From an optimization exercise on the open Yosys and OpenROAD flow, aimed at small area and a short achievable clock period; shortcuts taken in it are not production practice. Only simulation tests tie the RTL to the original design; equivalence was not proved. Some runs may be left out. An edit can pass the tests and still lose a function that they never use.

File: config.mk
export PLATFORM = sky130hd
export DESIGN_NAME = pe_blk64
export DESIGN_NICKNAME = pe_blk64
export VERILOG_FILES = /design/flow/design.v
export SDC_FILE = /design/flow/constraint.sdc
export NUM_CORES = 4
export LEC_CHECK = 0
export CAP_MARGIN = 20
export CORE_MARGIN = 2
export CORE_UTILIZATION = 45
export PLACE_DENSITY = 0.6
export SLEW_MARGIN = 20
File: constraint.sdc
create_clock -name core_clock -period 10.0 [get_ports {clk}]
set_input_delay 2.0000 -clock core_clock [delete_from_list [all_inputs] [get_ports {clk}]]
set_output_delay 2.0000 -clock core_clock [all_outputs]
set_load 0.01 [all_outputs]
File: design.v
module pe_8e #(
	parameter ELE_BITS = 8 ,	 
	parameter OUT_BITS = 32,
	parameter BIAS_BITS = 32
)(
	clk 		
	,	reset 		
	,	act_0 		
	,	act_1 		
	,	act_2 		
	,	act_3 		
	,	act_4 		
	,	act_5 		
	,	act_6 		
	,	act_7 		
	,	valid_in 		
	,	final_in 		
	,	ker_0		
	,	ker_1		
	,	ker_2		
	,	ker_3		
	,	ker_4		
	,	ker_5		
	,	ker_6		
	,	ker_7		
	,	bias_in	
	,	pass_ker				
	,	pass_bias				
	,	valid_out				
	,	outmacb_sum 			
	,	outact_sum			
);
	input clk 	;
	input reset 	;
	input [ELE_BITS-1 : 0 ] act_0 	;
	input [ELE_BITS-1 : 0 ] act_1 	;
	input [ELE_BITS-1 : 0 ] act_2 	;
	input [ELE_BITS-1 : 0 ] act_3 	;
	input [ELE_BITS-1 : 0 ] act_4 	;
	input [ELE_BITS-1 : 0 ] act_5 	;
	input [ELE_BITS-1 : 0 ] act_6 	;
	input [ELE_BITS-1 : 0 ] act_7 	;
	input valid_in 	;
	input final_in 	;
	input [ELE_BITS-1 : 0 ] ker_0 ;
	input [ELE_BITS-1 : 0 ] ker_1 ;
	input [ELE_BITS-1 : 0 ] ker_2 ;
	input [ELE_BITS-1 : 0 ] ker_3 ;
	input [ELE_BITS-1 : 0 ] ker_4 ;
	input [ELE_BITS-1 : 0 ] ker_5 ;
	input [ELE_BITS-1 : 0 ] ker_6 ;
	input [ELE_BITS-1 : 0 ] ker_7 ;
	input wire signed [BIAS_BITS-1 : 0 ] bias_in ;
	output wire			[ELE_BITS*8-1 : 0 ] 	pass_ker 	;
	output wire signed	[BIAS_BITS-1 : 0 ] 		pass_bias 	;
	output reg valid_out ;
	output reg signed  [OUT_BITS-1 : 0 ] outmacb_sum ;
	output reg signed  [OUT_BITS-1 : 0 ] outact_sum ;
reg valid_in_dly0 , valid_in_dly1 , valid_in_dly2 , valid_in_dly3 , valid_in_dly4 , valid_in_dly5 , valid_in_dly6 , valid_in_dly7 ;
reg final_in_dly0 , final_in_dly1 , final_in_dly2 , final_in_dly3 , final_in_dly4 , final_in_dly5 , final_in_dly6 , final_in_dly7	;
reg signed [BIAS_BITS-1 : 0] stage0_bias_in ;
reg signed [BIAS_BITS-1 : 0] stage1_bias_in ;
reg signed [BIAS_BITS-1 : 0] stage2_bias_in ;
reg signed [BIAS_BITS-1 : 0] stage3_bias_in ;
reg signed [BIAS_BITS-1 : 0] stage4_bias_in ;
reg signed [BIAS_BITS-1 : 0] stage5_bias_in ;
reg signed [BIAS_BITS-1 : 0] stage6_bias_in ;
reg signed [BIAS_BITS-1 : 0] stage7_bias_in ;
reg signed [BIAS_BITS-1 : 0] bias_in_dly0 , bias_in_dly1 , bias_in_dly2 , bias_in_dly3 , bias_in_dly4 , bias_in_dly5 , bias_in_dly6 , bias_in_dly7 ;
reg		[ELE_BITS-1 : 0 ] stage0_act_0 ;
reg		[ELE_BITS-1 : 0 ] stage0_act_1 ;
reg		[ELE_BITS-1 : 0 ] stage0_act_2 ;
reg		[ELE_BITS-1 : 0 ] stage0_act_3 ;
reg		[ELE_BITS-1 : 0 ] stage0_act_4 ;
reg		[ELE_BITS-1 : 0 ] stage0_act_5 ;
reg		[ELE_BITS-1 : 0 ] stage0_act_6 ;
reg		[ELE_BITS-1 : 0 ] stage0_act_7 ;
reg		[ELE_BITS-1 : 0 ] stage0_ker_0 ;
reg		[ELE_BITS-1 : 0 ] stage0_ker_1 ;
reg		[ELE_BITS-1 : 0 ] stage0_ker_2 ;
reg		[ELE_BITS-1 : 0 ] stage0_ker_3 ;
reg		[ELE_BITS-1 : 0 ] stage0_ker_4 ;
reg		[ELE_BITS-1 : 0 ] stage0_ker_5 ;
reg		[ELE_BITS-1 : 0 ] stage0_ker_6 ;
reg		[ELE_BITS-1 : 0 ] stage0_ker_7 ;
reg		stage0_final_in	;
reg		stage1_final_in	;
reg		stage2_final_in	;
reg		stage3_final_in	;
reg		stage4_final_in	;
reg		stage5_final_in	;
reg		stage6_final_in	;
reg		stage7_final_in	;
reg		stage0_align_final	;
reg		stage1_align_final	;
reg		stage2_align_final	;
reg		stage3_align_final	;
reg		stage4_align_final	;
reg		stage5_align_final	;
reg		stage6_align_final	;
reg		stage7_align_final	;
reg 	stage0_valid_in	;
reg 	stage1_valid_in	;
reg 	stage2_valid_in	;
reg 	stage3_valid_in	;
reg 	stage4_valid_in	;
reg 	stage5_valid_in	;
reg 	stage6_valid_in	;
reg 	stage7_valid_in	;
reg signed [ 2*ELE_BITS+1  : 0] stage1_multsigned_pd_0 ;
reg signed [ 2*ELE_BITS+1  : 0] stage1_multsigned_pd_1 ;
reg signed [ 2*ELE_BITS+1  : 0] stage1_multsigned_pd_2 ;
reg signed [ 2*ELE_BITS+1  : 0] stage1_multsigned_pd_3 ;
reg signed [ 2*ELE_BITS+1  : 0] stage1_multsigned_pd_4 ;
reg signed [ 2*ELE_BITS+1  : 0] stage1_multsigned_pd_5 ;
reg signed [ 2*ELE_BITS+1  : 0] stage1_multsigned_pd_6 ;
reg signed [ 2*ELE_BITS+1  : 0] stage1_multsigned_pd_7 ;
reg signed [ 2*ELE_BITS+1  : 0] stage2_addmult_0 ;
reg signed [ 2*ELE_BITS+1  : 0] stage2_addmult_1 ;
reg signed [ 2*ELE_BITS+1  : 0] stage2_addmult_2 ;
reg signed [ 2*ELE_BITS+1  : 0] stage2_addmult_3 ;
reg signed [ 2*ELE_BITS+2  : 0] stage3_add2_0 ;
reg signed [ 2*ELE_BITS+2  : 0] stage3_add2_1 ;
reg signed [ OUT_BITS-1  : 0] stage4_addend_0 ;
reg signed [ OUT_BITS-1  : 0] stage5_acc_0 ;
reg signed [ OUT_BITS-1  : 0] stage5_accout ;
reg signed [ OUT_BITS-1  : 0] stage6_ab_0 ;
reg  [ ELE_BITS : 0] stage1_addact_ru_0	;
reg  [ ELE_BITS : 0] stage1_addact_ru_1	;
reg  [ ELE_BITS : 0] stage1_addact_ru_2	;
reg  [ ELE_BITS : 0] stage1_addact_ru_3	;
reg  [ ELE_BITS+1 : 0] stage2_addact_ru_0	;
reg  [ ELE_BITS+1 : 0] stage2_addact_ru_1	;
reg  [ ELE_BITS+2 : 0] stage3_addact_ru_0	;
reg  [ 17 : 0] stage4_addact_acc_0 ;
reg  [ 17 : 0] stage4_asum_out_0 ;
reg  [ 17 : 0] stage5_asum_out_0 ;
reg  [ 17 : 0] stage6_actsum ;
assign pass_ker =	{
	stage0_ker_0 , stage0_ker_1 , stage0_ker_2 , stage0_ker_3
	,	stage0_ker_4 , stage0_ker_5 , stage0_ker_6 , stage0_ker_7	};
assign pass_bias 	=	stage0_bias_in	;
always@( posedge clk )begin
	if ( stage0_valid_in )begin
		stage0_act_0 <= act_0	;
		stage0_act_1 <= act_1	;
		stage0_act_2 <= act_2	;
		stage0_act_3 <= act_3	;
		stage0_act_4 <= act_4	;
		stage0_act_5 <= act_5	;
		stage0_act_6 <= act_6	;
		stage0_act_7 <= act_7	;
	end
	else begin
		stage0_act_0 <= 'd0	;
		stage0_act_1 <= 'd0	;
		stage0_act_2 <= 'd0	;
		stage0_act_3 <= 'd0	;
		stage0_act_4 <= 'd0	;
		stage0_act_5 <= 'd0	;
		stage0_act_6 <= 'd0	;
		stage0_act_7 <= 'd0	;
	end
end
always@( posedge clk )begin
	if ( stage0_valid_in )begin
		stage0_ker_0 <= ker_0	;
		stage0_ker_1 <= ker_1	;
		stage0_ker_2 <= ker_2	;
		stage0_ker_3 <= ker_3	;
		stage0_ker_4 <= ker_4	;
		stage0_ker_5 <= ker_5	;
		stage0_ker_6 <= ker_6	;
		stage0_ker_7 <= ker_7	;
	end
	else begin
		stage0_ker_0 <= 'd0	;
		stage0_ker_1 <= 'd0	;
		stage0_ker_2 <= 'd0	;
		stage0_ker_3 <= 'd0	;
		stage0_ker_4 <= 'd0	;
		stage0_ker_5 <= 'd0	;
		stage0_ker_6 <= 'd0	;
		stage0_ker_7 <= 'd0	;
	end
end
always@( posedge clk )begin
	if( reset )begin
		stage1_multsigned_pd_0 <= 'd0 ;
		stage1_multsigned_pd_1 <= 'd0 ;
		stage1_multsigned_pd_2 <= 'd0 ;
		stage1_multsigned_pd_3 <= 'd0 ;
		stage1_multsigned_pd_4 <= 'd0 ;
		stage1_multsigned_pd_5 <= 'd0 ;
		stage1_multsigned_pd_6 <= 'd0 ;
		stage1_multsigned_pd_7 <= 'd0 ;
	end
	else begin
		stage1_multsigned_pd_0 <= $signed( {1'd0 , stage0_act_0} ) * $signed( {1'd0 , stage0_ker_0} )	;
		stage1_multsigned_pd_1 <= $signed( {1'd0 , stage0_act_1} ) * $signed( {1'd0 , stage0_ker_1} )	;
		stage1_multsigned_pd_2 <= $signed( {1'd0 , stage0_act_2} ) * $signed( {1'd0 , stage0_ker_2} )	;
		stage1_multsigned_pd_3 <= $signed( {1'd0 , stage0_act_3} ) * $signed( {1'd0 , stage0_ker_3} )	;
		stage1_multsigned_pd_4 <= $signed( {1'd0 , stage0_act_4} ) * $signed( {1'd0 , stage0_ker_4} )	;
		stage1_multsigned_pd_5 <= $signed( {1'd0 , stage0_act_5} ) * $signed( {1'd0 , stage0_ker_5} )	;
		stage1_multsigned_pd_6 <= $signed( {1'd0 , stage0_act_6} ) * $signed( {1'd0 , stage0_ker_6} )	;
		stage1_multsigned_pd_7 <= $signed( {1'd0 , stage0_act_7} ) * $signed( {1'd0 , stage0_ker_7} )	;
	end
end
always@(posedge clk )begin
	if(reset)begin
		stage1_addact_ru_0 <= 'd0 ;
		stage1_addact_ru_1 <= 'd0 ;
		stage1_addact_ru_2 <= 'd0 ;
		stage1_addact_ru_3 <= 'd0 ;
	end
	else begin
		stage1_addact_ru_0 <= stage0_act_0 + stage0_act_1	;
		stage1_addact_ru_1 <= stage0_act_2 + stage0_act_3	;
		stage1_addact_ru_2 <= stage0_act_4 + stage0_act_5	;
		stage1_addact_ru_3 <= stage0_act_6 + stage0_act_7	;
	end
end
always@( posedge clk )begin
	if( reset )begin
		stage2_addmult_0 <= 'd0 ;
		stage2_addmult_1 <= 'd0 ;
		stage2_addmult_2 <= 'd0 ;
		stage2_addmult_3 <= 'd0 ;
	end
	else begin
		stage2_addmult_0 <= $signed( stage1_multsigned_pd_0 ) + $signed( stage1_multsigned_pd_1 )	;
		stage2_addmult_1 <= $signed( stage1_multsigned_pd_2 ) + $signed( stage1_multsigned_pd_3 )	;
		stage2_addmult_2 <= $signed( stage1_multsigned_pd_4 ) + $signed( stage1_multsigned_pd_5 )	;
		stage2_addmult_3 <= $signed( stage1_multsigned_pd_6 ) + $signed( stage1_multsigned_pd_7 )	;
	end
end
always@(posedge clk )begin
	if( reset )begin
		stage2_addact_ru_0 <= 'd0 ;
		stage2_addact_ru_1 <= 'd0 ;
	end
	else begin
		stage2_addact_ru_0 <= stage1_addact_ru_0 + stage1_addact_ru_1 ;
		stage2_addact_ru_1 <= stage1_addact_ru_2 + stage1_addact_ru_3 ;
	end
end
always@( posedge clk )begin
	if( reset )begin
		stage3_add2_0 <= 'd0 ;
		stage3_add2_1 <= 'd0 ;
	end
	else begin
		stage3_add2_0	<= $signed( stage2_addmult_0 ) + $signed( stage2_addmult_1 )	;
		stage3_add2_1	<= $signed( stage2_addmult_2 ) + $signed( stage2_addmult_3 )	;
	end
end
always@(posedge clk )begin
	if( reset )begin
		stage3_addact_ru_0 <= 'd0 ;
	end
	else begin
		stage3_addact_ru_0 <= stage2_addact_ru_0 + stage2_addact_ru_1 ;
	end
end
always@( posedge clk )begin
	if( reset )begin
		stage4_addend_0 <= 'd0 ;
	end
	else begin
		stage4_addend_0 <= $signed( stage3_add2_0 ) + $signed( stage3_add2_1 )	;
	end
end
always@(posedge clk )begin
	if( reset )begin
		stage4_addact_acc_0 <= 'd0 ;
	end
	else begin
		if( stage4_valid_in)begin
			if( !stage4_final_in )begin
				stage4_addact_acc_0 <=  stage4_addact_acc_0 +  stage3_addact_ru_0  ;
			end
			else begin
				stage4_addact_acc_0 <=  0  ;
			end
		end
		else begin
			stage4_addact_acc_0 <= stage4_addact_acc_0 ;
		end
	end
end
always @(posedge clk ) begin
	if(reset)begin
		stage4_asum_out_0 <= 0 ;
	end
	else begin
		if(stage4_final_in)begin
			stage4_asum_out_0 <=  stage4_addact_acc_0 +  stage3_addact_ru_0  ;
		end
		else begin
			stage4_asum_out_0 <=  0 ;
		end
	end
end
always @(posedge clk ) begin
	if(reset)begin
		stage5_accout <= 'd0 ;
	end
	else begin
		if(stage5_final_in)begin
			stage5_accout <= $signed( stage5_acc_0 ) + $signed( stage4_addend_0 )	;
		end
		else begin
			stage5_accout <= 'd0 ;
		end
	end
end
always@( posedge clk )begin
	if( reset )begin
		stage5_acc_0 <= 'd0 ;
	end
	else begin
		if( stage5_valid_in )begin
			if( !stage5_final_in)begin
				stage5_acc_0 <= $signed( stage5_acc_0 ) + $signed( stage4_addend_0 )	;
			end
			else begin
				stage5_acc_0 <= 'd0 	;
			end
		end
		else begin
			stage5_acc_0 <= stage5_acc_0	;
		end
	end
end
always@(posedge clk )begin
	if(reset) begin
		stage5_asum_out_0 <= 'd0 ;
	end
	else begin
		stage5_asum_out_0 <= stage4_asum_out_0 ;
	end
end
always@(posedge clk )begin
	if(reset)begin
		stage6_ab_0 <= 32'd0	;
	end
	else begin
		if( stage6_final_in )begin
			stage6_ab_0 <= stage5_accout + stage6_bias_in;
		end
		else begin
			stage6_ab_0 <= 32'd0 ;
		end
	end
end
always@(posedge clk )begin
	if(reset) begin
		stage6_actsum <= 'd0 ;
	end
	else begin
		stage6_actsum <= stage5_asum_out_0 ;
	end
end
always@( posedge clk )begin
	if(reset )begin
		outmacb_sum <= 32'd0 ;
		outact_sum <= 32'd0 ;
		valid_out <= 0 ;
	end
	else begin
		if( stage7_valid_in )begin
			if( stage7_final_in)begin
				outmacb_sum <= stage6_ab_0		 ;
				outact_sum <=  stage6_actsum	 ;
				valid_out <= 1 ;
			end
			else begin
				outmacb_sum <= outmacb_sum;
				outact_sum <= outact_sum;
				valid_out <= 0 ;
			end
		end
		else begin
			outmacb_sum <= 32'd0	;
			outact_sum <= 32'd0	;
			valid_out <= 0 ;
		end
	end
end
always@( * )begin
	stage0_align_final	= final_in_dly0;
	stage1_align_final	= final_in_dly1 ;
	stage2_align_final	= final_in_dly2 ;
	stage3_align_final	= final_in_dly3 ;
	stage4_align_final	= final_in_dly4 ;
	stage5_align_final	= final_in_dly5 ;
	stage6_align_final	= final_in_dly6 ;
	stage7_align_final	= final_in_dly7 ;
end
always@( * )begin
	stage0_final_in	= final_in_dly0;
	stage1_final_in	= final_in_dly1 ;
	stage2_final_in	= final_in_dly2 ;
	stage3_final_in	= final_in_dly3 ;
	stage4_final_in	= stage3_align_final ;
	stage5_final_in	= stage4_align_final ;
	stage6_final_in	= stage5_align_final ;
	stage7_final_in	= stage6_align_final ;
end
always@( * )begin
	stage0_valid_in	= valid_in ;
	stage1_valid_in	= valid_in_dly0 ;
	stage2_valid_in	= valid_in_dly1 ;
	stage3_valid_in	= valid_in_dly2 ;
	stage4_valid_in	= valid_in_dly3 ;
	stage5_valid_in	= valid_in_dly4 ;
	stage6_valid_in	= valid_in_dly5 ;
	stage7_valid_in	= valid_in_dly6 ;
end
always @(posedge clk ) begin
	valid_in_dly0 <= valid_in ;
	valid_in_dly1 <= valid_in_dly0 ;
	valid_in_dly2 <= valid_in_dly1 ;
	valid_in_dly3 <= valid_in_dly2 ;
	valid_in_dly4 <= valid_in_dly3 ;
	valid_in_dly5 <= valid_in_dly4 ;
	valid_in_dly6 <= valid_in_dly5 ;
	valid_in_dly7 <= valid_in_dly6 ;
end
always @(posedge clk ) begin
	final_in_dly0 <= final_in ;
	final_in_dly1 <= final_in_dly0 ;
	final_in_dly2 <= final_in_dly1 ;
	final_in_dly3 <= final_in_dly2 ;
	final_in_dly4 <= final_in_dly3 ;
	final_in_dly5 <= final_in_dly4 ;
	final_in_dly6 <= final_in_dly5 ;
	final_in_dly7 <= final_in_dly6 ;
end
always @(posedge clk ) begin
	bias_in_dly0 <= bias_in ;
	bias_in_dly1 <= bias_in_dly0 ;
	bias_in_dly2 <= bias_in_dly1 ;
	bias_in_dly3 <= bias_in_dly2 ;
	bias_in_dly4 <= bias_in_dly3 ;
	bias_in_dly5 <= bias_in_dly4 ;
	bias_in_dly6 <= bias_in_dly5 ;
	bias_in_dly7 <= bias_in_dly6 ;
end
always @(*) begin
		stage0_bias_in	= bias_in_dly0	;
		stage1_bias_in	= bias_in_dly0	;
		stage2_bias_in	= bias_in_dly0	;
		stage3_bias_in	= bias_in_dly1	;
		stage4_bias_in	= bias_in_dly2	;
		stage5_bias_in	= bias_in_dly3	;
		stage6_bias_in	= bias_in_dly4	;	 
		stage7_bias_in	= bias_in_dly5	;
end
endmodule
module getpe_result #(
	parameter INV_BITS = 1 ,		 
	parameter OUTQ_BITS = 32		 
) (
	clk			
	,	reset				
	,	pe0_result 			
	,	pe1_result 			
	,	pe2_result 			
	,	pe3_result 			
	,	pe4_result 			
	,	pe5_result 			
	,	pe6_result 			
	,	pe7_result 			
	,	pe0_actsum 			
	,	pe1_actsum 			
	,	pe2_actsum 			
	,	pe3_actsum 			
	,	pe4_actsum 			
	,	pe5_actsum 			
	,	pe6_actsum 			
	,	pe7_actsum 			
	,	valid_out 			
	,	serial_result 		
	,	serial_actresult 	
);
input wire			clk 		;
input wire			reset 		;
input wire	[ OUTQ_BITS + INV_BITS - 1 : 0 ]		pe0_result 		;
input wire	[ OUTQ_BITS + INV_BITS - 1 : 0 ]		pe1_result 		;
input wire	[ OUTQ_BITS + INV_BITS - 1 : 0 ]		pe2_result 		;
input wire	[ OUTQ_BITS + INV_BITS - 1 : 0 ]		pe3_result 		;
input wire	[ OUTQ_BITS + INV_BITS - 1 : 0 ]		pe4_result 		;
input wire	[ OUTQ_BITS + INV_BITS - 1 : 0 ]		pe5_result 		;
input wire	[ OUTQ_BITS + INV_BITS - 1 : 0 ]		pe6_result 		;
input wire	[ OUTQ_BITS + INV_BITS - 1 : 0 ]		pe7_result 		;
input wire	[ OUTQ_BITS - 1 : 0 ]		pe0_actsum 		;
input wire	[ OUTQ_BITS - 1 : 0 ]		pe1_actsum 		;
input wire	[ OUTQ_BITS - 1 : 0 ]		pe2_actsum 		;
input wire	[ OUTQ_BITS - 1 : 0 ]		pe3_actsum 		;
input wire	[ OUTQ_BITS - 1 : 0 ]		pe4_actsum 		;
input wire	[ OUTQ_BITS - 1 : 0 ]		pe5_actsum 		;
input wire	[ OUTQ_BITS - 1 : 0 ]		pe6_actsum 		;
input wire	[ OUTQ_BITS - 1 : 0 ]		pe7_actsum 		;
output reg						valid_out 		;
output reg	[ OUTQ_BITS - 1: 0 ]			serial_result		;
output reg	[ OUTQ_BITS - 1: 0 ]			serial_actresult		;
wire [ 7:0 ] valid_in ;
reg signed [ 31 : 0 ] data_choose ;
reg signed [ 31 : 0 ] actsum_choose ;
assign valid_in = { 
	pe0_result[ OUTQ_BITS + INV_BITS-1  -: 1 ],
	pe1_result[ OUTQ_BITS + INV_BITS-1  -: 1 ],
	pe2_result[ OUTQ_BITS + INV_BITS-1  -: 1 ],
	pe3_result[ OUTQ_BITS + INV_BITS-1  -: 1 ],
	pe4_result[ OUTQ_BITS + INV_BITS-1  -: 1 ],
	pe5_result[ OUTQ_BITS + INV_BITS-1  -: 1 ],
	pe6_result[ OUTQ_BITS + INV_BITS-1  -: 1 ],
	pe7_result[ OUTQ_BITS + INV_BITS-1  -: 1 ]
	}	;
always@(*)begin
	case (valid_in)
		8'b1000_0000: data_choose = { pe0_result[ OUTQ_BITS -1  -: 32 ]};
		8'b0100_0000: data_choose = { pe1_result[ OUTQ_BITS -1  -: 32 ]};
		8'b0010_0000: data_choose = { pe2_result[ OUTQ_BITS -1  -: 32 ]};
		8'b0001_0000: data_choose = { pe3_result[ OUTQ_BITS -1  -: 32 ]};
		8'b0000_1000: data_choose = { pe4_result[ OUTQ_BITS -1  -: 32 ]};
		8'b0000_0100: data_choose = { pe5_result[ OUTQ_BITS -1  -: 32 ]};
		8'b0000_0010: data_choose = { pe6_result[ OUTQ_BITS -1  -: 32 ]};
		8'b0000_0001: data_choose = { pe7_result[ OUTQ_BITS -1  -: 32 ]};
		default: data_choose = 32'd0 ;
	endcase
end
always@(*)begin
	case (valid_in)
		8'b1000_0000: actsum_choose = pe0_actsum;
		8'b0100_0000: actsum_choose = pe1_actsum;
		8'b0010_0000: actsum_choose = pe2_actsum;
		8'b0001_0000: actsum_choose = pe3_actsum;
		8'b0000_1000: actsum_choose = pe4_actsum;
		8'b0000_0100: actsum_choose = pe5_actsum;
		8'b0000_0010: actsum_choose = pe6_actsum;
		8'b0000_0001: actsum_choose = pe7_actsum;
		default: actsum_choose = 32'd0 ;
	endcase
end
always@( posedge clk )begin
	if(reset)begin
		serial_result <= 32'd0 ;
		serial_actresult <= 32'd0 ;
		valid_out <= 0;
	end
	else begin
		if(  valid_in != 8'd0 )begin
			serial_result <= data_choose ;
			serial_actresult <= actsum_choose ;
			valid_out <= 1;
		end
		else begin
			serial_result <= 32'd0;
			serial_actresult <= 32'd0;
			valid_out <= 0;
		end
	end
end
endmodule
module quan2uint8(
	clk				
	,	reset			
	,	m0_scale		
	,	index			
	,	z_of_weight		
	,	z3				
	,	valid_in		
	,	serial32_in		
	,	act_sum_in		
	,	q_out			
	,	valid_out		
);
input wire    		clk;
input wire     		reset;
input wire    		valid_in;
input wire   [31:0] serial32_in;  
input wire   [31:0] act_sum_in;   
input wire   [31:0] m0_scale;     
input wire   [7 :0] index;
input wire 	 [15:0] z_of_weight;  
input wire	 [7 :0] z3; 		  
output reg   [7 :0] q_out;
output reg  		valid_out;
wire  signed [31:0] neg_result;
wire   		 [31:0] maskiflessthan;
wire   		 [31:0] threshold;
wire   		 [31:0] remainder;
wire  signed [31:0] maskifgreaterthan;
wire  signed [31:0] m_move_rounding;
reg   signed [31:0] act_zofw_reg ;
reg   signed [31:0] serial32_reg ;
reg   signed [63:0] saturatingrounding ;
reg   signed [31:0] bfm0_reg ;
reg   signed [63:0] after_m0_reg ;
reg   signed [31:0] m0_scale_reg ;
reg   signed [31:0] mask_index ;
reg   signed [31:0] add_z3;
reg   signed [7 :0] index_reg;
reg   signed [7 :0] z3_reg;
reg                	stage0_valid_in;
reg                	stage1_valid_in;
reg                	stage2_valid_in;
reg                	stage3_valid_in;
reg                	stage4_valid_in;
assign neg_result        = (after_m0_reg >= 0) ? (1<<30) : (1-(1<<30));  
assign maskiflessthan    = (saturatingrounding<0) ? 1 : 0;               
assign remainder         = saturatingrounding&mask_index;
assign threshold         = (mask_index>>1) + (maskiflessthan & 1);       
assign maskifgreaterthan = (remainder>threshold)?1:0;
assign m_move_rounding   = (saturatingrounding>>>index_reg)+(maskifgreaterthan&1);
always@( posedge clk )begin
	if( reset )begin
  		act_zofw_reg <= 'd0;
		m0_scale_reg <= 'd0;
		serial32_reg <= 'd0;
		index_reg <= 'd0;
		z3_reg <= 'd0;
	end
	else if(valid_in) begin
		act_zofw_reg <= act_sum_in * z_of_weight;	 
		serial32_reg <= serial32_in;
		m0_scale_reg <= m0_scale;
		index_reg <= index;
		z3_reg <= z3;
	end
	else begin
		act_zofw_reg <= 'd0;
		serial32_reg <= 'd0;
		m0_scale_reg <= m0_scale_reg;
		index_reg <= index_reg;
		z3_reg <= z3_reg;
	end
end
always@( posedge clk )begin
	if( reset )begin
		bfm0_reg <= 'd0;
	end
	else begin
		bfm0_reg <= serial32_reg - act_zofw_reg;
	end
end
always@( posedge clk )begin
	if( reset )begin
		after_m0_reg <= 'd0;
	end
	else begin
		after_m0_reg <= m0_scale_reg * bfm0_reg;
	end
end
always@( posedge clk ) begin
    if(reset) saturatingrounding <= 0;
    else      saturatingrounding <= (after_m0_reg + neg_result) >>> 31;
end
always@( posedge clk )begin
	if(reset)  mask_index <= 0;
	else   	mask_index <= (1<<index_reg)-1;
end
always@(posedge clk) begin
    if(reset) add_z3 <= 0;
    else      add_z3 <= m_move_rounding+z3_reg;
end
always@(*)
begin
    if(add_z3>255)     q_out = 255;
    else if (add_z3<0) q_out = 0;
    else               q_out = add_z3[7:0];
end
always@( posedge clk )begin
	stage0_valid_in <= valid_in;
	stage1_valid_in <= stage0_valid_in;
	stage2_valid_in <= stage1_valid_in;
	stage3_valid_in <= stage2_valid_in;
	stage4_valid_in <= stage3_valid_in;
end
always @(*) begin
	valid_out = stage4_valid_in ;
end
endmodule
module pe_blk64 
#(
	parameter TBITS = 64 
	,	TBYTE = 8
	,	BIAS_BITS = 32 
)(
	clk			
	,	reset	
	,	cfg_m0_scale 	
	,	cfg_index 		
	,	cfg_z_of_weight	
	,	cfg_z3			
	,	valid_din		
	,	final_din		
	,	act_din			
	,	ker_din_0		
	,	ker_din_1		
	,	ker_din_2		
	,	ker_din_3		
	,	ker_din_4		
	,	ker_din_5		
	,	ker_din_6		
	,	ker_din_7		
	,	bias_din_0		
	,	bias_din_1		
	,	bias_din_2		
	,	bias_din_3		
	,	bias_din_4		
	,	bias_din_5		
	,	bias_din_6		
	,	bias_din_7		
	,	pass_ker_dout_0			
	,	pass_ker_dout_1			
	,	pass_ker_dout_2			
	,	pass_ker_dout_3			
	,	pass_ker_dout_4			
	,	pass_ker_dout_5			
	,	pass_ker_dout_6			
	,	pass_ker_dout_7			
	,	pass_bias_dout_0		
	,	pass_bias_dout_1		
	,	pass_bias_dout_2		
	,	pass_bias_dout_3		
	,	pass_bias_dout_4		
	,	pass_bias_dout_5		
	,	pass_bias_dout_6		
	,	pass_bias_dout_7		
	,	q_result_dout			
	,	valid_dout				
);
	input wire clk	;
	input wire reset	;
input wire	[ 32	-1 :0	]	cfg_m0_scale 		;
input wire	[ 8		-1 :0	]	cfg_index 			;
input wire	[ 16	-1 :0	]	cfg_z_of_weight		;
input wire	[ 8		-1 :0	]	cfg_z3				;
input wire									valid_din			;
input wire									final_din			;
input wire			[TBITS-1:0]				act_din 			;
input wire			[TBITS-1:0]			ker_din_0 , ker_din_1 , ker_din_2 , ker_din_3 , ker_din_4 , ker_din_5 , ker_din_6 , ker_din_7			;
input wire			[BIAS_BITS	-1:0]	bias_din_0 , bias_din_1 , bias_din_2 , bias_din_3 , bias_din_4 , bias_din_5 , bias_din_6 , bias_din_7	;	
output wire			[TBITS-1 : 0 ] 		pass_ker_dout_0 , pass_ker_dout_1 , pass_ker_dout_2 , pass_ker_dout_3 , pass_ker_dout_4 , pass_ker_dout_5 , pass_ker_dout_6 , pass_ker_dout_7		;
output wire signed	[BIAS_BITS-1 : 0 ] 	pass_bias_dout_0 , pass_bias_dout_1 , pass_bias_dout_2 , pass_bias_dout_3 , pass_bias_dout_4 , pass_bias_dout_5 , pass_bias_dout_6 , pass_bias_dout_7	;
output wire [8-1	:0	]	q_result_dout	;
output wire 				valid_dout		;
reg	[TBITS-1:0]		act_shf		[0:7] 	;
reg 				valid_pe	[0:7] 	;
reg 				final_pe	[0:7] 	;
wire q_valid[0:7]	;
wire [32-1:0]	mac_result	[0:7]	;
wire [32-1:0]	act_sum		[0:7]	;
wire 			serial_valid		;
wire [32-1:0]	serial_conv		;
wire [32-1:0]	serial_actsum	;
integer i0 ;
always @(*) begin
	act_shf[0] 		= act_din ;
	valid_pe[0] 	= valid_din ;
	final_pe[0] 	= final_din ;
end
always @(posedge clk ) begin
	if(reset)begin
		for (i0 =1 ;i0<8 ;i0=i0+1 ) begin
			act_shf[i0]		<= 0 ;
			valid_pe[i0]	<= 0 ;
			final_pe[i0]	<= 0 ;
		end
	end
	else begin
		for (i0 =1 ;i0<8 ;i0=i0+1 ) begin
			act_shf[i0]		<= act_shf[i0-1]	;
			valid_pe[i0]	<= valid_pe[i0-1]	;
			final_pe[i0]	<= final_pe[i0-1]	;
		end
	end
end
quan2uint8	q0(
	.clk ( clk )  
	,	.reset 	( reset ) 		
	,	.m0_scale		(	cfg_m0_scale 		)
	,	.index			(	cfg_index 			)
	,	.z_of_weight	(	cfg_z_of_weight		)
	,	.z3				(	cfg_z3				)
	,	.valid_in		(	serial_valid	)
	,	.serial32_in	(	serial_conv		)
	,	.act_sum_in		(	serial_actsum	)
	,	.q_out			(	q_result_dout	)
	,	.valid_out		(	valid_dout		)
);
getpe_result #(
	.INV_BITS(	1 	) 		 
	,	.OUTQ_BITS(	32 	) 	 
) gr00(
	.clk ( clk )  
	,	.reset ( reset ) 			
	,	.pe0_result 		(	{	q_valid[0]	,mac_result[0]	}	)
	,	.pe1_result 		(	{	q_valid[1]	,mac_result[1]	}	)
	,	.pe2_result 		(	{	q_valid[2]	,mac_result[2]	}	)
	,	.pe3_result 		(	{	q_valid[3]	,mac_result[3]	}	)
	,	.pe4_result 		(	{	q_valid[4]	,mac_result[4]	}	)
	,	.pe5_result 		(	{	q_valid[5]	,mac_result[5]	}	)
	,	.pe6_result 		(	{	q_valid[6]	,mac_result[6]	}	)
	,	.pe7_result 		(	{	q_valid[7]	,mac_result[7]	}	)
	,	.pe0_actsum 		(	act_sum[0]	)
	,	.pe1_actsum 		(	act_sum[1]	)
	,	.pe2_actsum 		(	act_sum[2]	)
	,	.pe3_actsum 		(	act_sum[3]	)
	,	.pe4_actsum 		(	act_sum[4]	)
	,	.pe5_actsum 		(	act_sum[5]	)
	,	.pe6_actsum 		(	act_sum[6]	)
	,	.pe7_actsum 		(	act_sum[7]	)
	,	.valid_out 			(	serial_valid			)
	,	.serial_result 		(	serial_conv			)
	,	.serial_actresult 	(	serial_actsum		)
);
pe_8e  #(    .ELE_BITS(	8 	)     ,   .OUT_BITS(	32	)     ,   .BIAS_BITS(	32	) 
    )pe_r0_col_0(.clk ( clk )  ,    .reset ( reset ) 
    , .act_0( act_shf[0][63-:8] )
    , .act_1( act_shf[0][55-:8] )
    , .act_2( act_shf[0][47-:8] )
    , .act_3( act_shf[0][39-:8] )
    , .act_4( act_shf[0][31-:8] )
    , .act_5( act_shf[0][23-:8] )
    , .act_6( act_shf[0][15-:8] )
    , .act_7( act_shf[0][ 7-:8] )
    ,  .valid_in( valid_pe[0] )
    ,  .final_in( final_pe[0] )
    ,  .ker_0( ker_din_0[63-:8] )
    ,  .ker_1( ker_din_0[55-:8] )
    ,  .ker_2( ker_din_0[47-:8] )
    ,  .ker_3( ker_din_0[39-:8] )
    ,  .ker_4( ker_din_0[31-:8] )
    ,  .ker_5( ker_din_0[23-:8] )
    ,  .ker_6( ker_din_0[15-:8] )
    ,  .ker_7( ker_din_0[ 7-:8] )
    ,  .bias_in	( bias_din_0 )	
    ,  .pass_ker ( pass_ker_dout_0 )	
    ,  .pass_bias ( pass_bias_dout_0 )	
    ,  .valid_out ( q_valid[0] )	
    ,  .outmacb_sum ( mac_result[0] )	
    ,  .outact_sum ( act_sum[0] )	
    );
pe_8e  #(    .ELE_BITS(	8 	)     ,   .OUT_BITS(	32	)     ,   .BIAS_BITS(	32	) 
    )pe_r0_col_1(.clk ( clk )  ,    .reset ( reset ) 
    , .act_0( act_shf[1][63-:8] )
    , .act_1( act_shf[1][55-:8] )
    , .act_2( act_shf[1][47-:8] )
    , .act_3( act_shf[1][39-:8] )
    , .act_4( act_shf[1][31-:8] )
    , .act_5( act_shf[1][23-:8] )
    , .act_6( act_shf[1][15-:8] )
    , .act_7( act_shf[1][ 7-:8] )
    ,  .valid_in( valid_pe[1] )
    ,  .final_in( final_pe[1] )
    ,  .ker_0( ker_din_1[63-:8] )
    ,  .ker_1( ker_din_1[55-:8] )
    ,  .ker_2( ker_din_1[47-:8] )
    ,  .ker_3( ker_din_1[39-:8] )
    ,  .ker_4( ker_din_1[31-:8] )
    ,  .ker_5( ker_din_1[23-:8] )
    ,  .ker_6( ker_din_1[15-:8] )
    ,  .ker_7( ker_din_1[ 7-:8] )
    ,  .bias_in	( bias_din_1 )	
    ,  .pass_ker ( pass_ker_dout_1 )	
    ,  .pass_bias ( pass_bias_dout_1 )	
    ,  .valid_out ( q_valid[1] )	
    ,  .outmacb_sum ( mac_result[1] )	
    ,  .outact_sum ( act_sum[1] )	
    );
pe_8e  #(    .ELE_BITS(	8 	)     ,   .OUT_BITS(	32	)     ,   .BIAS_BITS(	32	) 
    )pe_r0_col_2(.clk ( clk )  ,    .reset ( reset ) 
    , .act_0( act_shf[2][63-:8] )
    , .act_1( act_shf[2][55-:8] )
    , .act_2( act_shf[2][47-:8] )
    , .act_3( act_shf[2][39-:8] )
    , .act_4( act_shf[2][31-:8] )
    , .act_5( act_shf[2][23-:8] )
    , .act_6( act_shf[2][15-:8] )
    , .act_7( act_shf[2][ 7-:8] )
    ,  .valid_in( valid_pe[2] )
    ,  .final_in( final_pe[2] )
    ,  .ker_0( ker_din_2[63-:8] )
    ,  .ker_1( ker_din_2[55-:8] )
    ,  .ker_2( ker_din_2[47-:8] )
    ,  .ker_3( ker_din_2[39-:8] )
    ,  .ker_4( ker_din_2[31-:8] )
    ,  .ker_5( ker_din_2[23-:8] )
    ,  .ker_6( ker_din_2[15-:8] )
    ,  .ker_7( ker_din_2[ 7-:8] )
    ,  .bias_in	( bias_din_2 )	
    ,  .pass_ker ( pass_ker_dout_2 )	
    ,  .pass_bias ( pass_bias_dout_2 )	
    ,  .valid_out ( q_valid[2] )	
    ,  .outmacb_sum ( mac_result[2] )	
    ,  .outact_sum ( act_sum[2] )	
    );
pe_8e  #(    .ELE_BITS(	8 	)     ,   .OUT_BITS(	32	)     ,   .BIAS_BITS(	32	) 
    )pe_r0_col_3(.clk ( clk )  ,    .reset ( reset ) 
    , .act_0( act_shf[3][63-:8] )
    , .act_1( act_shf[3][55-:8] )
    , .act_2( act_shf[3][47-:8] )
    , .act_3( act_shf[3][39-:8] )
    , .act_4( act_shf[3][31-:8] )
    , .act_5( act_shf[3][23-:8] )
    , .act_6( act_shf[3][15-:8] )
    , .act_7( act_shf[3][ 7-:8] )
    ,  .valid_in( valid_pe[3] )
    ,  .final_in( final_pe[3] )
    ,  .ker_0( ker_din_3[63-:8] )
    ,  .ker_1( ker_din_3[55-:8] )
    ,  .ker_2( ker_din_3[47-:8] )
    ,  .ker_3( ker_din_3[39-:8] )
    ,  .ker_4( ker_din_3[31-:8] )
    ,  .ker_5( ker_din_3[23-:8] )
    ,  .ker_6( ker_din_3[15-:8] )
    ,  .ker_7( ker_din_3[ 7-:8] )
    ,  .bias_in	( bias_din_3 )	
    ,  .pass_ker ( pass_ker_dout_3 )	
    ,  .pass_bias ( pass_bias_dout_3 )	
    ,  .valid_out ( q_valid[3] )	
    ,  .outmacb_sum ( mac_result[3] )	
    ,  .outact_sum ( act_sum[3] )	
    );
pe_8e  #(    .ELE_BITS(	8 	)     ,   .OUT_BITS(	32	)     ,   .BIAS_BITS(	32	) 
    )pe_r0_col_4(.clk ( clk )  ,    .reset ( reset ) 
    , .act_0( act_shf[4][63-:8] )
    , .act_1( act_shf[4][55-:8] )
    , .act_2( act_shf[4][47-:8] )
    , .act_3( act_shf[4][39-:8] )
    , .act_4( act_shf[4][31-:8] )
    , .act_5( act_shf[4][23-:8] )
    , .act_6( act_shf[4][15-:8] )
    , .act_7( act_shf[4][ 7-:8] )
    ,  .valid_in( valid_pe[4] )
    ,  .final_in( final_pe[4] )
    ,  .ker_0( ker_din_4[63-:8] )
    ,  .ker_1( ker_din_4[55-:8] )
    ,  .ker_2( ker_din_4[47-:8] )
    ,  .ker_3( ker_din_4[39-:8] )
    ,  .ker_4( ker_din_4[31-:8] )
    ,  .ker_5( ker_din_4[23-:8] )
    ,  .ker_6( ker_din_4[15-:8] )
    ,  .ker_7( ker_din_4[ 7-:8] )
    ,  .bias_in	( bias_din_4 )	
    ,  .pass_ker ( pass_ker_dout_4 )	
    ,  .pass_bias ( pass_bias_dout_4 )	
    ,  .valid_out ( q_valid[4] )	
    ,  .outmacb_sum ( mac_result[4] )	
    ,  .outact_sum ( act_sum[4] )	
    );
pe_8e  #(    .ELE_BITS(	8 	)     ,   .OUT_BITS(	32	)     ,   .BIAS_BITS(	32	) 
    )pe_r0_col_5(.clk ( clk )  ,    .reset ( reset ) 
    , .act_0( act_shf[5][63-:8] )
    , .act_1( act_shf[5][55-:8] )
    , .act_2( act_shf[5][47-:8] )
    , .act_3( act_shf[5][39-:8] )
    , .act_4( act_shf[5][31-:8] )
    , .act_5( act_shf[5][23-:8] )
    , .act_6( act_shf[5][15-:8] )
    , .act_7( act_shf[5][ 7-:8] )
    ,  .valid_in( valid_pe[5] )
    ,  .final_in( final_pe[5] )
    ,  .ker_0( ker_din_5[63-:8] )
    ,  .ker_1( ker_din_5[55-:8] )
    ,  .ker_2( ker_din_5[47-:8] )
    ,  .ker_3( ker_din_5[39-:8] )
    ,  .ker_4( ker_din_5[31-:8] )
    ,  .ker_5( ker_din_5[23-:8] )
    ,  .ker_6( ker_din_5[15-:8] )
    ,  .ker_7( ker_din_5[ 7-:8] )
    ,  .bias_in	( bias_din_5 )	
    ,  .pass_ker ( pass_ker_dout_5 )	
    ,  .pass_bias ( pass_bias_dout_5 )	
    ,  .valid_out ( q_valid[5] )	
    ,  .outmacb_sum ( mac_result[5] )	
    ,  .outact_sum ( act_sum[5] )	
    );
pe_8e  #(    .ELE_BITS(	8 	)     ,   .OUT_BITS(	32	)     ,   .BIAS_BITS(	32	) 
    )pe_r0_col_6(.clk ( clk )  ,    .reset ( reset ) 
    , .act_0( act_shf[6][63-:8] )
    , .act_1( act_shf[6][55-:8] )
    , .act_2( act_shf[6][47-:8] )
    , .act_3( act_shf[6][39-:8] )
    , .act_4( act_shf[6][31-:8] )
    , .act_5( act_shf[6][23-:8] )
    , .act_6( act_shf[6][15-:8] )
    , .act_7( act_shf[6][ 7-:8] )
    ,  .valid_in( valid_pe[6] )
    ,  .final_in( final_pe[6] )
    ,  .ker_0( ker_din_6[63-:8] )
    ,  .ker_1( ker_din_6[55-:8] )
    ,  .ker_2( ker_din_6[47-:8] )
    ,  .ker_3( ker_din_6[39-:8] )
    ,  .ker_4( ker_din_6[31-:8] )
    ,  .ker_5( ker_din_6[23-:8] )
    ,  .ker_6( ker_din_6[15-:8] )
    ,  .ker_7( ker_din_6[ 7-:8] )
    ,  .bias_in	( bias_din_6 )	
    ,  .pass_ker ( pass_ker_dout_6 )	
    ,  .pass_bias ( pass_bias_dout_6 )	
    ,  .valid_out ( q_valid[6] )	
    ,  .outmacb_sum ( mac_result[6] )	
    ,  .outact_sum ( act_sum[6] )	
    );
pe_8e  #(    .ELE_BITS(	8 	)     ,   .OUT_BITS(	32	)     ,   .BIAS_BITS(	32	) 
    )pe_r0_col_7(.clk ( clk )  ,    .reset ( reset ) 
    , .act_0( act_shf[7][63-:8] )
    , .act_1( act_shf[7][55-:8] )
    , .act_2( act_shf[7][47-:8] )
    , .act_3( act_shf[7][39-:8] )
    , .act_4( act_shf[7][31-:8] )
    , .act_5( act_shf[7][23-:8] )
    , .act_6( act_shf[7][15-:8] )
    , .act_7( act_shf[7][ 7-:8] )
    ,  .valid_in( valid_pe[7] )
    ,  .final_in( final_pe[7] )
    ,  .ker_0( ker_din_7[63-:8] )
    ,  .ker_1( ker_din_7[55-:8] )
    ,  .ker_2( ker_din_7[47-:8] )
    ,  .ker_3( ker_din_7[39-:8] )
    ,  .ker_4( ker_din_7[31-:8] )
    ,  .ker_5( ker_din_7[23-:8] )
    ,  .ker_6( ker_din_7[15-:8] )
    ,  .ker_7( ker_din_7[ 7-:8] )
    ,  .bias_in	( bias_din_7 )	
    ,  .pass_ker ( pass_ker_dout_7 )	
    ,  .pass_bias ( pass_bias_dout_7 )	
    ,  .valid_out ( q_valid[7] )	
    ,  .outmacb_sum ( mac_result[7] )	
    ,  .outact_sum ( act_sum[7] )	
    );
endmodule
File: run.sh
#!/bin/bash
# synth_recipe.tcl (not shown) runs the flow's synth.tcl, then flattens the netlist and writes it again
# the make line also repeats each setting of config.mk as NAME=value (left out here)
make -C /OpenROAD-flow-scripts/flow DESIGN_CONFIG=/design/flow/config.mk WORK_HOME=/design/flow/orfs CLKGATE_MAP_FILE= SYNTH_SCRIPT=/design/flow/synth_recipe.tcl finish
### Metal 3, run 1

Scale bar: 200 microns.
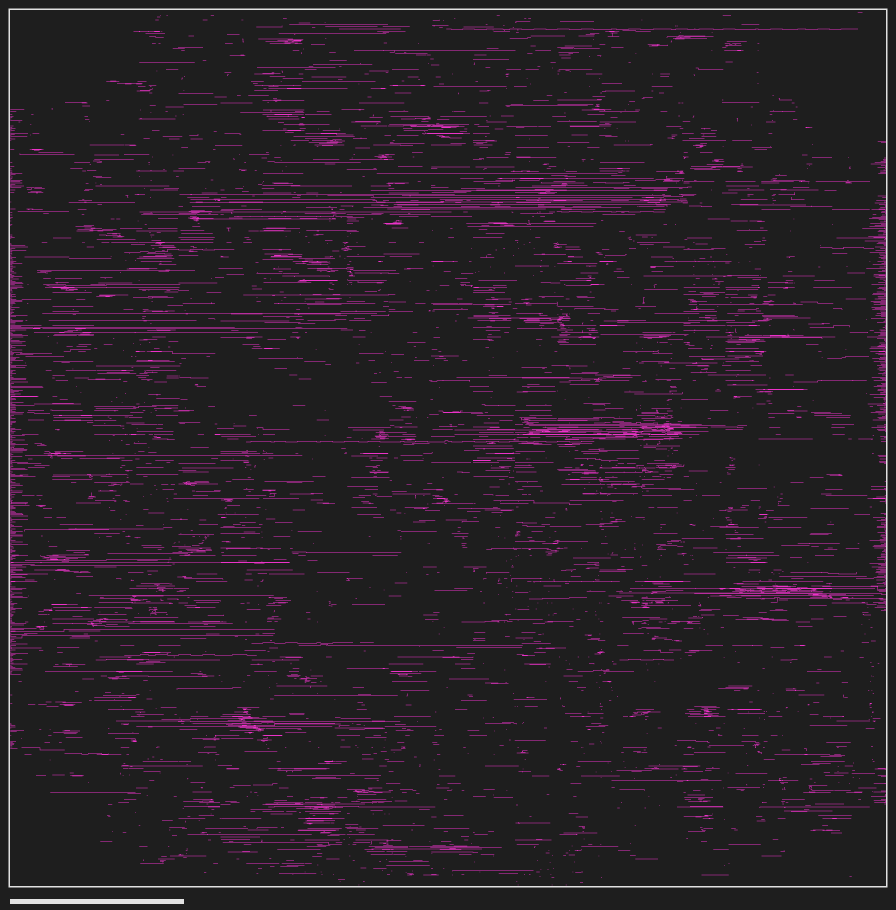
nets with wire on the layer: 3,603
main direction: horizontal
vias: 332,000
met3 usage: 3.91%
total length of routed wires: 1,400,000 microns

### Port wiring, run 1

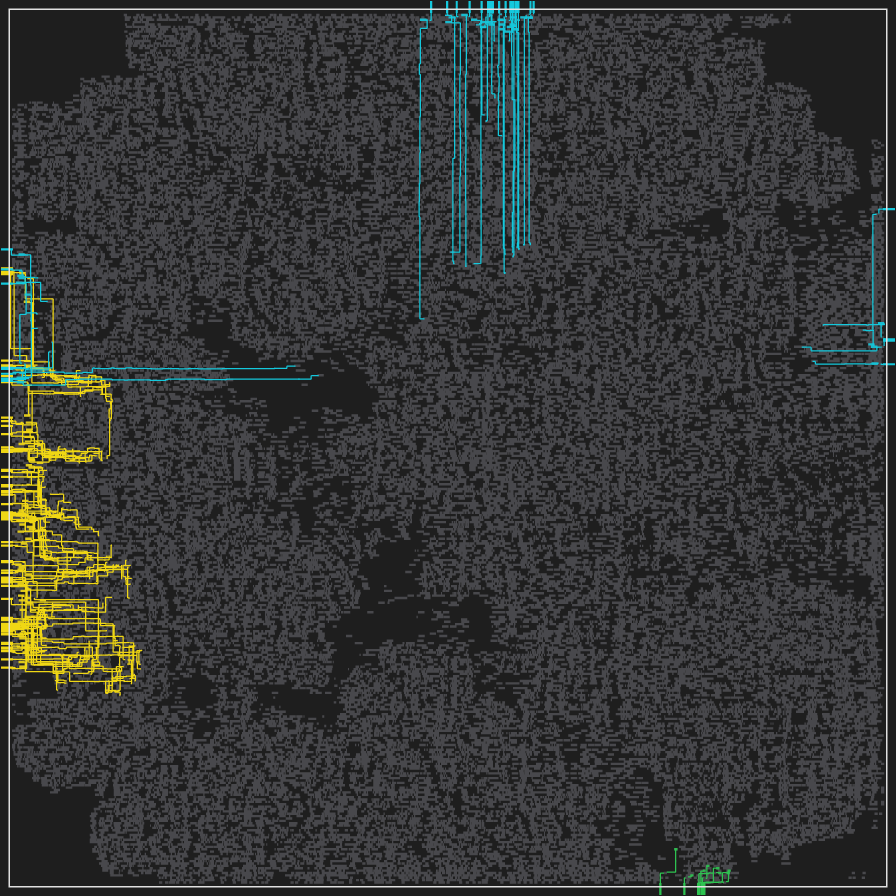
legend:
  `cfg_z3`:
    colour: green
    bits: 8
    direction: input
    end_cells: 8
    buffers: 8
    wire: 269 microns
  `pass_bias_dout_5`:
    colour: cyan
    bits: 32
    direction: output
    end_cells: 32
    buffers: 32
    wire: 6,350 microns
  `pass_ker_dout_2`:
    colour: yellow
    bits: 64
    direction: output
    end_cells: 64
    buffers: 64
    wire: 11,600 microns
# IOs: 1,677
number of buffers added on ports: 1,676

### Cell placement, run 1

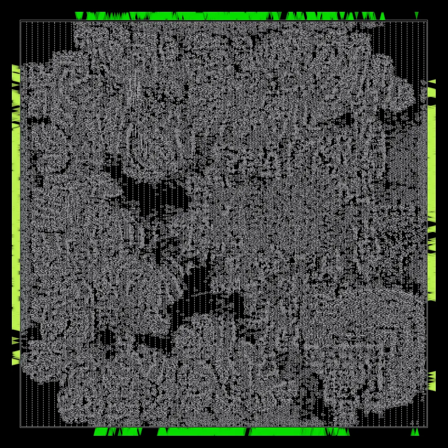
num sequential: 7,535
fraction of area in registers: 29.4%
core footprint: 0.999 sq mm

### I/O pins on the die edge, run 1

Pins as bars across the die edge, other pins in grey.
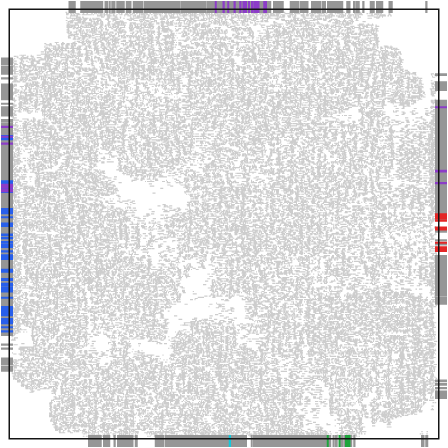
legend:
  `cfg_z3`:
    colour: green
    pins: 8
    direction: input
    edge: bottom
  `pass_ker_dout_2`:
    colour: blue
    pins: 64
    direction: output
    edge: left
  `valid_din`:
    colour: cyan
    pins: 1
    direction: input
    edge: bottom
  `pass_bias_dout_5`:
    colour: purple
    pins: 32
    direction: output
    edge: 19 top, 9 left, 4 right
  `cfg_z_of_weight`:
    colour: red
    pins: 16
    direction: input
    edge: right
all pins by edge: 474 bottom, 444 top, 437 left, 322 right
width of the die: 1010 microns
Die Height: 1010 microns

==> key figures, run 1 <==
Status
  • Outcome: complete, no violations

Cells and area
  • Fraction of area in multi-input gates: 53.5%
  • Synth-to-layout area growth: 13.9%
  • Final cell count without fillers: about 63,000
  • Layout cell share with drive strength beyond 1: approximately 4.2%
  • Area-dominant class: multi-input combinational cells
  • Register area: 0.151 sq mm
  • Most common cell after layout, fill and taps aside: dfxtp_1
  • N_diodes: 412
  • FILL cells: 91,300
  • Bufs w/o clock: ~2,000
  • Most frequent cells in the layout: 7,507 x dfxtp_1, 5,627 x inv_1, 4,607 x ha_1, 4,049 x and2_1, 3,746 x fa_1
  • Clk cell area share: 5.85%
  • Final net count: 58,100

Yosys
  • Most instantiated cells after synthesis: 7,535 x dfxtp_1, 5,630 x inv_1, 4,607 x ha_1, 4,049 x and2_1, 3,746 x fa_1
  • Count leader, synth: dfxtp_1
  • Part of the Yosys area used for sequential elements: 33.4%
  • Total of warnings raised by yosys: 10
  • Post-synth cell types: 91
  • EDFF count, synth: 0
  • Top_reg_cell synth: dfxtp_1
  • Compound-cell area share of the yosys netlist: 8.74%
  • Ranking of synthesized cells by area: dfxtp_1 33%, fa_1 17%, ha_1 13%, and2_1 5.6%, inv_1 4.7%
  • Post-synthesis xor/xnor area fraction: 3.45%

Clock network
  • # clock sinks: 7,535
  • Clk Latency, worst-skew pair: 1230 ps
  • Cts repair resizes: 0
  • CTS Buffer Depth: 5
  • TritonCTS clock tree: done
  • Postcts setup bufs: 0
  • Clock Tree Root: clkbuf_16
  • Hold Buf Count CTS: 0
  • Clk slew on worst S/H paths: 70 ps

Global route
  • Overflow after GRT: 0
  • Vias in the first global route: 336,000
  • First-pass GRT wire length: 2,080,000 microns
  • Gr busiest metal: met2

Worst setup path
  • CP Capture Point: q0.after_m0_reg[61]$_SDFF_PP0_
  • Reg2Reg Setup Slack: between 1000 and 1500 ps
  • Reg-to-reg startpoint: q0.m0_scale_reg[6]$_SDFFE_PP0P_
  • Critical path's slowest cell: dfxtp_1
  • Critical-path maximum fanout: 18
  • CP Launch Type: register
  • Buf/Inv on CP: 4
  • CP endpoint kind: register
  • CP required: 11,070 ps

STA
  • Worst slew pin tran: 1370 ps
  • Tmin final: 8970 ps
  • Hold slack: 272 ps
  • Layout Skew: 105 ps
  • Relative slew margins: between 8 and 9%

Route
  • WL/cell: about 22 microns
  • Final ANT Viol Nets: 0
  • Initial DRT Pass Iterations: 6
  • Met3 Wirelength: around 83,000 microns
  • DR DRC count: 0
  • WL met1: 628,000 microns
  • Routed vias/inst: 5.24

Die
  • Initial Util: 45.2%

Placed design
  • Placement Cell Area: 0.483 sq mm
  • GPL Wtd Cong: 0.939
  • DP HPWL: between 1,000,000 and 1,500,000 microns
## Run 2: large edit since run 1, in outline
design.v: 1037 -> 4668 lines; modules unchanged: 0
  pe_mac: new, 1227 lines
  fa: new, 4 lines
  ha: new, 4 lines
  gpc: new, 3 lines
  bpc: new, 4 lines
  result_sel: new, 15 lines
  asum_zw: new, 777 lines
  quant: new, 2497 lines
  pe_blk64: edited, 352 -> 137 lines
  removed: pe_8e, getpe_result, quan2uint8
==> module ha as of run 2 <==
module ha (input wire a, input wire b, output wire s, output wire co);
assign s = a ^ b;
assign co = a & b;
endmodule
==> module pe_blk64 as of run 2 <==
module pe_blk64 (
	input  wire        clk,
	input  wire        reset,
	input  wire [31:0] cfg_m0_scale,
	input  wire [7:0]  cfg_index,
	input  wire [15:0] cfg_z_of_weight,
	input  wire [7:0]  cfg_z3,
	input  wire        valid_din,
	input  wire        final_din,
	input  wire [63:0] act_din,
	input  wire [63:0] ker_din_0, ker_din_1, ker_din_2, ker_din_3,
	input  wire [63:0] ker_din_4, ker_din_5, ker_din_6, ker_din_7,
	input  wire [31:0] bias_din_0, bias_din_1, bias_din_2, bias_din_3,
	input  wire [31:0] bias_din_4, bias_din_5, bias_din_6, bias_din_7,
	output wire [63:0] pass_ker_dout_0, pass_ker_dout_1, pass_ker_dout_2, pass_ker_dout_3,
	output wire [63:0] pass_ker_dout_4, pass_ker_dout_5, pass_ker_dout_6, pass_ker_dout_7,
	output wire signed [31:0] pass_bias_dout_0, pass_bias_dout_1, pass_bias_dout_2, pass_bias_dout_3,
	output wire signed [31:0] pass_bias_dout_4, pass_bias_dout_5, pass_bias_dout_6, pass_bias_dout_7,
	output wire [7:0]  q_result_dout,
	output wire        valid_dout
);
wire [63:0] ker_din [0:7];
wire [31:0] bias_din [0:7];
assign ker_din[0] = ker_din_0; assign ker_din[1] = ker_din_1;
assign ker_din[2] = ker_din_2; assign ker_din[3] = ker_din_3;
assign ker_din[4] = ker_din_4; assign ker_din[5] = ker_din_5;
assign ker_din[6] = ker_din_6; assign ker_din[7] = ker_din_7;
assign bias_din[0] = bias_din_0; assign bias_din[1] = bias_din_1;
assign bias_din[2] = bias_din_2; assign bias_din[3] = bias_din_3;
assign bias_din[4] = bias_din_4; assign bias_din[5] = bias_din_5;
assign bias_din[6] = bias_din_6; assign bias_din[7] = bias_din_7;
reg rst_r;
always @(posedge clk) rst_r <= reset;
reg [7:1]  vch;
reg [10:1] fch;
wire [7:0]  vd = {vch, valid_din};
always @(posedge clk) begin
	vch <= {vch[6:1], valid_din};
	fch <= {fch[9:1], final_din};
end
reg [63:0] act_d [1:8];
integer i;
always @(posedge clk) begin
	act_d[1] <= valid_din ? act_din : 64'd0;
	for (i = 2; i <= 8; i = i + 1) act_d[i] <= act_d[i-1];
end
reg [63:0] ker_r [0:7];
reg [31:0] bias_r [0:7];
always @(posedge clk) begin
	for (i = 0; i < 8; i = i + 1) begin
		ker_r[i] <= vd[i] ? ker_din[i] : 64'd0;
		bias_r[i] <= bias_din[i];
	end
end
assign pass_ker_dout_0 = ker_r[0]; assign pass_ker_dout_1 = ker_r[1];
assign pass_ker_dout_2 = ker_r[2]; assign pass_ker_dout_3 = ker_r[3];
assign pass_ker_dout_4 = ker_r[4]; assign pass_ker_dout_5 = ker_r[5];
assign pass_ker_dout_6 = ker_r[6]; assign pass_ker_dout_7 = ker_r[7];
assign pass_bias_dout_0 = bias_r[0]; assign pass_bias_dout_1 = bias_r[1];
assign pass_bias_dout_2 = bias_r[2]; assign pass_bias_dout_3 = bias_r[3];
assign pass_bias_dout_4 = bias_r[4]; assign pass_bias_dout_5 = bias_r[5];
assign pass_bias_dout_6 = bias_r[6]; assign pass_bias_dout_7 = bias_r[7];
wire [31:0] accs [0:7];
wire [31:0] accc [0:7];
reg [1:0] clrp [0:7];
always @(posedge clk)
	for (i = 0; i < 8; i = i + 1) clrp[i] <= {~(fch[i+2] | reset), fch[i+2] | reset};
genvar k;
generate for (k = 0; k < 8; k = k + 1) begin : pe
	pe_mac u (
		.clk(clk),
		.clr(clrp[k]),
		.act(act_d[k+1]),
		.ker(ker_r[k]),
		.accs(accs[k]),
		.accc(accc[k])
	);
end endgenerate
wire [31:0] azs, azc;
reg [15:0] zw_r;
always @(posedge clk) zw_r <= cfg_z_of_weight;
reg clra, lda, ldan;
always @(posedge clk) begin
	clra <= fch[1] | reset;
	lda <= fch[1];
	ldan <= ~fch[1];
end
asum_zw uz (
	.clk(clk),
	.clr(clra),
	.load(lda),
	.loadn(ldan),
	.act(act_d[1]),
	.zw(zw_r),
	.azs(azs),
	.azc(azc)
);
wire [31:0] ss, sc;
wire [31:0] bs;
reg [7:0] selb, selsn, selc;
always @(posedge clk) begin
	selb <= fch[8:1];
	selsn <= ~fch[9:2];
	selc <= fch[9:2];
end
result_sel us (
	.fb(selb),
	.fsn(selsn),
	.fc(selc),
	.b0(bias_r[0]), .b1(bias_r[1]), .b2(bias_r[2]), .b3(bias_r[3]),
	.b4(bias_r[4]), .b5(bias_r[5]), .b6(bias_r[6]), .b7(bias_r[7]),
	.s0(accs[0]), .s1(accs[1]), .s2(accs[2]), .s3(accs[3]),
	.s4(accs[4]), .s5(accs[5]), .s6(accs[6]), .s7(accs[7]),
	.c0(accc[0]), .c1(accc[1]), .c2(accc[2]), .c3(accc[3]),
	.c4(accc[4]), .c5(accc[5]), .c6(accc[6]), .c7(accc[7]),
	.bsel(bs), .ssel(ss), .csel(sc)
);
reg [31:0] bsel;
always @(posedge clk) bsel <= bs;
wire [7:0] q;
quant uq (
	.clk(clk),
	.ss(ss), .sc(sc), .bsel(bsel), .azs(azs), .azc(azc),
	.cfg_m0(cfg_m0_scale), .cfg_e(cfg_index[4:0]), .cfg_z3(cfg_z3),
	.q(q)
);
reg [7:0] qd [8:14];
reg [14:4] vq;
always @(posedge clk) begin
	qd[8] <= q;
	for (i = 9; i <= 14; i = i + 1) qd[i] <= qd[i-1];
	if (rst_r) vq <= 11'd0;
	else vq <= {vq[13:4], |fch[10:3]};
end
assign q_result_dout = qd[14];
assign valid_dout = vq[14];
endmodule
==> module fa as of run 2 <==
module fa (input wire a, input wire b, input wire c, output wire s, output wire co);
assign s = a ^ b ^ c;
assign co = (a & b) | (a & c) | (b & c);
endmodule
==> module bpc as of run 2 <==
module bpc (input wire g1, input wire p1, input wire g0, input wire p0, output wire g, output wire p);
assign g = g1 | (p1 & g0);
assign p = p1 & p0;
endmodule
==> module gpc as of run 2 <==
module gpc (input wire g1, input wire p1, input wire g0, output wire g);
assign g = g1 | (p1 & g0);
endmodule
==> module result_sel as of run 2 <==
module result_sel (
	input  wire [7:0]  fb,
	input  wire [7:0]  fsn,
	input  wire [7:0]  fc,
	input  wire [31:0] b0, b1, b2, b3, b4, b5, b6, b7,
	input  wire [31:0] s0, s1, s2, s3, s4, s5, s6, s7,
	input  wire [31:0] c0, c1, c2, c3, c4, c5, c6, c7,
	output wire [31:0] bsel,
	output wire [31:0] ssel,
	output wire [31:0] csel
);
assign bsel = ({32{fb[0]}} & b0) | ({32{fb[1]}} & b1) | ({32{fb[2]}} & b2) | ({32{fb[3]}} & b3) | ({32{fb[4]}} & b4) | ({32{fb[5]}} & b5) | ({32{fb[6]}} & b6) | ({32{fb[7]}} & b7);
assign ssel = ({32{~fsn[0]}} & s0) | ({32{~fsn[1]}} & s1) | ({32{~fsn[2]}} & s2) | ({32{~fsn[3]}} & s3) | ({32{~fsn[4]}} & s4) | ({32{~fsn[5]}} & s5) | ({32{~fsn[6]}} & s6) | ({32{~fsn[7]}} & s7);
assign csel = ({32{fc[0]}} & c0) | ({32{fc[1]}} & c1) | ({32{fc[2]}} & c2) | ({32{fc[3]}} & c3) | ({32{fc[4]}} & c4) | ({32{fc[5]}} & c5) | ({32{fc[6]}} & c6) | ({32{fc[7]}} & c7);
endmodule
--- a/config.mk
+++ b/config.mk
@@ -8,5 +8,8 @@
 export CAP_MARGIN = 20
 export CORE_MARGIN = 2
-export CORE_UTILIZATION = 45
-export PLACE_DENSITY = 0.6
+export CORE_UTILIZATION = 50
+export PLACE_DENSITY = 0.62
+export SETUP_SLACK_MARGIN = 5
 export SLEW_MARGIN = 20
+export SYNTH_HIERARCHICAL = 1
+export SYNTH_MINIMUM_KEEP_SIZE = 0
### Port wiring, run 2

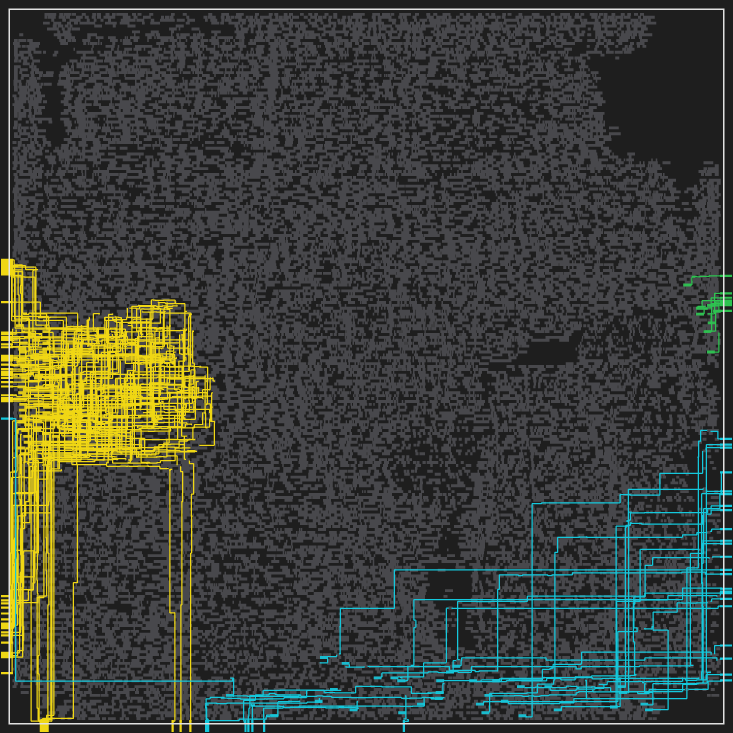
legend:
  `cfg_z3`:
    colour: green
    bits: 8
    direction: input
    end_cells: 8
    buffers: 8
    wire: 298 microns
  `pass_bias_dout_5`:
    colour: cyan
    bits: 32
    direction: output
    end_cells: 32
    buffers: 32
    wire: 9,620 microns
  `pass_ker_dout_2`:
    colour: yellow
    bits: 64
    direction: output
    end_cells: 64
    buffers: 65
    wire: 26.3 mm
number of buffers added on ports: 1,673

==> run 2 against run 1 <==
Wire length down 34%. Critical path depth down 23. Area after synthesis down 51%. Register-to-register slack better by 4100 ps. Clock-buffer cell count down 642. Synthesized cell count down 59%. Die area down 56%. Non-clock buffer count down 202. Utilization up 5.6 points. Fmax up 83%. Via count down 53%. Critical endpoint is now pass_ker_dout_1[47].
==> key figures, run 2 <==
Cells and area
  • FILL cells: 37,200 (-59%)
  • Clk cell area share: 4.56% (-1.3 points)
  • Layout cell share with drive strength beyond 1: 5.76% (+1.5 points)
  • Bufs w/o clock: 1,775 (-10%)
  • Fraction of area in registers: 24.9% (-4.5 points)
  • Fraction of area in multi-input gates: 59.1% (+5.6 points)
  • Synth-to-layout area growth: 13.6%
  • Area-dominant class: multi-input combinational cells
  • Most frequent cells in the layout: 4,918 x fa_1, 4,470 x nand2_1, 2,979 x dfxtp_1, 1,672 x clkdlybuf4s50_1, 978 x inv_1

Clock network
  • Hold Buf Count CTS: 0 (unchanged)
  • # clock sinks: 3,064 (-59%)
  • Clock Tree Root: clkbuf_16
  • CTS Buffer Depth: 4 (-1)
  • Clk slew on worst S/H paths: 60 ps (about the same)

STA
  • Layout Skew: 64.8 ps (-40.1 ps)
  • Relative slew margins: 10.3% (+1.8 points)
  • Worst slew pin tran: 1340 ps (-25.7 ps)
  • Hold slack: 325 ps (+53.0 ps)

Placed design
  • GPL Wtd Cong: 1.07 (+14%)
  • DP HPWL: 740,000 microns (-34%)
  • Placement Cell Area: 0.238 sq mm (-51%)

Route
  • WL met1: 334,000 microns (-47%)
  • Routed vias/inst: 6.06 (+16%)
  • DR DRC count: 0 (unchanged)
  • WL/cell: 35.7 microns (+62%)
  • Met3 Wirelength: 126,000 microns (+52%)

Worst setup path
  • Reg-to-reg startpoint: selsn[3]$_DFF_P_
  • CP required: 8000 ps (-3070 ps)
  • Buf/Inv on CP: 1 (-3)
  • Critical path's slowest cell: dfxtp_1
  • Reg2Reg Setup Slack: 5120 ps (+4090 ps)
  • CP endpoint kind: output port
  • Critical-path maximum fanout: 9 (-9)
  • CP Capture Point: pass_ker_dout_1[47]

Global route
  • Gr busiest metal: met2
  • Vias in the first global route: 165,000 (-51%)
  • Overflow after GRT: 0 (unchanged)

Die
  • Initial Util: 50.1% (+5.0 points)
  • Die Height: 666 microns (-34%)
  • # IOs: 1,677 (unchanged)

Status
  • Outcome: complete, no violations

Yosys
  • Total of warnings raised by yosys: 20 (+10)
### Cell placement, run 2

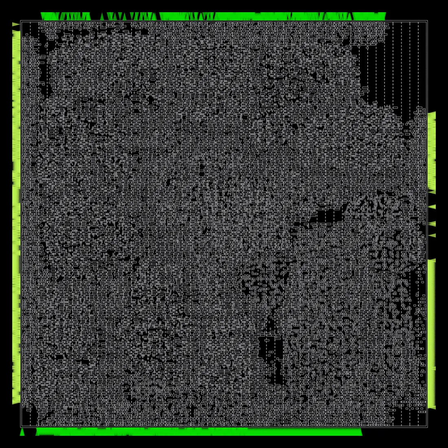
core footprint: 0.438 sq mm
final cell count without fillers: 25,900
row count: 243
tapcells inserted: 5,757
num sequential: 3,064

--- run 3 (diff from run 2) ---
==> flow/run.sh (new file) <==
#!/bin/bash
set -euo pipefail
bash standard.sh SETUP_SLACK_MARGIN=6.0 finish > orfs_make.log 2>&1
==> standard.sh (new file) <==
#!/bin/bash
# synth_recipe.tcl (not shown) runs the flow's synth.tcl, then flattens the netlist and writes it again
# the make line also repeats each setting of config.mk as NAME=value (left out here)
make -C /OpenROAD-flow-scripts/flow DESIGN_CONFIG=/design/flow/config.mk WORK_HOME=/design/flow/orfs CLKGATE_MAP_FILE= SYNTH_SCRIPT=/design/flow/synth_recipe.tcl "${@:-finish}"
--- a/config.mk
+++ b/config.mk
@@ -9,7 +9,6 @@
 export CORE_MARGIN = 2
 export CORE_UTILIZATION = 50
 export PLACE_DENSITY = 0.62
-export SETUP_SLACK_MARGIN = 5
 export SLEW_MARGIN = 20
 export SYNTH_HIERARCHICAL = 1
 export SYNTH_MINIMUM_KEEP_SIZE = 0
removed: run.sh
### Metal 3, run 3

Scale bar: 200 microns.
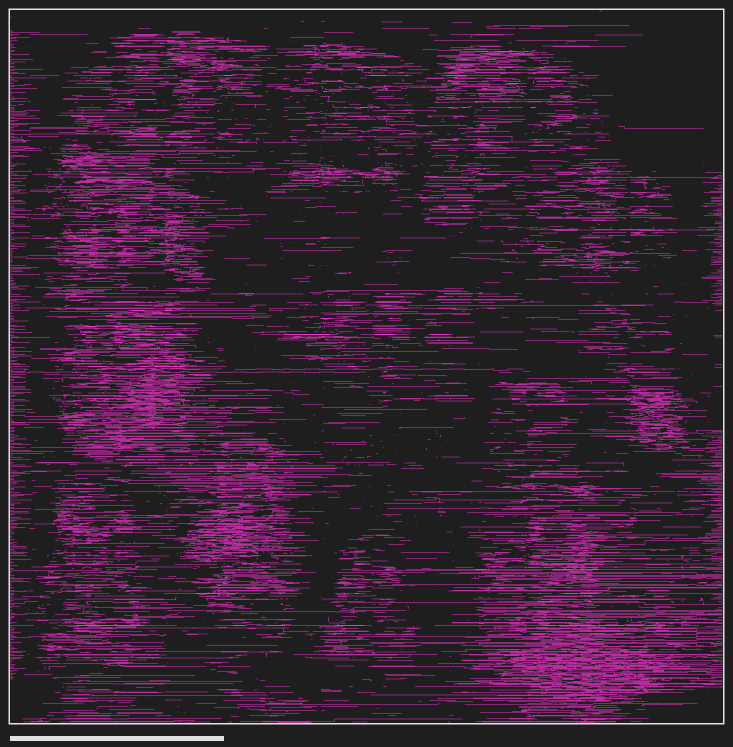
main direction: horizontal
longest straight run: 304 microns
wire length on this layer: 126 mm
nets with wire on the layer: 4,114
share of all routed wire: 14%
total length of routed wires: 933,000 microns
met3 usage: 16.0%
vias: 159,000

==> run 3 against run 2 <==
Synthesized cell count is the same. First-iteration DRC count increased by 3.5%. Critical endpoint is now uq.xbn[31]$_DFF_P_. Flip-flop and latch count is the same. Via count grew 1.6%. Worst setup slack gained 680 ps. Critical path type is now register to register. Sequential share of layout area is 0.36 points higher. Clock-buffer cell count stayed put.
==> key figures, run 3 <==
Worst setup path
  • WP depth: 14
  • FF-to-FF End: uq.xbn[31]$_DFF_P_
  • Reg-to-reg startpoint: fch[5]$_DFF_P_
  • CP Data Arrival Time: 5100 ps
  • Crit. Startpoint: fch[5]$_DFF_P_
  • CP cell instances: a22oi_1, nand4_1, inv_1, fa_1, fa_1, ha_4, and2_1, and2_1, a21o_1, a21o_1, a21o_1, xnor2_2, xnor2_2, inv_1
  • Critical-path maximum fanout: 24 (+15)
  • Critical path's slowest cell: a22oi_1
  • CP endpoint kind: register
  • CP required: 10,890 ps (+2890 ps)
  • CP Capture Point: uq.xbn[31]$_DFF_P_
  • Worst reg-to-reg path cell count: 14
  • Buf/Inv on CP: 2 (+1)
  • CP dominant cell by count: a21o_1
  • Reg2Reg Setup Slack: 5790 ps (+670 ps)

Cells and area
  • Layout cell share with drive strength beyond 1: 14.2% (+8.5 points)
  • Most common cell after layout, fill and taps aside: fa_1
  • Bufs w/o clock: 2,161 (+22%)
  • Signal inverters: 985
  • Most frequent cells in the layout: 4,908 x fa_1, 4,470 x nand2_1, 1,955 x dfxtp_1, 1,156 x clkdlybuf4s50_1, 930 x inv_1
  • Fraction of area in multi-input gates: 57.8% (-1.2 points)
  • Synth-to-layout area growth: 17.2%
  • N_diodes: 62
  • Design area: 0.257 sq mm
  • Num sequential: 3,064 (unchanged)
  • Area-dominant class: multi-input combinational cells
  • Final net count: 26,400
  • Clk cell area share: 4.42% (-0.14 points)

Die
  • Core footprint: 0.438 sq mm (unchanged)
  • Tapcells inserted: 5,757 (unchanged)
  • Width of the die: 666 microns
  • Die Height: 666 microns (unchanged)
  • Initial Util: 50.1% (unchanged)
  • Row count: 243 (unchanged)
  • # IOs: 1,677 (unchanged)
  • Die area: 0.444 sq mm

Route
  • DR DRC count: 0 (unchanged)
  • Met3 Wirelength: 126,000 microns (+0.14%)
  • WL met1: 336,000 microns (+0.57%)
  • Initial DRT Pass Iterations: 9
  • Routed vias/inst: 6.06 (about the same)
  • WL/cell: 35.5 microns (-0.68%)
  • Initial DRC count: 20,400

Global route
  • First-pass GRT wire length: 1,290,000 microns
  • Largest net degree at the start of global routing: 117
  • GR Layer Usage met1: a little over half
  • Vias in the first global route: 167,000 (+1.2%)
  • Overflow after GRT: 0 (unchanged)
  • Initial antenna violation count: 114
  • Gr busiest metal: met2
  • Total GRT Usage: 41.7%

Clock network
  • CTS Buffer Depth: 4 (unchanged)
  • Clk Latency, worst-skew pair: ~1000 ps
  • Clk slew on worst S/H paths: 60 ps (about the same)
  • # clock sinks: 3,064 (unchanged)
  • Clock Tree Root: clkbuf_16
  • Max H-tree Level: 5
  • CTS Buf Count: 336
  • Hold Buf Count CTS: 0 (unchanged)

STA
  • Layout Skew: 68.8 ps (+4.02 ps)
  • Slack of the critical path: around 5800 ps
  • Final Hold Vio Count: 0
  • Setup violators final: 0
  • Hold slack: 322 ps (-2.50 ps)
  • Fmax: 237 MHz
  • Relative slew margins: 25.5% (+15 points)
  • Period utilisation layout: 42.1%
  • Max-slew violation count: 0
  • Worst slew pin tran: 1120 ps (-227 ps)

Placed design
  • Number of buffers added on ports: 1,673 (unchanged)
  • DP HPWL: 740,000 microns (unchanged)
  • Placement Cell Area: 0.238 sq mm (unchanged)
  • GPL Wtd Cong: 1.07 (unchanged)
  • Placed cells: 25,300

Worst hold path
  • Class of the worst hold path: register to register

Yosys
  • Synth Instances: ~19,000
  • Total of warnings raised by yosys: 20 (unchanged)
  • Avg Cell Area, Syn: 11.3 sq um
  • Synthesized area: 0.219 sq mm

Status
  • Outcome: complete, no violations
### Cell placement, run 3

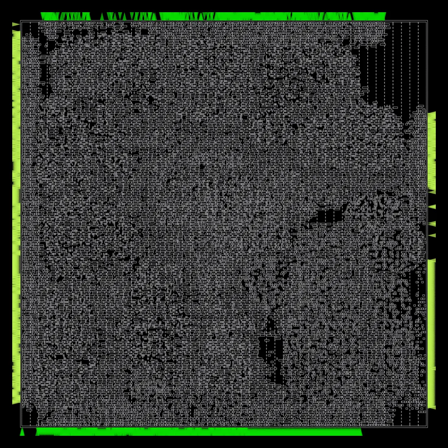
FILL cells: 36,600
final cell count without fillers: 26,300
fraction of area in registers: 25.2%
final core occ: 58.8%

--- run 4 (diff from run 3) ---
==> flow/run.sh (replaced) <==
#!/bin/bash
set -euo pipefail
bash standard.sh SETUP_SLACK_MARGIN=6.5 "BUFFER_PORTS_ARGS=-buffer_cell sky130_fd_sc_hd__buf_2" CTS_CLUSTER_SIZE=30 CTS_CLUSTER_DIAMETER=65 finish > orfs_make.log 2>&1
### Metal 3, run 4

Scale bar: 200 microns.
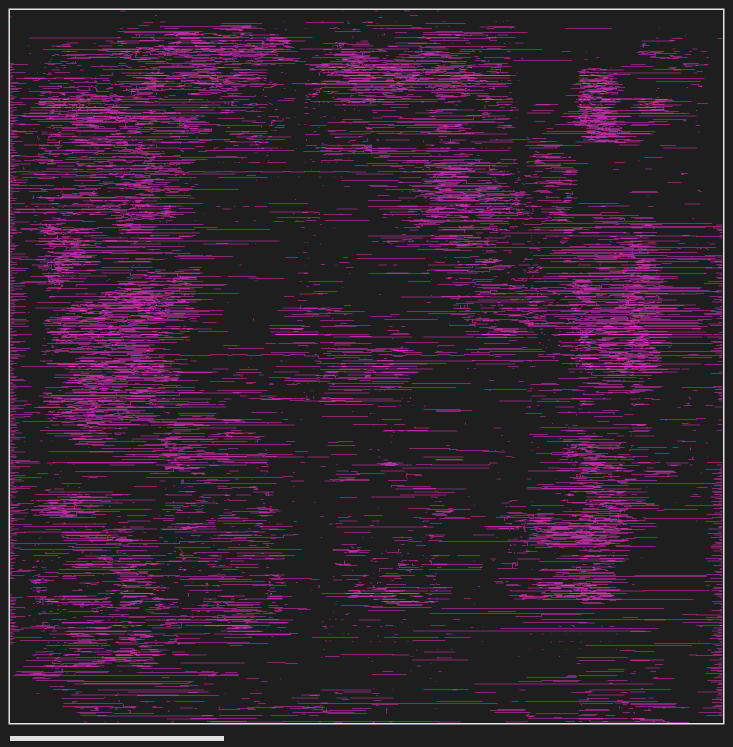
wire length on this layer: 114 mm
main direction: horizontal
share of all routed wire: 12%
nets with wire on the layer: 4,662
longest straight run: 243 microns

==> run 4 against run 3 <==
Clock skew is 17 ps higher. Still clean on timing, DRC and antenna. Highest routed layer unchanged. Non-clock buffer count is 1636 higher. Critical endpoint unchanged. Critical path type unchanged. Worst setup slack got worse by 54 ps.
==> key figures, run 4 <==
Clock network
  • Clk Latency, worst-skew pair: 1010 ps (about the same)
  • # clock sinks: 3,064 (unchanged)
  • Max H-tree Level: 5 (unchanged)
  • Clk slew on worst S/H paths: 90 ps (+30 ps)
  • CTS Buffer Depth: 4 (unchanged)
  • CTS Buf Count: 273 (-19%)

Cells and area
  • Most frequent cells in the layout: 4,385 x nand2_1, 3,653 x fa_1, 1,538 x dfxtp_1, 1,333 x buf_4, 1,265 x fa_2
  • Final net count: 28,000 (+6.0%)
  • N_diodes: 57 (-8.1%)
  • Synth-to-layout area growth: 26.9%
  • FILL cells: 33,600 (-8.1%)
  • Design area: 0.278 sq mm (+8.3%)
  • Num sequential: 3,064 (unchanged)
  • Layout cell share with drive strength beyond 1: 36.1% (+22 points)
  • Clk cell area share: 3.76% (-0.66 points)
  • Bufs w/o clock: 3,797 (+76%)
  • Area-dominant class: multi-input combinational cells
  • Multi-In Gates: 13,700
  • Signal inverters: 986 (+0.10%)
  • Final core occ: 63.7% (+4.9 points)
  • Fraction of area in multi-input gates: 55.0% (-2.8 points)
  • Most common cell after layout, fill and taps aside: nand2_1

Global route
  • Vias in the first global route: 178,000 (+6.7%)
  • Largest net degree at the start of global routing: 130 (+11%)
  • Gr busiest metal: met2
  • Total GRT Usage: 43.4% (+1.7 points)
  • Initial antenna violation count: 121 (+6.1%)
  • GR Layer Usage met1: 53.7% (+1.4 points)
  • First-pass GRT wire length: 1,340,000 microns (+4.3%)
  • Overflow after GRT: 0 (unchanged)
  • Met3 usage: 13.3% (-2.7 points)

Worst setup path
  • Critical path's slowest cell: fa_1
  • CP endpoint kind: register
  • Buf/Inv on CP: 3 (+1)
  • CP dominant cell by count: a21o_1
  • WP depth: 15 (+1)
  • CP Capture Point: uq.xbn[31]$_DFF_P_
  • FF-to-FF End: uq.xbn[31]$_DFF_P_
  • CP Data Arrival Time: 5150 ps (+50 ps)
  • CP cell instances: buf_4, a22oi_1, nand4_1, inv_1, fa_1, fa_1, ha_4, a21o_1, a21o_1, a21o_1, a21o_1, a21o_1, xnor2_2, xnor2_2, inv_1
  • Max stage delay on crit path: approximately 560 ps
  • Worst reg-to-reg path cell count: 15 (+1)
  • Reg2Reg Setup Slack: 5730 ps (-50 ps)
  • Critical-path maximum fanout: 11 (-54%)
  • Crit. Startpoint: fch[9]$_DFF_P_
  • CP required: 10,880 ps (about the same)

Route
  • Vias: 167,000 (+4.7%)
  • DR DRC count: 0 (unchanged)
  • WL/cell: 34.9 microns (-1.6%)
  • Routed vias/inst: 6.00 (-1.0%)
  • Initial DRC count: 20,500 (+0.32%)
  • WL met1: 345,000 microns (+2.7%)
  • Met3 Wirelength: 114,000 microns (-9.9%)
  • Initial DRT Pass Iterations: 12 (+3)
  • Total length of routed wires: 972,000 microns (+4.1%)

Yosys
  • Avg Cell Area, Syn: 11.3 sq um (unchanged)
  • Total of warnings raised by yosys: 20 (unchanged)
  • Synth Instances: 19,300 (unchanged)
  • Synthesized area: 0.219 sq mm (unchanged)

Die
  • Row count: 243 (unchanged)
  • Initial Util: 50.1% (unchanged)
  • Core footprint: 0.438 sq mm (unchanged)
  • Width of the die: 666 microns (unchanged)
  • # IOs: 1,677 (unchanged)
  • Tapcells inserted: 5,757 (unchanged)
  • Die Height: 666 microns (unchanged)

Placed design
  • Placed cells: 25,300 (-0.016%)
  • DP HPWL: 735,000 microns (-0.58%)
  • GPL Wtd Cong: 1.02 (-4.6%)
  • Placement Cell Area: 0.230 sq mm (-3.4%)
  • Number of buffers added on ports: 1,673 (unchanged)

STA
  • Period utilisation layout: 42.7% (+0.54 points)
  • Layout Skew: 86.1 ps (+17.3 ps)
  • Relative slew margins: 24.9% (-0.54 points)
  • Setup violators final: 0 (unchanged)
  • Slack of the critical path: 5730 ps (-54.1 ps)
  • Hold slack: 331 ps (+8.85 ps)
  • Max-slew violation count: 0 (unchanged)
  • Worst slew pin tran: 1120 ps (+5.83 ps)
  • Final Hold Vio Count: 0 (unchanged)
  • Fmax: 234 MHz (-1.3%)

Status
  • Outcome: complete, no violations

Worst hold path
  • Class of the worst hold path: register to register
  • Hold Path Sink: qd[13][7]$_DFF_P_
### Cell placement, run 4

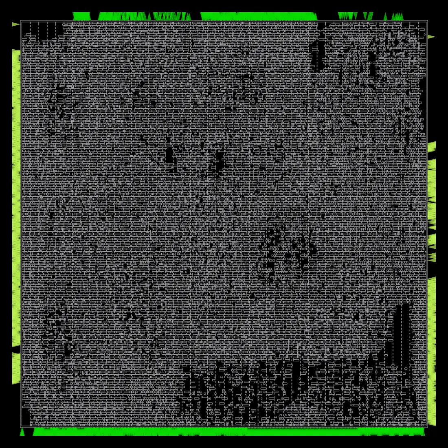
fraction of area in registers: 24.0%
final cell count without fillers: 27,800

==> run 5: too many edits to list; what changed since run 4 <==
design.v: 4668 -> 4767 lines; modules unchanged: 5
  pe_mac: edited, 1227 -> 1251 lines
  asum_zw: edited, 777 -> 780 lines
  quant: edited, 2497 -> 2568 lines
  pe_blk64: edited, 137 -> 138 lines
==> module pe_blk64 as of run 5 <==
module pe_blk64 (
	input  wire        clk,
	input  wire        reset,
	input  wire [31:0] cfg_m0_scale,
	input  wire [7:0]  cfg_index,
	input  wire [15:0] cfg_z_of_weight,
	input  wire [7:0]  cfg_z3,
	input  wire        valid_din,
	input  wire        final_din,
	input  wire [63:0] act_din,
	input  wire [63:0] ker_din_0, ker_din_1, ker_din_2, ker_din_3,
	input  wire [63:0] ker_din_4, ker_din_5, ker_din_6, ker_din_7,
	input  wire [31:0] bias_din_0, bias_din_1, bias_din_2, bias_din_3,
	input  wire [31:0] bias_din_4, bias_din_5, bias_din_6, bias_din_7,
	output wire [63:0] pass_ker_dout_0, pass_ker_dout_1, pass_ker_dout_2, pass_ker_dout_3,
	output wire [63:0] pass_ker_dout_4, pass_ker_dout_5, pass_ker_dout_6, pass_ker_dout_7,
	output wire signed [31:0] pass_bias_dout_0, pass_bias_dout_1, pass_bias_dout_2, pass_bias_dout_3,
	output wire signed [31:0] pass_bias_dout_4, pass_bias_dout_5, pass_bias_dout_6, pass_bias_dout_7,
	output wire [7:0]  q_result_dout,
	output wire        valid_dout
);
wire [63:0] ker_din [0:7];
wire [31:0] bias_din [0:7];
assign ker_din[0] = ker_din_0; assign ker_din[1] = ker_din_1;
assign ker_din[2] = ker_din_2; assign ker_din[3] = ker_din_3;
assign ker_din[4] = ker_din_4; assign ker_din[5] = ker_din_5;
assign ker_din[6] = ker_din_6; assign ker_din[7] = ker_din_7;
assign bias_din[0] = bias_din_0; assign bias_din[1] = bias_din_1;
assign bias_din[2] = bias_din_2; assign bias_din[3] = bias_din_3;
assign bias_din[4] = bias_din_4; assign bias_din[5] = bias_din_5;
assign bias_din[6] = bias_din_6; assign bias_din[7] = bias_din_7;
reg rst_r;
always @(posedge clk) rst_r <= reset;
reg [7:1]  vch;
reg [10:1] fch;
wire [7:0]  vd = {vch, valid_din};
always @(posedge clk) begin
	vch <= {vch[6:1], valid_din};
	fch <= {fch[9:1], final_din};
end
reg [63:0] act_d [1:8];
integer i;
always @(posedge clk) begin
	act_d[1] <= valid_din ? act_din : 64'd0;
	for (i = 2; i <= 8; i = i + 1) act_d[i] <= act_d[i-1];
end
reg [63:0] ker_r [0:7];
reg [31:0] bias_r [0:7];
always @(posedge clk) begin
	for (i = 0; i < 8; i = i + 1) begin
		ker_r[i] <= vd[i] ? ker_din[i] : 64'd0;
		bias_r[i] <= bias_din[i];
	end
end
assign pass_ker_dout_0 = ker_r[0]; assign pass_ker_dout_1 = ker_r[1];
assign pass_ker_dout_2 = ker_r[2]; assign pass_ker_dout_3 = ker_r[3];
assign pass_ker_dout_4 = ker_r[4]; assign pass_ker_dout_5 = ker_r[5];
assign pass_ker_dout_6 = ker_r[6]; assign pass_ker_dout_7 = ker_r[7];
assign pass_bias_dout_0 = bias_r[0]; assign pass_bias_dout_1 = bias_r[1];
assign pass_bias_dout_2 = bias_r[2]; assign pass_bias_dout_3 = bias_r[3];
assign pass_bias_dout_4 = bias_r[4]; assign pass_bias_dout_5 = bias_r[5];
assign pass_bias_dout_6 = bias_r[6]; assign pass_bias_dout_7 = bias_r[7];
wire [31:0] accs [0:7];
wire [31:0] accc [0:7];
reg [1:0] clrp [0:7];
always @(posedge clk)
	for (i = 0; i < 8; i = i + 1) clrp[i] <= {~(fch[i+2] | reset), fch[i+2] | reset};
genvar k;
generate for (k = 0; k < 8; k = k + 1) begin : pe
	pe_mac u (
		.clk(clk),
		.clr(clrp[k]),
		.act(act_d[k+1]),
		.ker(ker_r[k]),
		.accs(accs[k]),
		.accc(accc[k])
	);
end endgenerate
wire [31:0] azs, azc;
reg [15:0] zw_r;
always @(posedge clk) zw_r <= cfg_z_of_weight;
reg clra, lda, ldan;
always @(posedge clk) begin
	clra <= fch[1] | reset;
	lda <= fch[1];
	ldan <= ~fch[1];
end
asum_zw uz (
	.clk(clk),
	.clr(clra),
	.load(lda),
	.loadn(ldan),
	.act(act_d[1]),
	.zw(zw_r),
	.azs(azs),
	.azc(azc)
);
wire [31:0] ss, sc;
wire [31:0] bs;
reg [7:0] selb, selsn, selc;
always @(posedge clk) begin
	selb <= fch[8:1];
	selsn <= ~fch[9:2];
	selc <= fch[9:2];
end
result_sel us (
	.fb(selb),
	.fsn(selsn),
	.fc(selc),
	.b0(bias_r[0]), .b1(bias_r[1]), .b2(bias_r[2]), .b3(bias_r[3]),
	.b4(bias_r[4]), .b5(bias_r[5]), .b6(bias_r[6]), .b7(bias_r[7]),
	.s0(accs[0]), .s1(accs[1]), .s2(accs[2]), .s3(accs[3]),
	.s4(accs[4]), .s5(accs[5]), .s6(accs[6]), .s7(accs[7]),
	.c0(accc[0]), .c1(accc[1]), .c2(accc[2]), .c3(accc[3]),
	.c4(accc[4]), .c5(accc[5]), .c6(accc[6]), .c7(accc[7]),
	.bsel(bs), .ssel(ss), .csel(sc)
);
reg [31:0] bsel;
always @(posedge clk) bsel <= bs;
wire [7:0] q;
quant uq (
	.clk(clk),
	.ss(ss), .sc(sc), .bsel(bsel), .azs(azs), .azc(azc),
	.cfg_m0(cfg_m0_scale), .cfg_e(cfg_index[4:0]), .cfg_z3(cfg_z3),
	.q(q)
);
localparam QD0 = 9;
reg [7:0] qd [QD0:14];
reg [14:4] vq;
always @(posedge clk) begin
	qd[QD0] <= q;
	for (i = QD0 + 1; i <= 14; i = i + 1) qd[i] <= qd[i-1];
	if (rst_r) vq <= 11'd0;
	else vq <= {vq[13:4], |fch[10:3]};
end
assign q_result_dout = qd[14];
assign valid_dout = vq[14];
endmodule
==> flow/run.sh (replaced) <==
#!/bin/bash
set -euo pipefail
bash standard.sh SETUP_SLACK_MARGIN=6.0 "BUFFER_PORTS_ARGS=-buffer_cell sky130_fd_sc_hd__buf_2" CTS_CLUSTER_SIZE=25 CTS_CLUSTER_DIAMETER=60 finish > orfs_make.log 2>&1
### Metal 3, run 5

Scale bar: 200 microns.
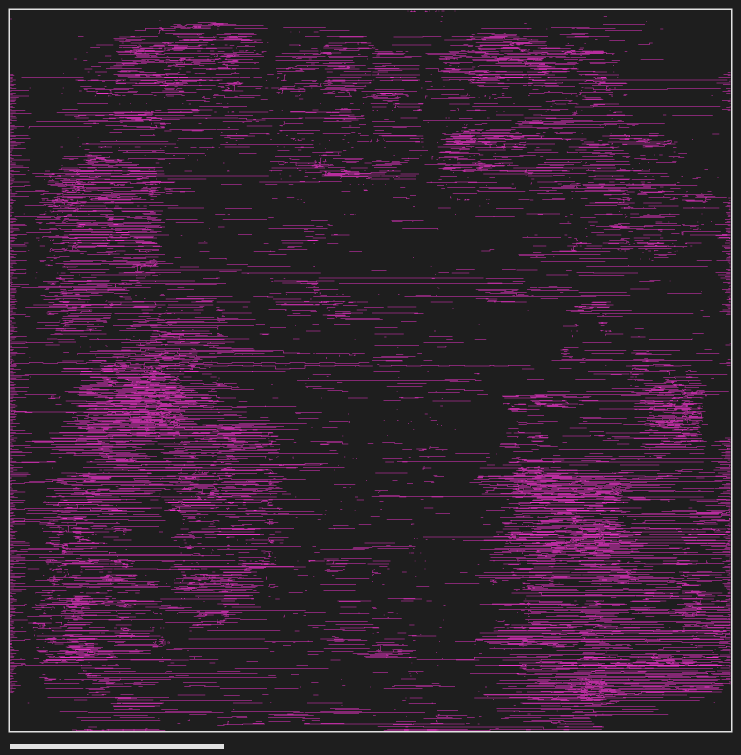
main direction: horizontal
nets with wire on the layer: 3,900
share of all routed wire: 12%
longest straight run: 227 microns
wire length on this layer: 109 mm

==> run 5 against run 4 <==
Still clean. Register-to-register slack improved by 230 ps. Wire length fell by 7.0%. Worst hold slack got worse by 20 ps.
==> key figures, run 5 <==
Die
  • # IOs: 1,677 (unchanged)
  • Row count: 245 (+0.82%)
  • Tapcells inserted: 5,928 (+3.0%)
  • Core footprint: 0.446 sq mm (+1.9%)
  • Initial Util: 50.3% (+0.13 points)
  • Die Height: 674 microns (+1.1%)
  • Width of the die: 674 microns (+1.1%)

Worst setup path
  • CP Data Arrival Time: 4930 ps (-220 ps)
  • Worst reg-to-reg path cell count: 12 (-3)
  • Reg2Reg Setup Slack: 5970 ps (+230 ps)
  • Max stage delay on crit path: 570 ps (about the same)
  • CP cell instances: buf_6, fa_2, fa_2, fa_1, fa_1, ha_4, a21o_1, a21o_1, a21o_1, a21o_1, a21o_1, xor2_1
  • Buf/Inv on CP: 1 (-2)
  • Crit. Startpoint: act_d[1][37]$_SDFF_PN0_
  • FF-to-FF End: uz.asumn[17]$_DFF_P_
  • Critical path's slowest cell: fa_1
  • CP endpoint kind: register

Cells and area
  • Most common cell after layout, fill and taps aside: fa_1
  • Synth-to-layout area growth: 10.3%
  • N_diodes: 59 (+3.5%)
  • Design area: 0.247 sq mm (-11%)
  • Signal inverters: 977 (-0.91%)
  • Fraction of area in multi-input gates: 60.0% (+5.0 points)
  • Bufs w/o clock: 1,849 (-51%)
  • Layout cell share with drive strength beyond 1: 16.1% (-20 points)
  • FILL cells: 38,600 (+15%)

Route
  • Initial DRT Pass Iterations: 8 (-4)
  • Met3 Wirelength: 109,000 microns (-3.8%)
  • Routed vias/inst: 5.96 (-0.53%)
  • WL met1: 333,000 microns (-3.5%)
  • WL/cell: 34.3 microns (-1.6%)
  • Total length of routed wires: 904,000 microns (-7.0%)

Clock network
  • CTS Buffer Depth: 4 (unchanged)
  • CTS Buf Count: 303 (+11%)
  • Max H-tree Level: 5 (unchanged)
  • Clk slew on worst S/H paths: 90 ps (about the same)

Placed design
  • Placed cells: 25,700 (+1.7%)
  • Number of buffers added on ports: 1,673 (unchanged)
  • DP HPWL: 730,000 microns (-0.77%)

STA
  • Slack of the critical path: 5970 ps (+234 ps)
  • Relative slew margins: 18.7% (-6.2 points)
  • Fmax: 248 MHz (+5.8%)
  • Final Hold Vio Count: 0 (unchanged)
  • Layout Skew: 67.8 ps (-18.3 ps)
  • Period utilisation layout: 40.3% (-2.3 points)
  • Hold slack: 311 ps (-20.4 ps)
  • Worst slew pin tran: 1220 ps (+97.4 ps)

Worst hold path
  • Class of the worst hold path: register to register

Global route
  • Initial antenna violation count: 142 (+17%)
  • First-pass GRT wire length: 1,250,000 microns (-6.4%)
  • Overflow after GRT: 0 (unchanged)
  • Largest net degree at the start of global routing: 130 (unchanged)
  • Gr busiest metal: met2
  • Vias in the first global route: 165,000 (-7.1%)
  • Met3 usage: 12.7% (-0.58 points)

Yosys
  • Synthesized area: 0.224 sq mm (+2.2%)
  • Avg Cell Area, Syn: 11.5 sq um (+1.3%)
  • Synth Instances: 19,500 (+0.94%)
  • Total of warnings raised by yosys: 20 (unchanged)

Status
  • Outcome: complete, no violations
### Cell placement, run 5

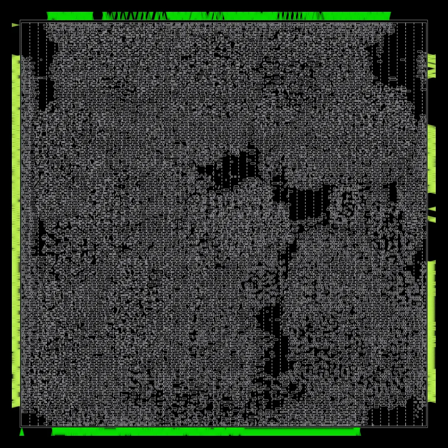
num sequential: 3,268
fraction of area in registers: 26.9%
final cell count without fillers: 26,300

--- run 6 (diff from run 5) ---
==> flow/run.sh (replaced) <==
#!/bin/bash
set -euo pipefail
bash standard.sh SETUP_SLACK_MARGIN=6.3 "BUFFER_PORTS_ARGS=-buffer_cell sky130_fd_sc_hd__buf_2" CTS_CLUSTER_SIZE=25 CTS_CLUSTER_DIAMETER=60 finish > orfs_make.log 2>&1
### Close-up of the layout, run 6

Scale bar: 10 microns. Region (324, 190) to (349, 215) microns. Cells in grey, sequential cells in the stronger grey; small squares are vias.
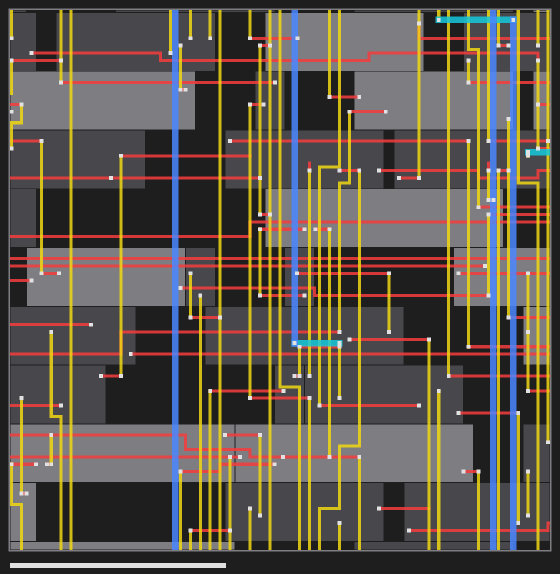
legend:
  metal 4:
    colour: blue
  metal 1:
    colour: red
  metal 2:
    colour: yellow
  metal 3:
    colour: cyan
sequential cells in the window: 8
netlist names of flops here include: `uz.azs` (4), `uq.xr0` (3)
cells with their middle in the window: 23
most frequent: fa_1 (8), dfxtp_1 (4), edfxtp_1 (4)

==> run 6 against run 5 <==
Utilization grew 1.3 points. Synthesized cell count is the same. Critical path depth grew 1. Critical path type unchanged.
==> key figures, run 6 <==
Cells and area
  • Bufs w/o clock: 2,078 (+12%)
  • Most common cell after layout, fill and taps aside: fa_1
  • Signal inverters: 977 (unchanged)
  • Final cell count without fillers: 26,600 (+0.87%)
  • Synth-to-layout area growth: 12.8%
  • FILL cells: 37,900 (-1.7%)
  • Layout cell share with drive strength beyond 1: 20.7% (+4.6 points)
  • N_diodes: 46 (-22%)

Yosys
  • Synthesized area: 0.224 sq mm (unchanged)
  • Avg Cell Area, Syn: 11.5 sq um (unchanged)
  • Synth Instances: 19,500 (unchanged)
  • Total of warnings raised by yosys: 20 (unchanged)

Worst hold path
  • Class of the worst hold path: register to register

Clock network
  • CTS Buf Count: 308 (+1.7%)
  • Max H-tree Level: 5 (unchanged)
  • CTS Buffer Depth: 4 (unchanged)
  • Clk slew on worst S/H paths: 90 ps (about the same)

Die
  • Width of the die: 674 microns (unchanged)
  • Tapcells inserted: 5,928 (unchanged)
  • Initial Util: 50.3% (unchanged)
  • Core footprint: 0.446 sq mm (unchanged)

Worst setup path
  • Buf/Inv on CP: 3 (+2)
  • FF-to-FF End: uz.asum[13]$_DFF_P_
  • CP cell instances: buf_12, fa_2, fa_2, fa_1, fa_1, ha_4, a21o_1, a21o_1, buf_4, buf_6, a21o_1, a21o_1, xor2_1
  • Reg2Reg Setup Slack: 6060 ps (+90 ps)

STA
  • Relative slew margins: 18.1% (-0.64 points)
  • Worst slew pin tran: 1230 ps (+9.62 ps)
  • Fmax: 254 MHz (+2.4%)
  • Final Hold Vio Count: 0 (unchanged)
  • Layout Skew: 60.0 ps (-7.84 ps)
  • Hold slack: 330 ps (+19.5 ps)

Placed design
  • DP HPWL: 731,000 microns (+0.22%)

Global route
  • Met3 usage: 13.2% (+0.56 points)
  • First-pass GRT wire length: 1,270,000 microns (+1.1%)
  • Vias in the first global route: 167,000 (+0.98%)
  • Largest net degree at the start of global routing: 121 (-6.9%)
  • Initial antenna violation count: 141 (-0.70%)

Route
  • Initial DRT Pass Iterations: 7 (-1)
  • WL/cell: 34.5 microns (+0.42%)
  • WL met1: 332,000 microns (-0.36%)

Status
  • Outcome: complete, no violations
### Port wiring, run 6

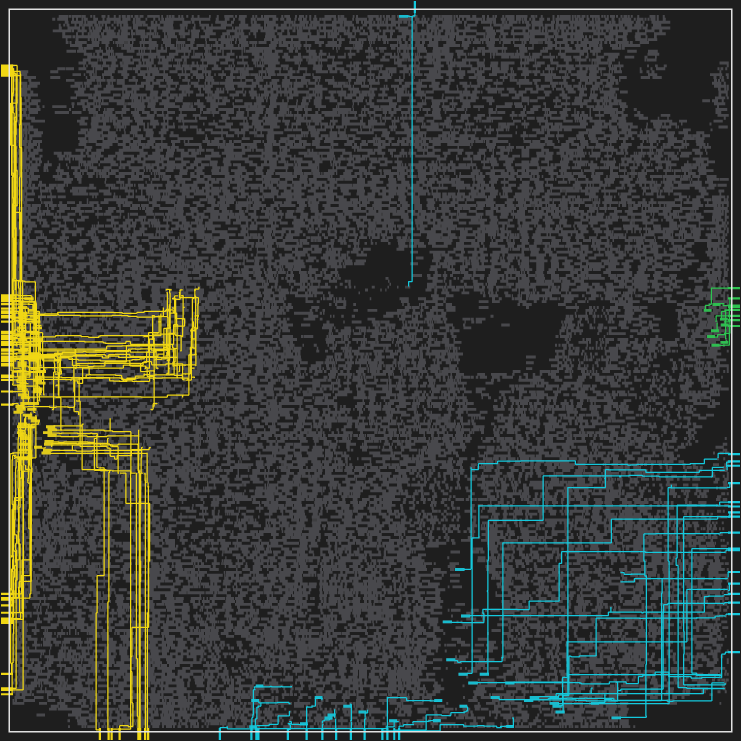
legend:
  `cfg_z3`:
    colour: green
    bits: 8
    direction: input
    end_cells: 8
    buffers: 8
    wire: 252 microns
  `pass_ker_dout_2`:
    colour: yellow
    bits: 64
    direction: output
    end_cells: 64
    buffers: 65
    wire: 14,500 microns
  `pass_bias_dout_5`:
    colour: cyan
    bits: 32
    direction: output
    end_cells: 32
    buffers: 32
    wire: 7,120 microns

--- run 7 (diff from run 6) ---
==> flow/run.sh (replaced) <==
#!/bin/bash
set -euo pipefail
bash standard.sh SETUP_SLACK_MARGIN=6.0 "BUFFER_PORTS_ARGS=-buffer_cell sky130_fd_sc_hd__buf_1" CTS_CLUSTER_SIZE=25 CTS_CLUSTER_DIAMETER=60 finish > orfs_make.log 2>&1
### Cell placement, run 7

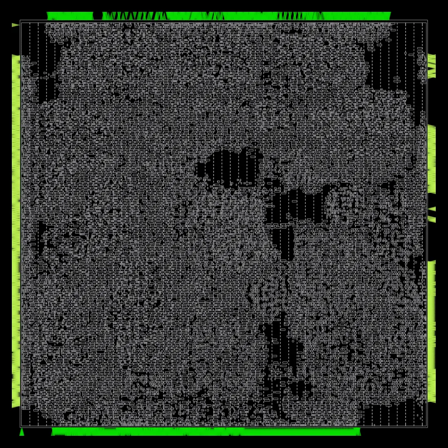
row count: 245
final core occ: 55.0%

==> run 7 against run 6 <==
Global-route usage shrank 0.90 points. First-iteration DRC count fell by 3.1%. Via count decreased by 1.3%. Synthesized cell count unchanged. Largest cell class unchanged. Clock-buffer cell count is the same. Highest routed layer unchanged. Die area stayed put. Clock skew grew 1.5 ps.
==> key figures, run 7 <==
Status
  • Outcome: complete, no violations

Cells and area
  • Most common cell after layout, fill and taps aside: fa_1
  • CLK BUF: about 340
  • FILL cells: 38,900 (+2.6%)
  • Multi-input gate area: 0.148 sq mm
  • Fraction of area in multi-input gates: 60.5%
  • Design area: 0.245 sq mm
  • Num sequential: 3,268
  • N_diodes: 65 (+41%)
  • Area-dominant class: multi-input combinational cells
  • Register area: 0.0666 sq mm
  • Multi-In Gates: approximately 14,000
  • Layout cell share with drive strength beyond 1: 7.98% (-13 points)
  • Fraction of area in registers: a little over a quarter
  • Synth-to-layout area growth: 9.30%
  • Clk cell area share: 4.57%
  • Signal inverters: 977 (unchanged)
  • Final cell count without fillers: 26,300 (-0.96%)
  • Final net count: 26,200
  • Bufs w/o clock: 1,818 (-13%)
  • Most frequent cells in the layout: 4,903 x fa_1, 4,182 x nand2_1, 2,850 x dfxtp_1, 1,619 x buf_1, 968 x inv_1

Yosys
  • Avg Cell Area, Syn: 11.5 sq um (unchanged)
  • Synth Instances: 19,500 (unchanged)
  • Total of warnings raised by yosys: 20 (unchanged)
  • Synthesized area: 0.224 sq mm (unchanged)

Worst hold path
  • Worst Hold Path Cells: 0
  • Class of the worst hold path: register to register
  • Hold Path Origin: qd[9][2]$_DFF_P_
  • Hold Path Sink: qd[10][2]$_DFF_P_

Clock network
  • Clk Latency, worst-skew pair: 1030 ps
  • # clock sinks: between 3,000 and 4,000
  • CTS Buffer Depth: 4 (unchanged)
  • Clock Tree Root: clkbuf_16
  • Max H-tree Level: 5 (unchanged)
  • Clk slew on worst S/H paths: 80 ps (about the same)
  • TritonCTS clock tree: done
  • Hold Buf Count CTS: 0
  • Postcts setup bufs: 0
  • CTS Buf Count: 300 (-2.6%)
  • Cts repair resizes: between 400 and 500

Die
  • Tapcells inserted: 5,928 (unchanged)
  • Initial Util: 50.3% (unchanged)
  • # IOs: 1,677
  • Die area: between 0.4 and 0.5 sq mm
  • Width of the die: 674 microns (unchanged)
  • Core footprint: 0.446 sq mm (unchanged)

Worst setup path
  • WP depth: 1
  • Critical path's top delay family: flip-flops
  • Buf/Inv on CP: 1 (-2)
  • Crit. Startpoint: ker_r[2][59]$_SDFF_PN0_
  • Max stage delay on crit path: between 600 and 700 ps
  • CP Launch Type: register
  • Kind of critical path: register to output port
  • CP Capture Point: pass_ker_dout_2[59]
  • Reg2Reg Setup Slack: 5950 ps (-110 ps)
  • CP Data Arrival Time: 2060 ps
  • CP endpoint kind: output port
  • CP required: 8000 ps
  • CP cell instances: clkbuf_2
  • FF-to-FF End: pe[3].u.r1_42$_DFF_P_
  • Critical-path maximum fanout: 9

STA
  • Fin Setup TNS: 0 ps
  • Setup violators final: 0
  • Relative slew margins: 15.7% (-2.4 points)
  • Hold slack: 325 ps (-4.65 ps)
  • Final Hold Vio Count: 0 (unchanged)
  • Period utilisation layout: ~41%
  • Max-slew violation count: 0
  • Fmax: 246 MHz (-3.0%)
  • Tmin final: 4060 ps
  • Slack of the critical path: 5940 ps
  • Layout Skew: 61.5 ps (+1.46 ps)
  • Worst slew pin tran: 1260 ps (+35.6 ps)

Global route
  • Met3 usage: 12.2% (-1.0 points)
  • Vias in the first global route: 165,000 (-1.0%)
  • First-pass GRT wire length: 1,240,000 microns (-1.9%)
  • GR Layer Usage met1: 50.1%
  • Total GRT Usage: between 30 and 40%
  • Initial antenna violation count: 118 (-16%)
  • Overflow after GRT: 0
  • Largest net degree at the start of global routing: 130 (+7.4%)

Route
  • Total length of routed wires: 895,000 microns
  • Met2 WL: just under 400,000 microns
  • Met3 Wirelength: between 100,000 and 150,000 microns
  • DR top layer: met5
  • Vias: 157,000
  • Initial DRT Pass Iterations: 10 (+3)
  • Initial DRC count: 19,000
  • WL met1: 331,000 microns (-0.37%)
  • Final ANT Viol Nets: 0
  • WL/cell: 34.0 microns (-1.4%)

Placed design
  • DP HPWL: 722,000 microns (-1.2%)
  • GPL Wtd Cong: 1.07
  • Number of buffers added on ports: 1,673
  • Pre-CTS WS: 5580 ps

Run
  • Max-Cap Viols: 0
### Metal 3, run 7

Scale bar: 200 microns.
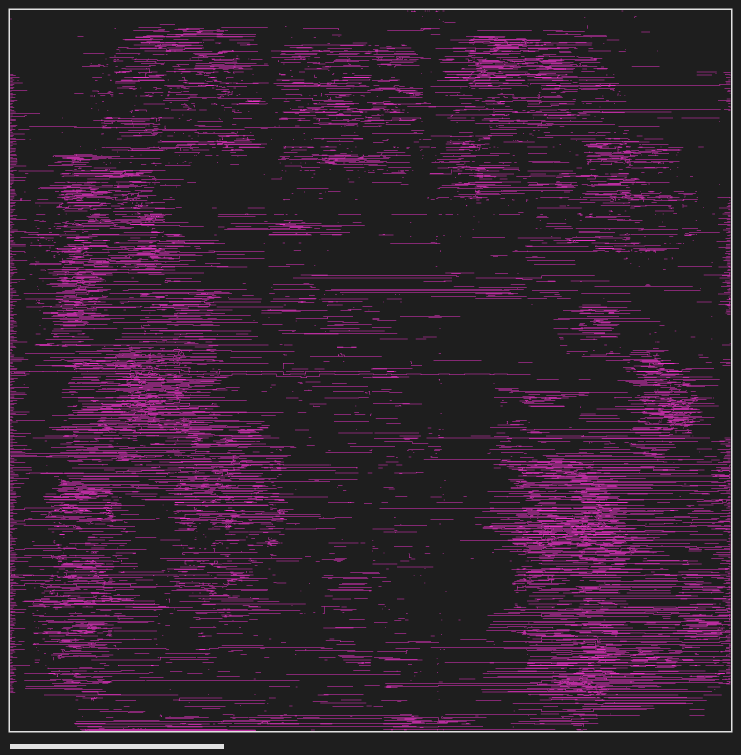
main direction: horizontal
nets with wire on the layer: 3,923
wire length on this layer: 106 mm
longest straight run: 265 microns

--- run 8 (diff from run 7) ---
--- a/config.mk
+++ b/config.mk
@@ -7,8 +7,8 @@
 export LEC_CHECK = 0
 export CAP_MARGIN = 20
 export CORE_MARGIN = 2
-export CORE_UTILIZATION = 50
-export PLACE_DENSITY = 0.62
+export CORE_UTILIZATION = 56
+export PLACE_DENSITY = 0.68
 export SLEW_MARGIN = 20
 export SYNTH_HIERARCHICAL = 1
 export SYNTH_MINIMUM_KEEP_SIZE = 0
### Metal 3, run 8

Scale bar: 200 microns.
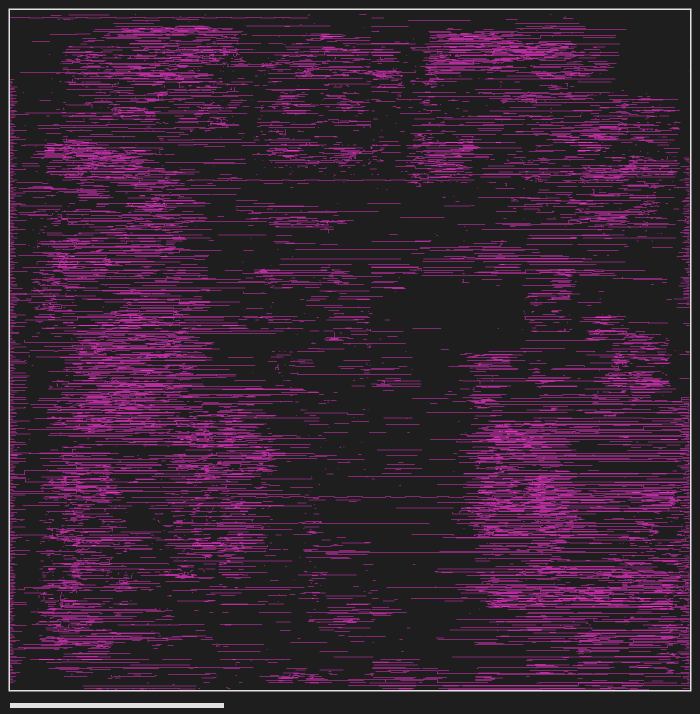
share of all routed wire: 13%
main direction: horizontal
nets with wire on the layer: 4,159
wire length on this layer: 118 mm
longest straight run: 291 microns
met3 usage: 16.2%
total length of routed wires: 873,000 microns
vias: 158,000

==> run 8 against run 7 <==
Flip-flop and latch count is the same. Global-route usage increased by 3.6 points.
==> key figures, run 8 <==
Worst setup path
  • Reg2Reg Setup Slack: 6000 ps (+50 ps)
  • Crit. Startpoint: bias_r[3][6]$_DFF_P_
  • Kind of critical path: register to output port
  • WP depth: 1 (unchanged)
  • CP required: 8000 ps (about the same)
  • Max stage delay on crit path: 690 ps (+50 ps)
  • FF-to-FF End: pe[3].u.r1_42$_DFF_P_
  • CP endpoint kind: output port
  • CP Capture Point: pass_bias_dout_3[6]
  • Critical-path maximum fanout: 2 (-7)
  • Critical path's top delay family: flip-flops
  • CP Data Arrival Time: 2020 ps (-40 ps)
  • CP cell instances: buf_2
  • CP Launch Type: register

Global route
  • First-pass GRT wire length: 1,220,000 microns (-1.8%)
  • Overflow after GRT: 0 (unchanged)
  • Total GRT Usage: 42.9% (+3.6 points)
  • Vias in the first global route: 166,000 (+0.64%)
  • Largest net degree at the start of global routing: 130 (unchanged)
  • Initial antenna violation count: 116 (-1.7%)
  • GR Layer Usage met1: 54.5% (+4.4 points)

Route
  • Final ANT Viol Nets: 0 (unchanged)
  • DR top layer: met5
  • Met3 Wirelength: 118,000 microns (+11%)
  • Met2 WL: 377,000 microns (-3.1%)
  • WL met1: 316,000 microns (-4.6%)
  • WL/cell: 34.1 microns (+0.15%)
  • Initial DRC count: 19,700 (+3.3%)
  • Initial DRT Pass Iterations: 12 (+2)

Cells and area
  • Synth-to-layout area growth: 8.79%
  • Final cell count without fillers: 25,600 (-2.6%)
  • Clk cell area share: 4.51% (-0.057 points)
  • Area-dominant class: multi-input combinational cells
  • Multi-input gate area: 0.148 sq mm (about the same)
  • Fraction of area in multi-input gates: 60.8% (+0.27 points)
  • Final core occ: 61.1% (+6.2 points)
  • Most frequent cells in the layout: 4,899 x fa_1, 4,182 x nand2_1, 2,936 x dfxtp_1, 1,635 x buf_1, 969 x inv_1
  • Final net count: 26,200 (+0.030%)
  • Register area: 0.0665 sq mm (-0.17%)
  • Bufs w/o clock: 1,836 (+0.99%)
  • Signal inverters: 977 (unchanged)
  • Layout cell share with drive strength beyond 1: 7.47% (-0.51 points)
  • N_diodes: 42 (-35%)
  • FILL cells: 32,700 (-16%)
  • Final non-clock buffer share: around 3.2%
  • Multi-In Gates: 13,700 (unchanged)
  • CLK BUF: 307 (-8.4%)
  • Design area: 0.244 sq mm (-0.47%)
  • Num sequential: 3,268 (unchanged)
  • Fraction of area in registers: 27.3% (+0.083 points)

Clock network
  • CTS Buf Count: 290 (-3.3%)
  • Clk slew on worst S/H paths: 90 ps (about the same)
  • # clock sinks: 3,268 (unchanged)
  • Postcts setup bufs: 1 (+1)
  • Clock Tree Root: clkbuf_16
  • TritonCTS clock tree: done
  • Cts repair resizes: 289 (-33%)
  • CTS Buffer Depth: 4 (unchanged)
  • Clk Latency, worst-skew pair: 1010 ps (-20 ps)
  • Hold Buf Count CTS: 0 (unchanged)
  • Max H-tree Level: 5 (unchanged)

Placed design
  • GPL Wtd Cong: 1.03 (-3.2%)
  • Number of buffers added on ports: 1,673 (unchanged)
  • DP HPWL: 697,000 microns (-3.5%)
  • Pre-CTS WS: 5560 ps (-15.3 ps)

STA
  • Relative slew margins: 11.7% (-3.9 points)
  • Slack of the critical path: 5980 ps (+48.0 ps)
  • Period utilisation layout: 40.2% (-0.48 points)
  • Layout Skew: 62.9 ps (+1.49 ps)
  • Max-slew violation count: 0 (unchanged)
  • Fmax: 249 MHz (+1.2%)
  • Final Hold Vio Count: 0 (unchanged)
  • Worst slew pin tran: 1320 ps (+57.2 ps)
  • Tmin final: 4020 ps (-48.0 ps)
  • Hold slack: 317 ps (-8.42 ps)

Worst hold path
  • Hold Path Sink: qd[11][3]$_DFF_P_
  • Hold Path Origin: qd[10][3]$_DFF_P_
  • Class of the worst hold path: register to register
  • Worst Hold Path Cells: 0 (unchanged)

Die
  • # IOs: 1,677 (unchanged)
  • Width of the die: 637 microns (-5.5%)
  • Row count: 232 (-5.3%)
  • Tapcells inserted: 5,265 (-11%)
  • Core footprint: 0.399 sq mm (-11%)
  • Initial Util: 56.2% (+5.9 points)

Yosys
  • Total of warnings raised by yosys: 20 (unchanged)
  • Synthesized area: 0.224 sq mm (unchanged)
  • Avg Cell Area, Syn: 11.5 sq um (unchanged)
  • Synth Instances: 19,500 (unchanged)

Status
  • Outcome: complete, no violations

Run
  • Max-Cap Viols: 0 (unchanged)
### I/O pins on the die edge, run 8

Pins as bars across the die edge, other pins in grey.
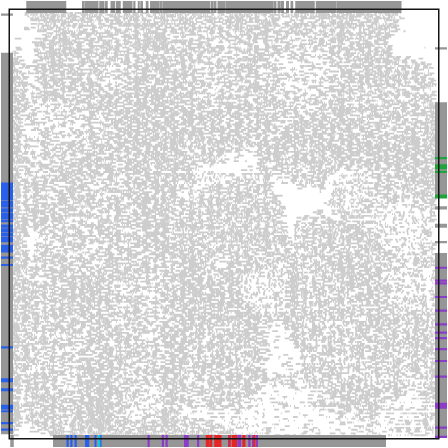
legend:
  `cfg_z_of_weight`:
    colour: red
    pins: 16
    direction: input
    edge: bottom
  `cfg_z3`:
    colour: green
    pins: 8
    direction: input
    edge: right
  `pass_ker_dout_2`:
    colour: blue
    pins: 64
    direction: output
    edge: 56 left, 8 bottom
  `pass_bias_dout_5`:
    colour: purple
    pins: 32
    direction: output
    edge: 17 right, 15 bottom
  `valid_din`:
    colour: cyan
    pins: 1
    direction: input
    edge: bottom
all pins by edge: 539 bottom, 417 left, 409 top, 312 right


==> gallery <==
Port wiring.
panel A
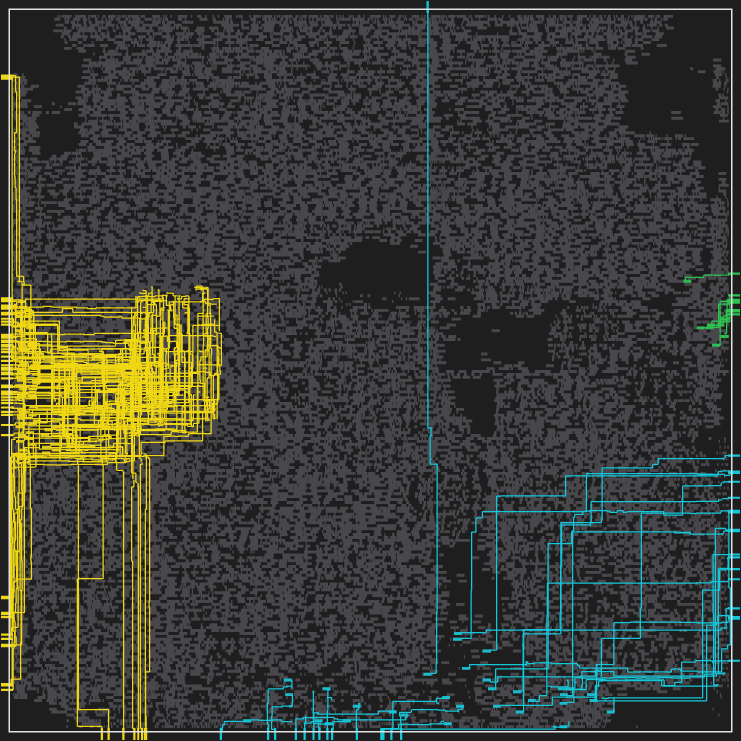
panel B
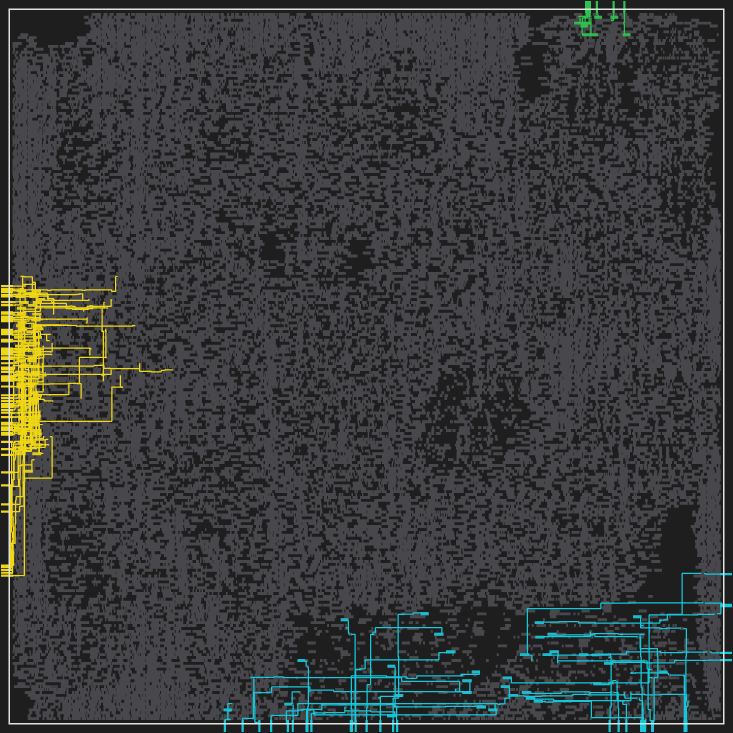
- run 4 = panel B
- run 7 = panel A

Key to panel A:
legend:
  `pass_bias_dout_5`:
    colour: cyan
    bits: 32
    direction: output
    end_cells: 32
    buffers: 32
    wire: 7,320 microns
  `cfg_z3`:
    colour: green
    bits: 8
    direction: input
    end_cells: 8
    buffers: 8
    wire: 326 microns
  `pass_ker_dout_2`:
    colour: yellow
    bits: 64
    direction: output
    end_cells: 64
    buffers: 64
    wire: 25.9 mm

[re-timing with driven ports]
No port has a modelled driver above. Below, the same layouts with a new extraction and two added sets of constraints.
Step 1, drivers: a clkbuf_16 drives clk and a buf_2 each remaining input, both assumed.
Step 2 times the ports against the registers' clock, not the clock port: input delays grow and output delays shrink by t, the midpoint of the rising clock arrivals with the driver on.
Three values: no drivers, after step 1, after step 2; two values: the first two.
| run | shift t [ns] | slack for setup (ns) | clock arrival spread, ns |
|---|---|---|---|
| run 1 | 1.342 | 1.035 / 1.035 / 0.894 | 0.115 / 0.116 |
| run 2 | 1.106 | 5.103 / 4.970 / 5.122 | 0.069 / 0.068 |
| run 3 | 1.112 | 5.786 / 5.786 / 5.786 | 0.076 / 0.076 |
| run 4 | 1.116 | 5.732 / 5.732 / 5.732 | 0.091 / 0.090 |
| run 5 | 1.110 | 5.966 / 5.840 / 5.966 | 0.086 / 0.087 |
| run 6 | 1.110 | 6.059 / 6.059 / 6.059 | 0.071 / 0.071 |
| run 7 | 1.120 | 5.936 / 5.801 / 5.953 | 0.087 / 0.087 |
| run 8 | 1.105 | 5.984 / 5.852 / 5.996 | 0.080 / 0.080 |
After both steps setup and hold are still met in every run listed. The setup slack of run 1, which loses most, moves by 0.000 ns with the drivers and by -0.141 ns with both steps.
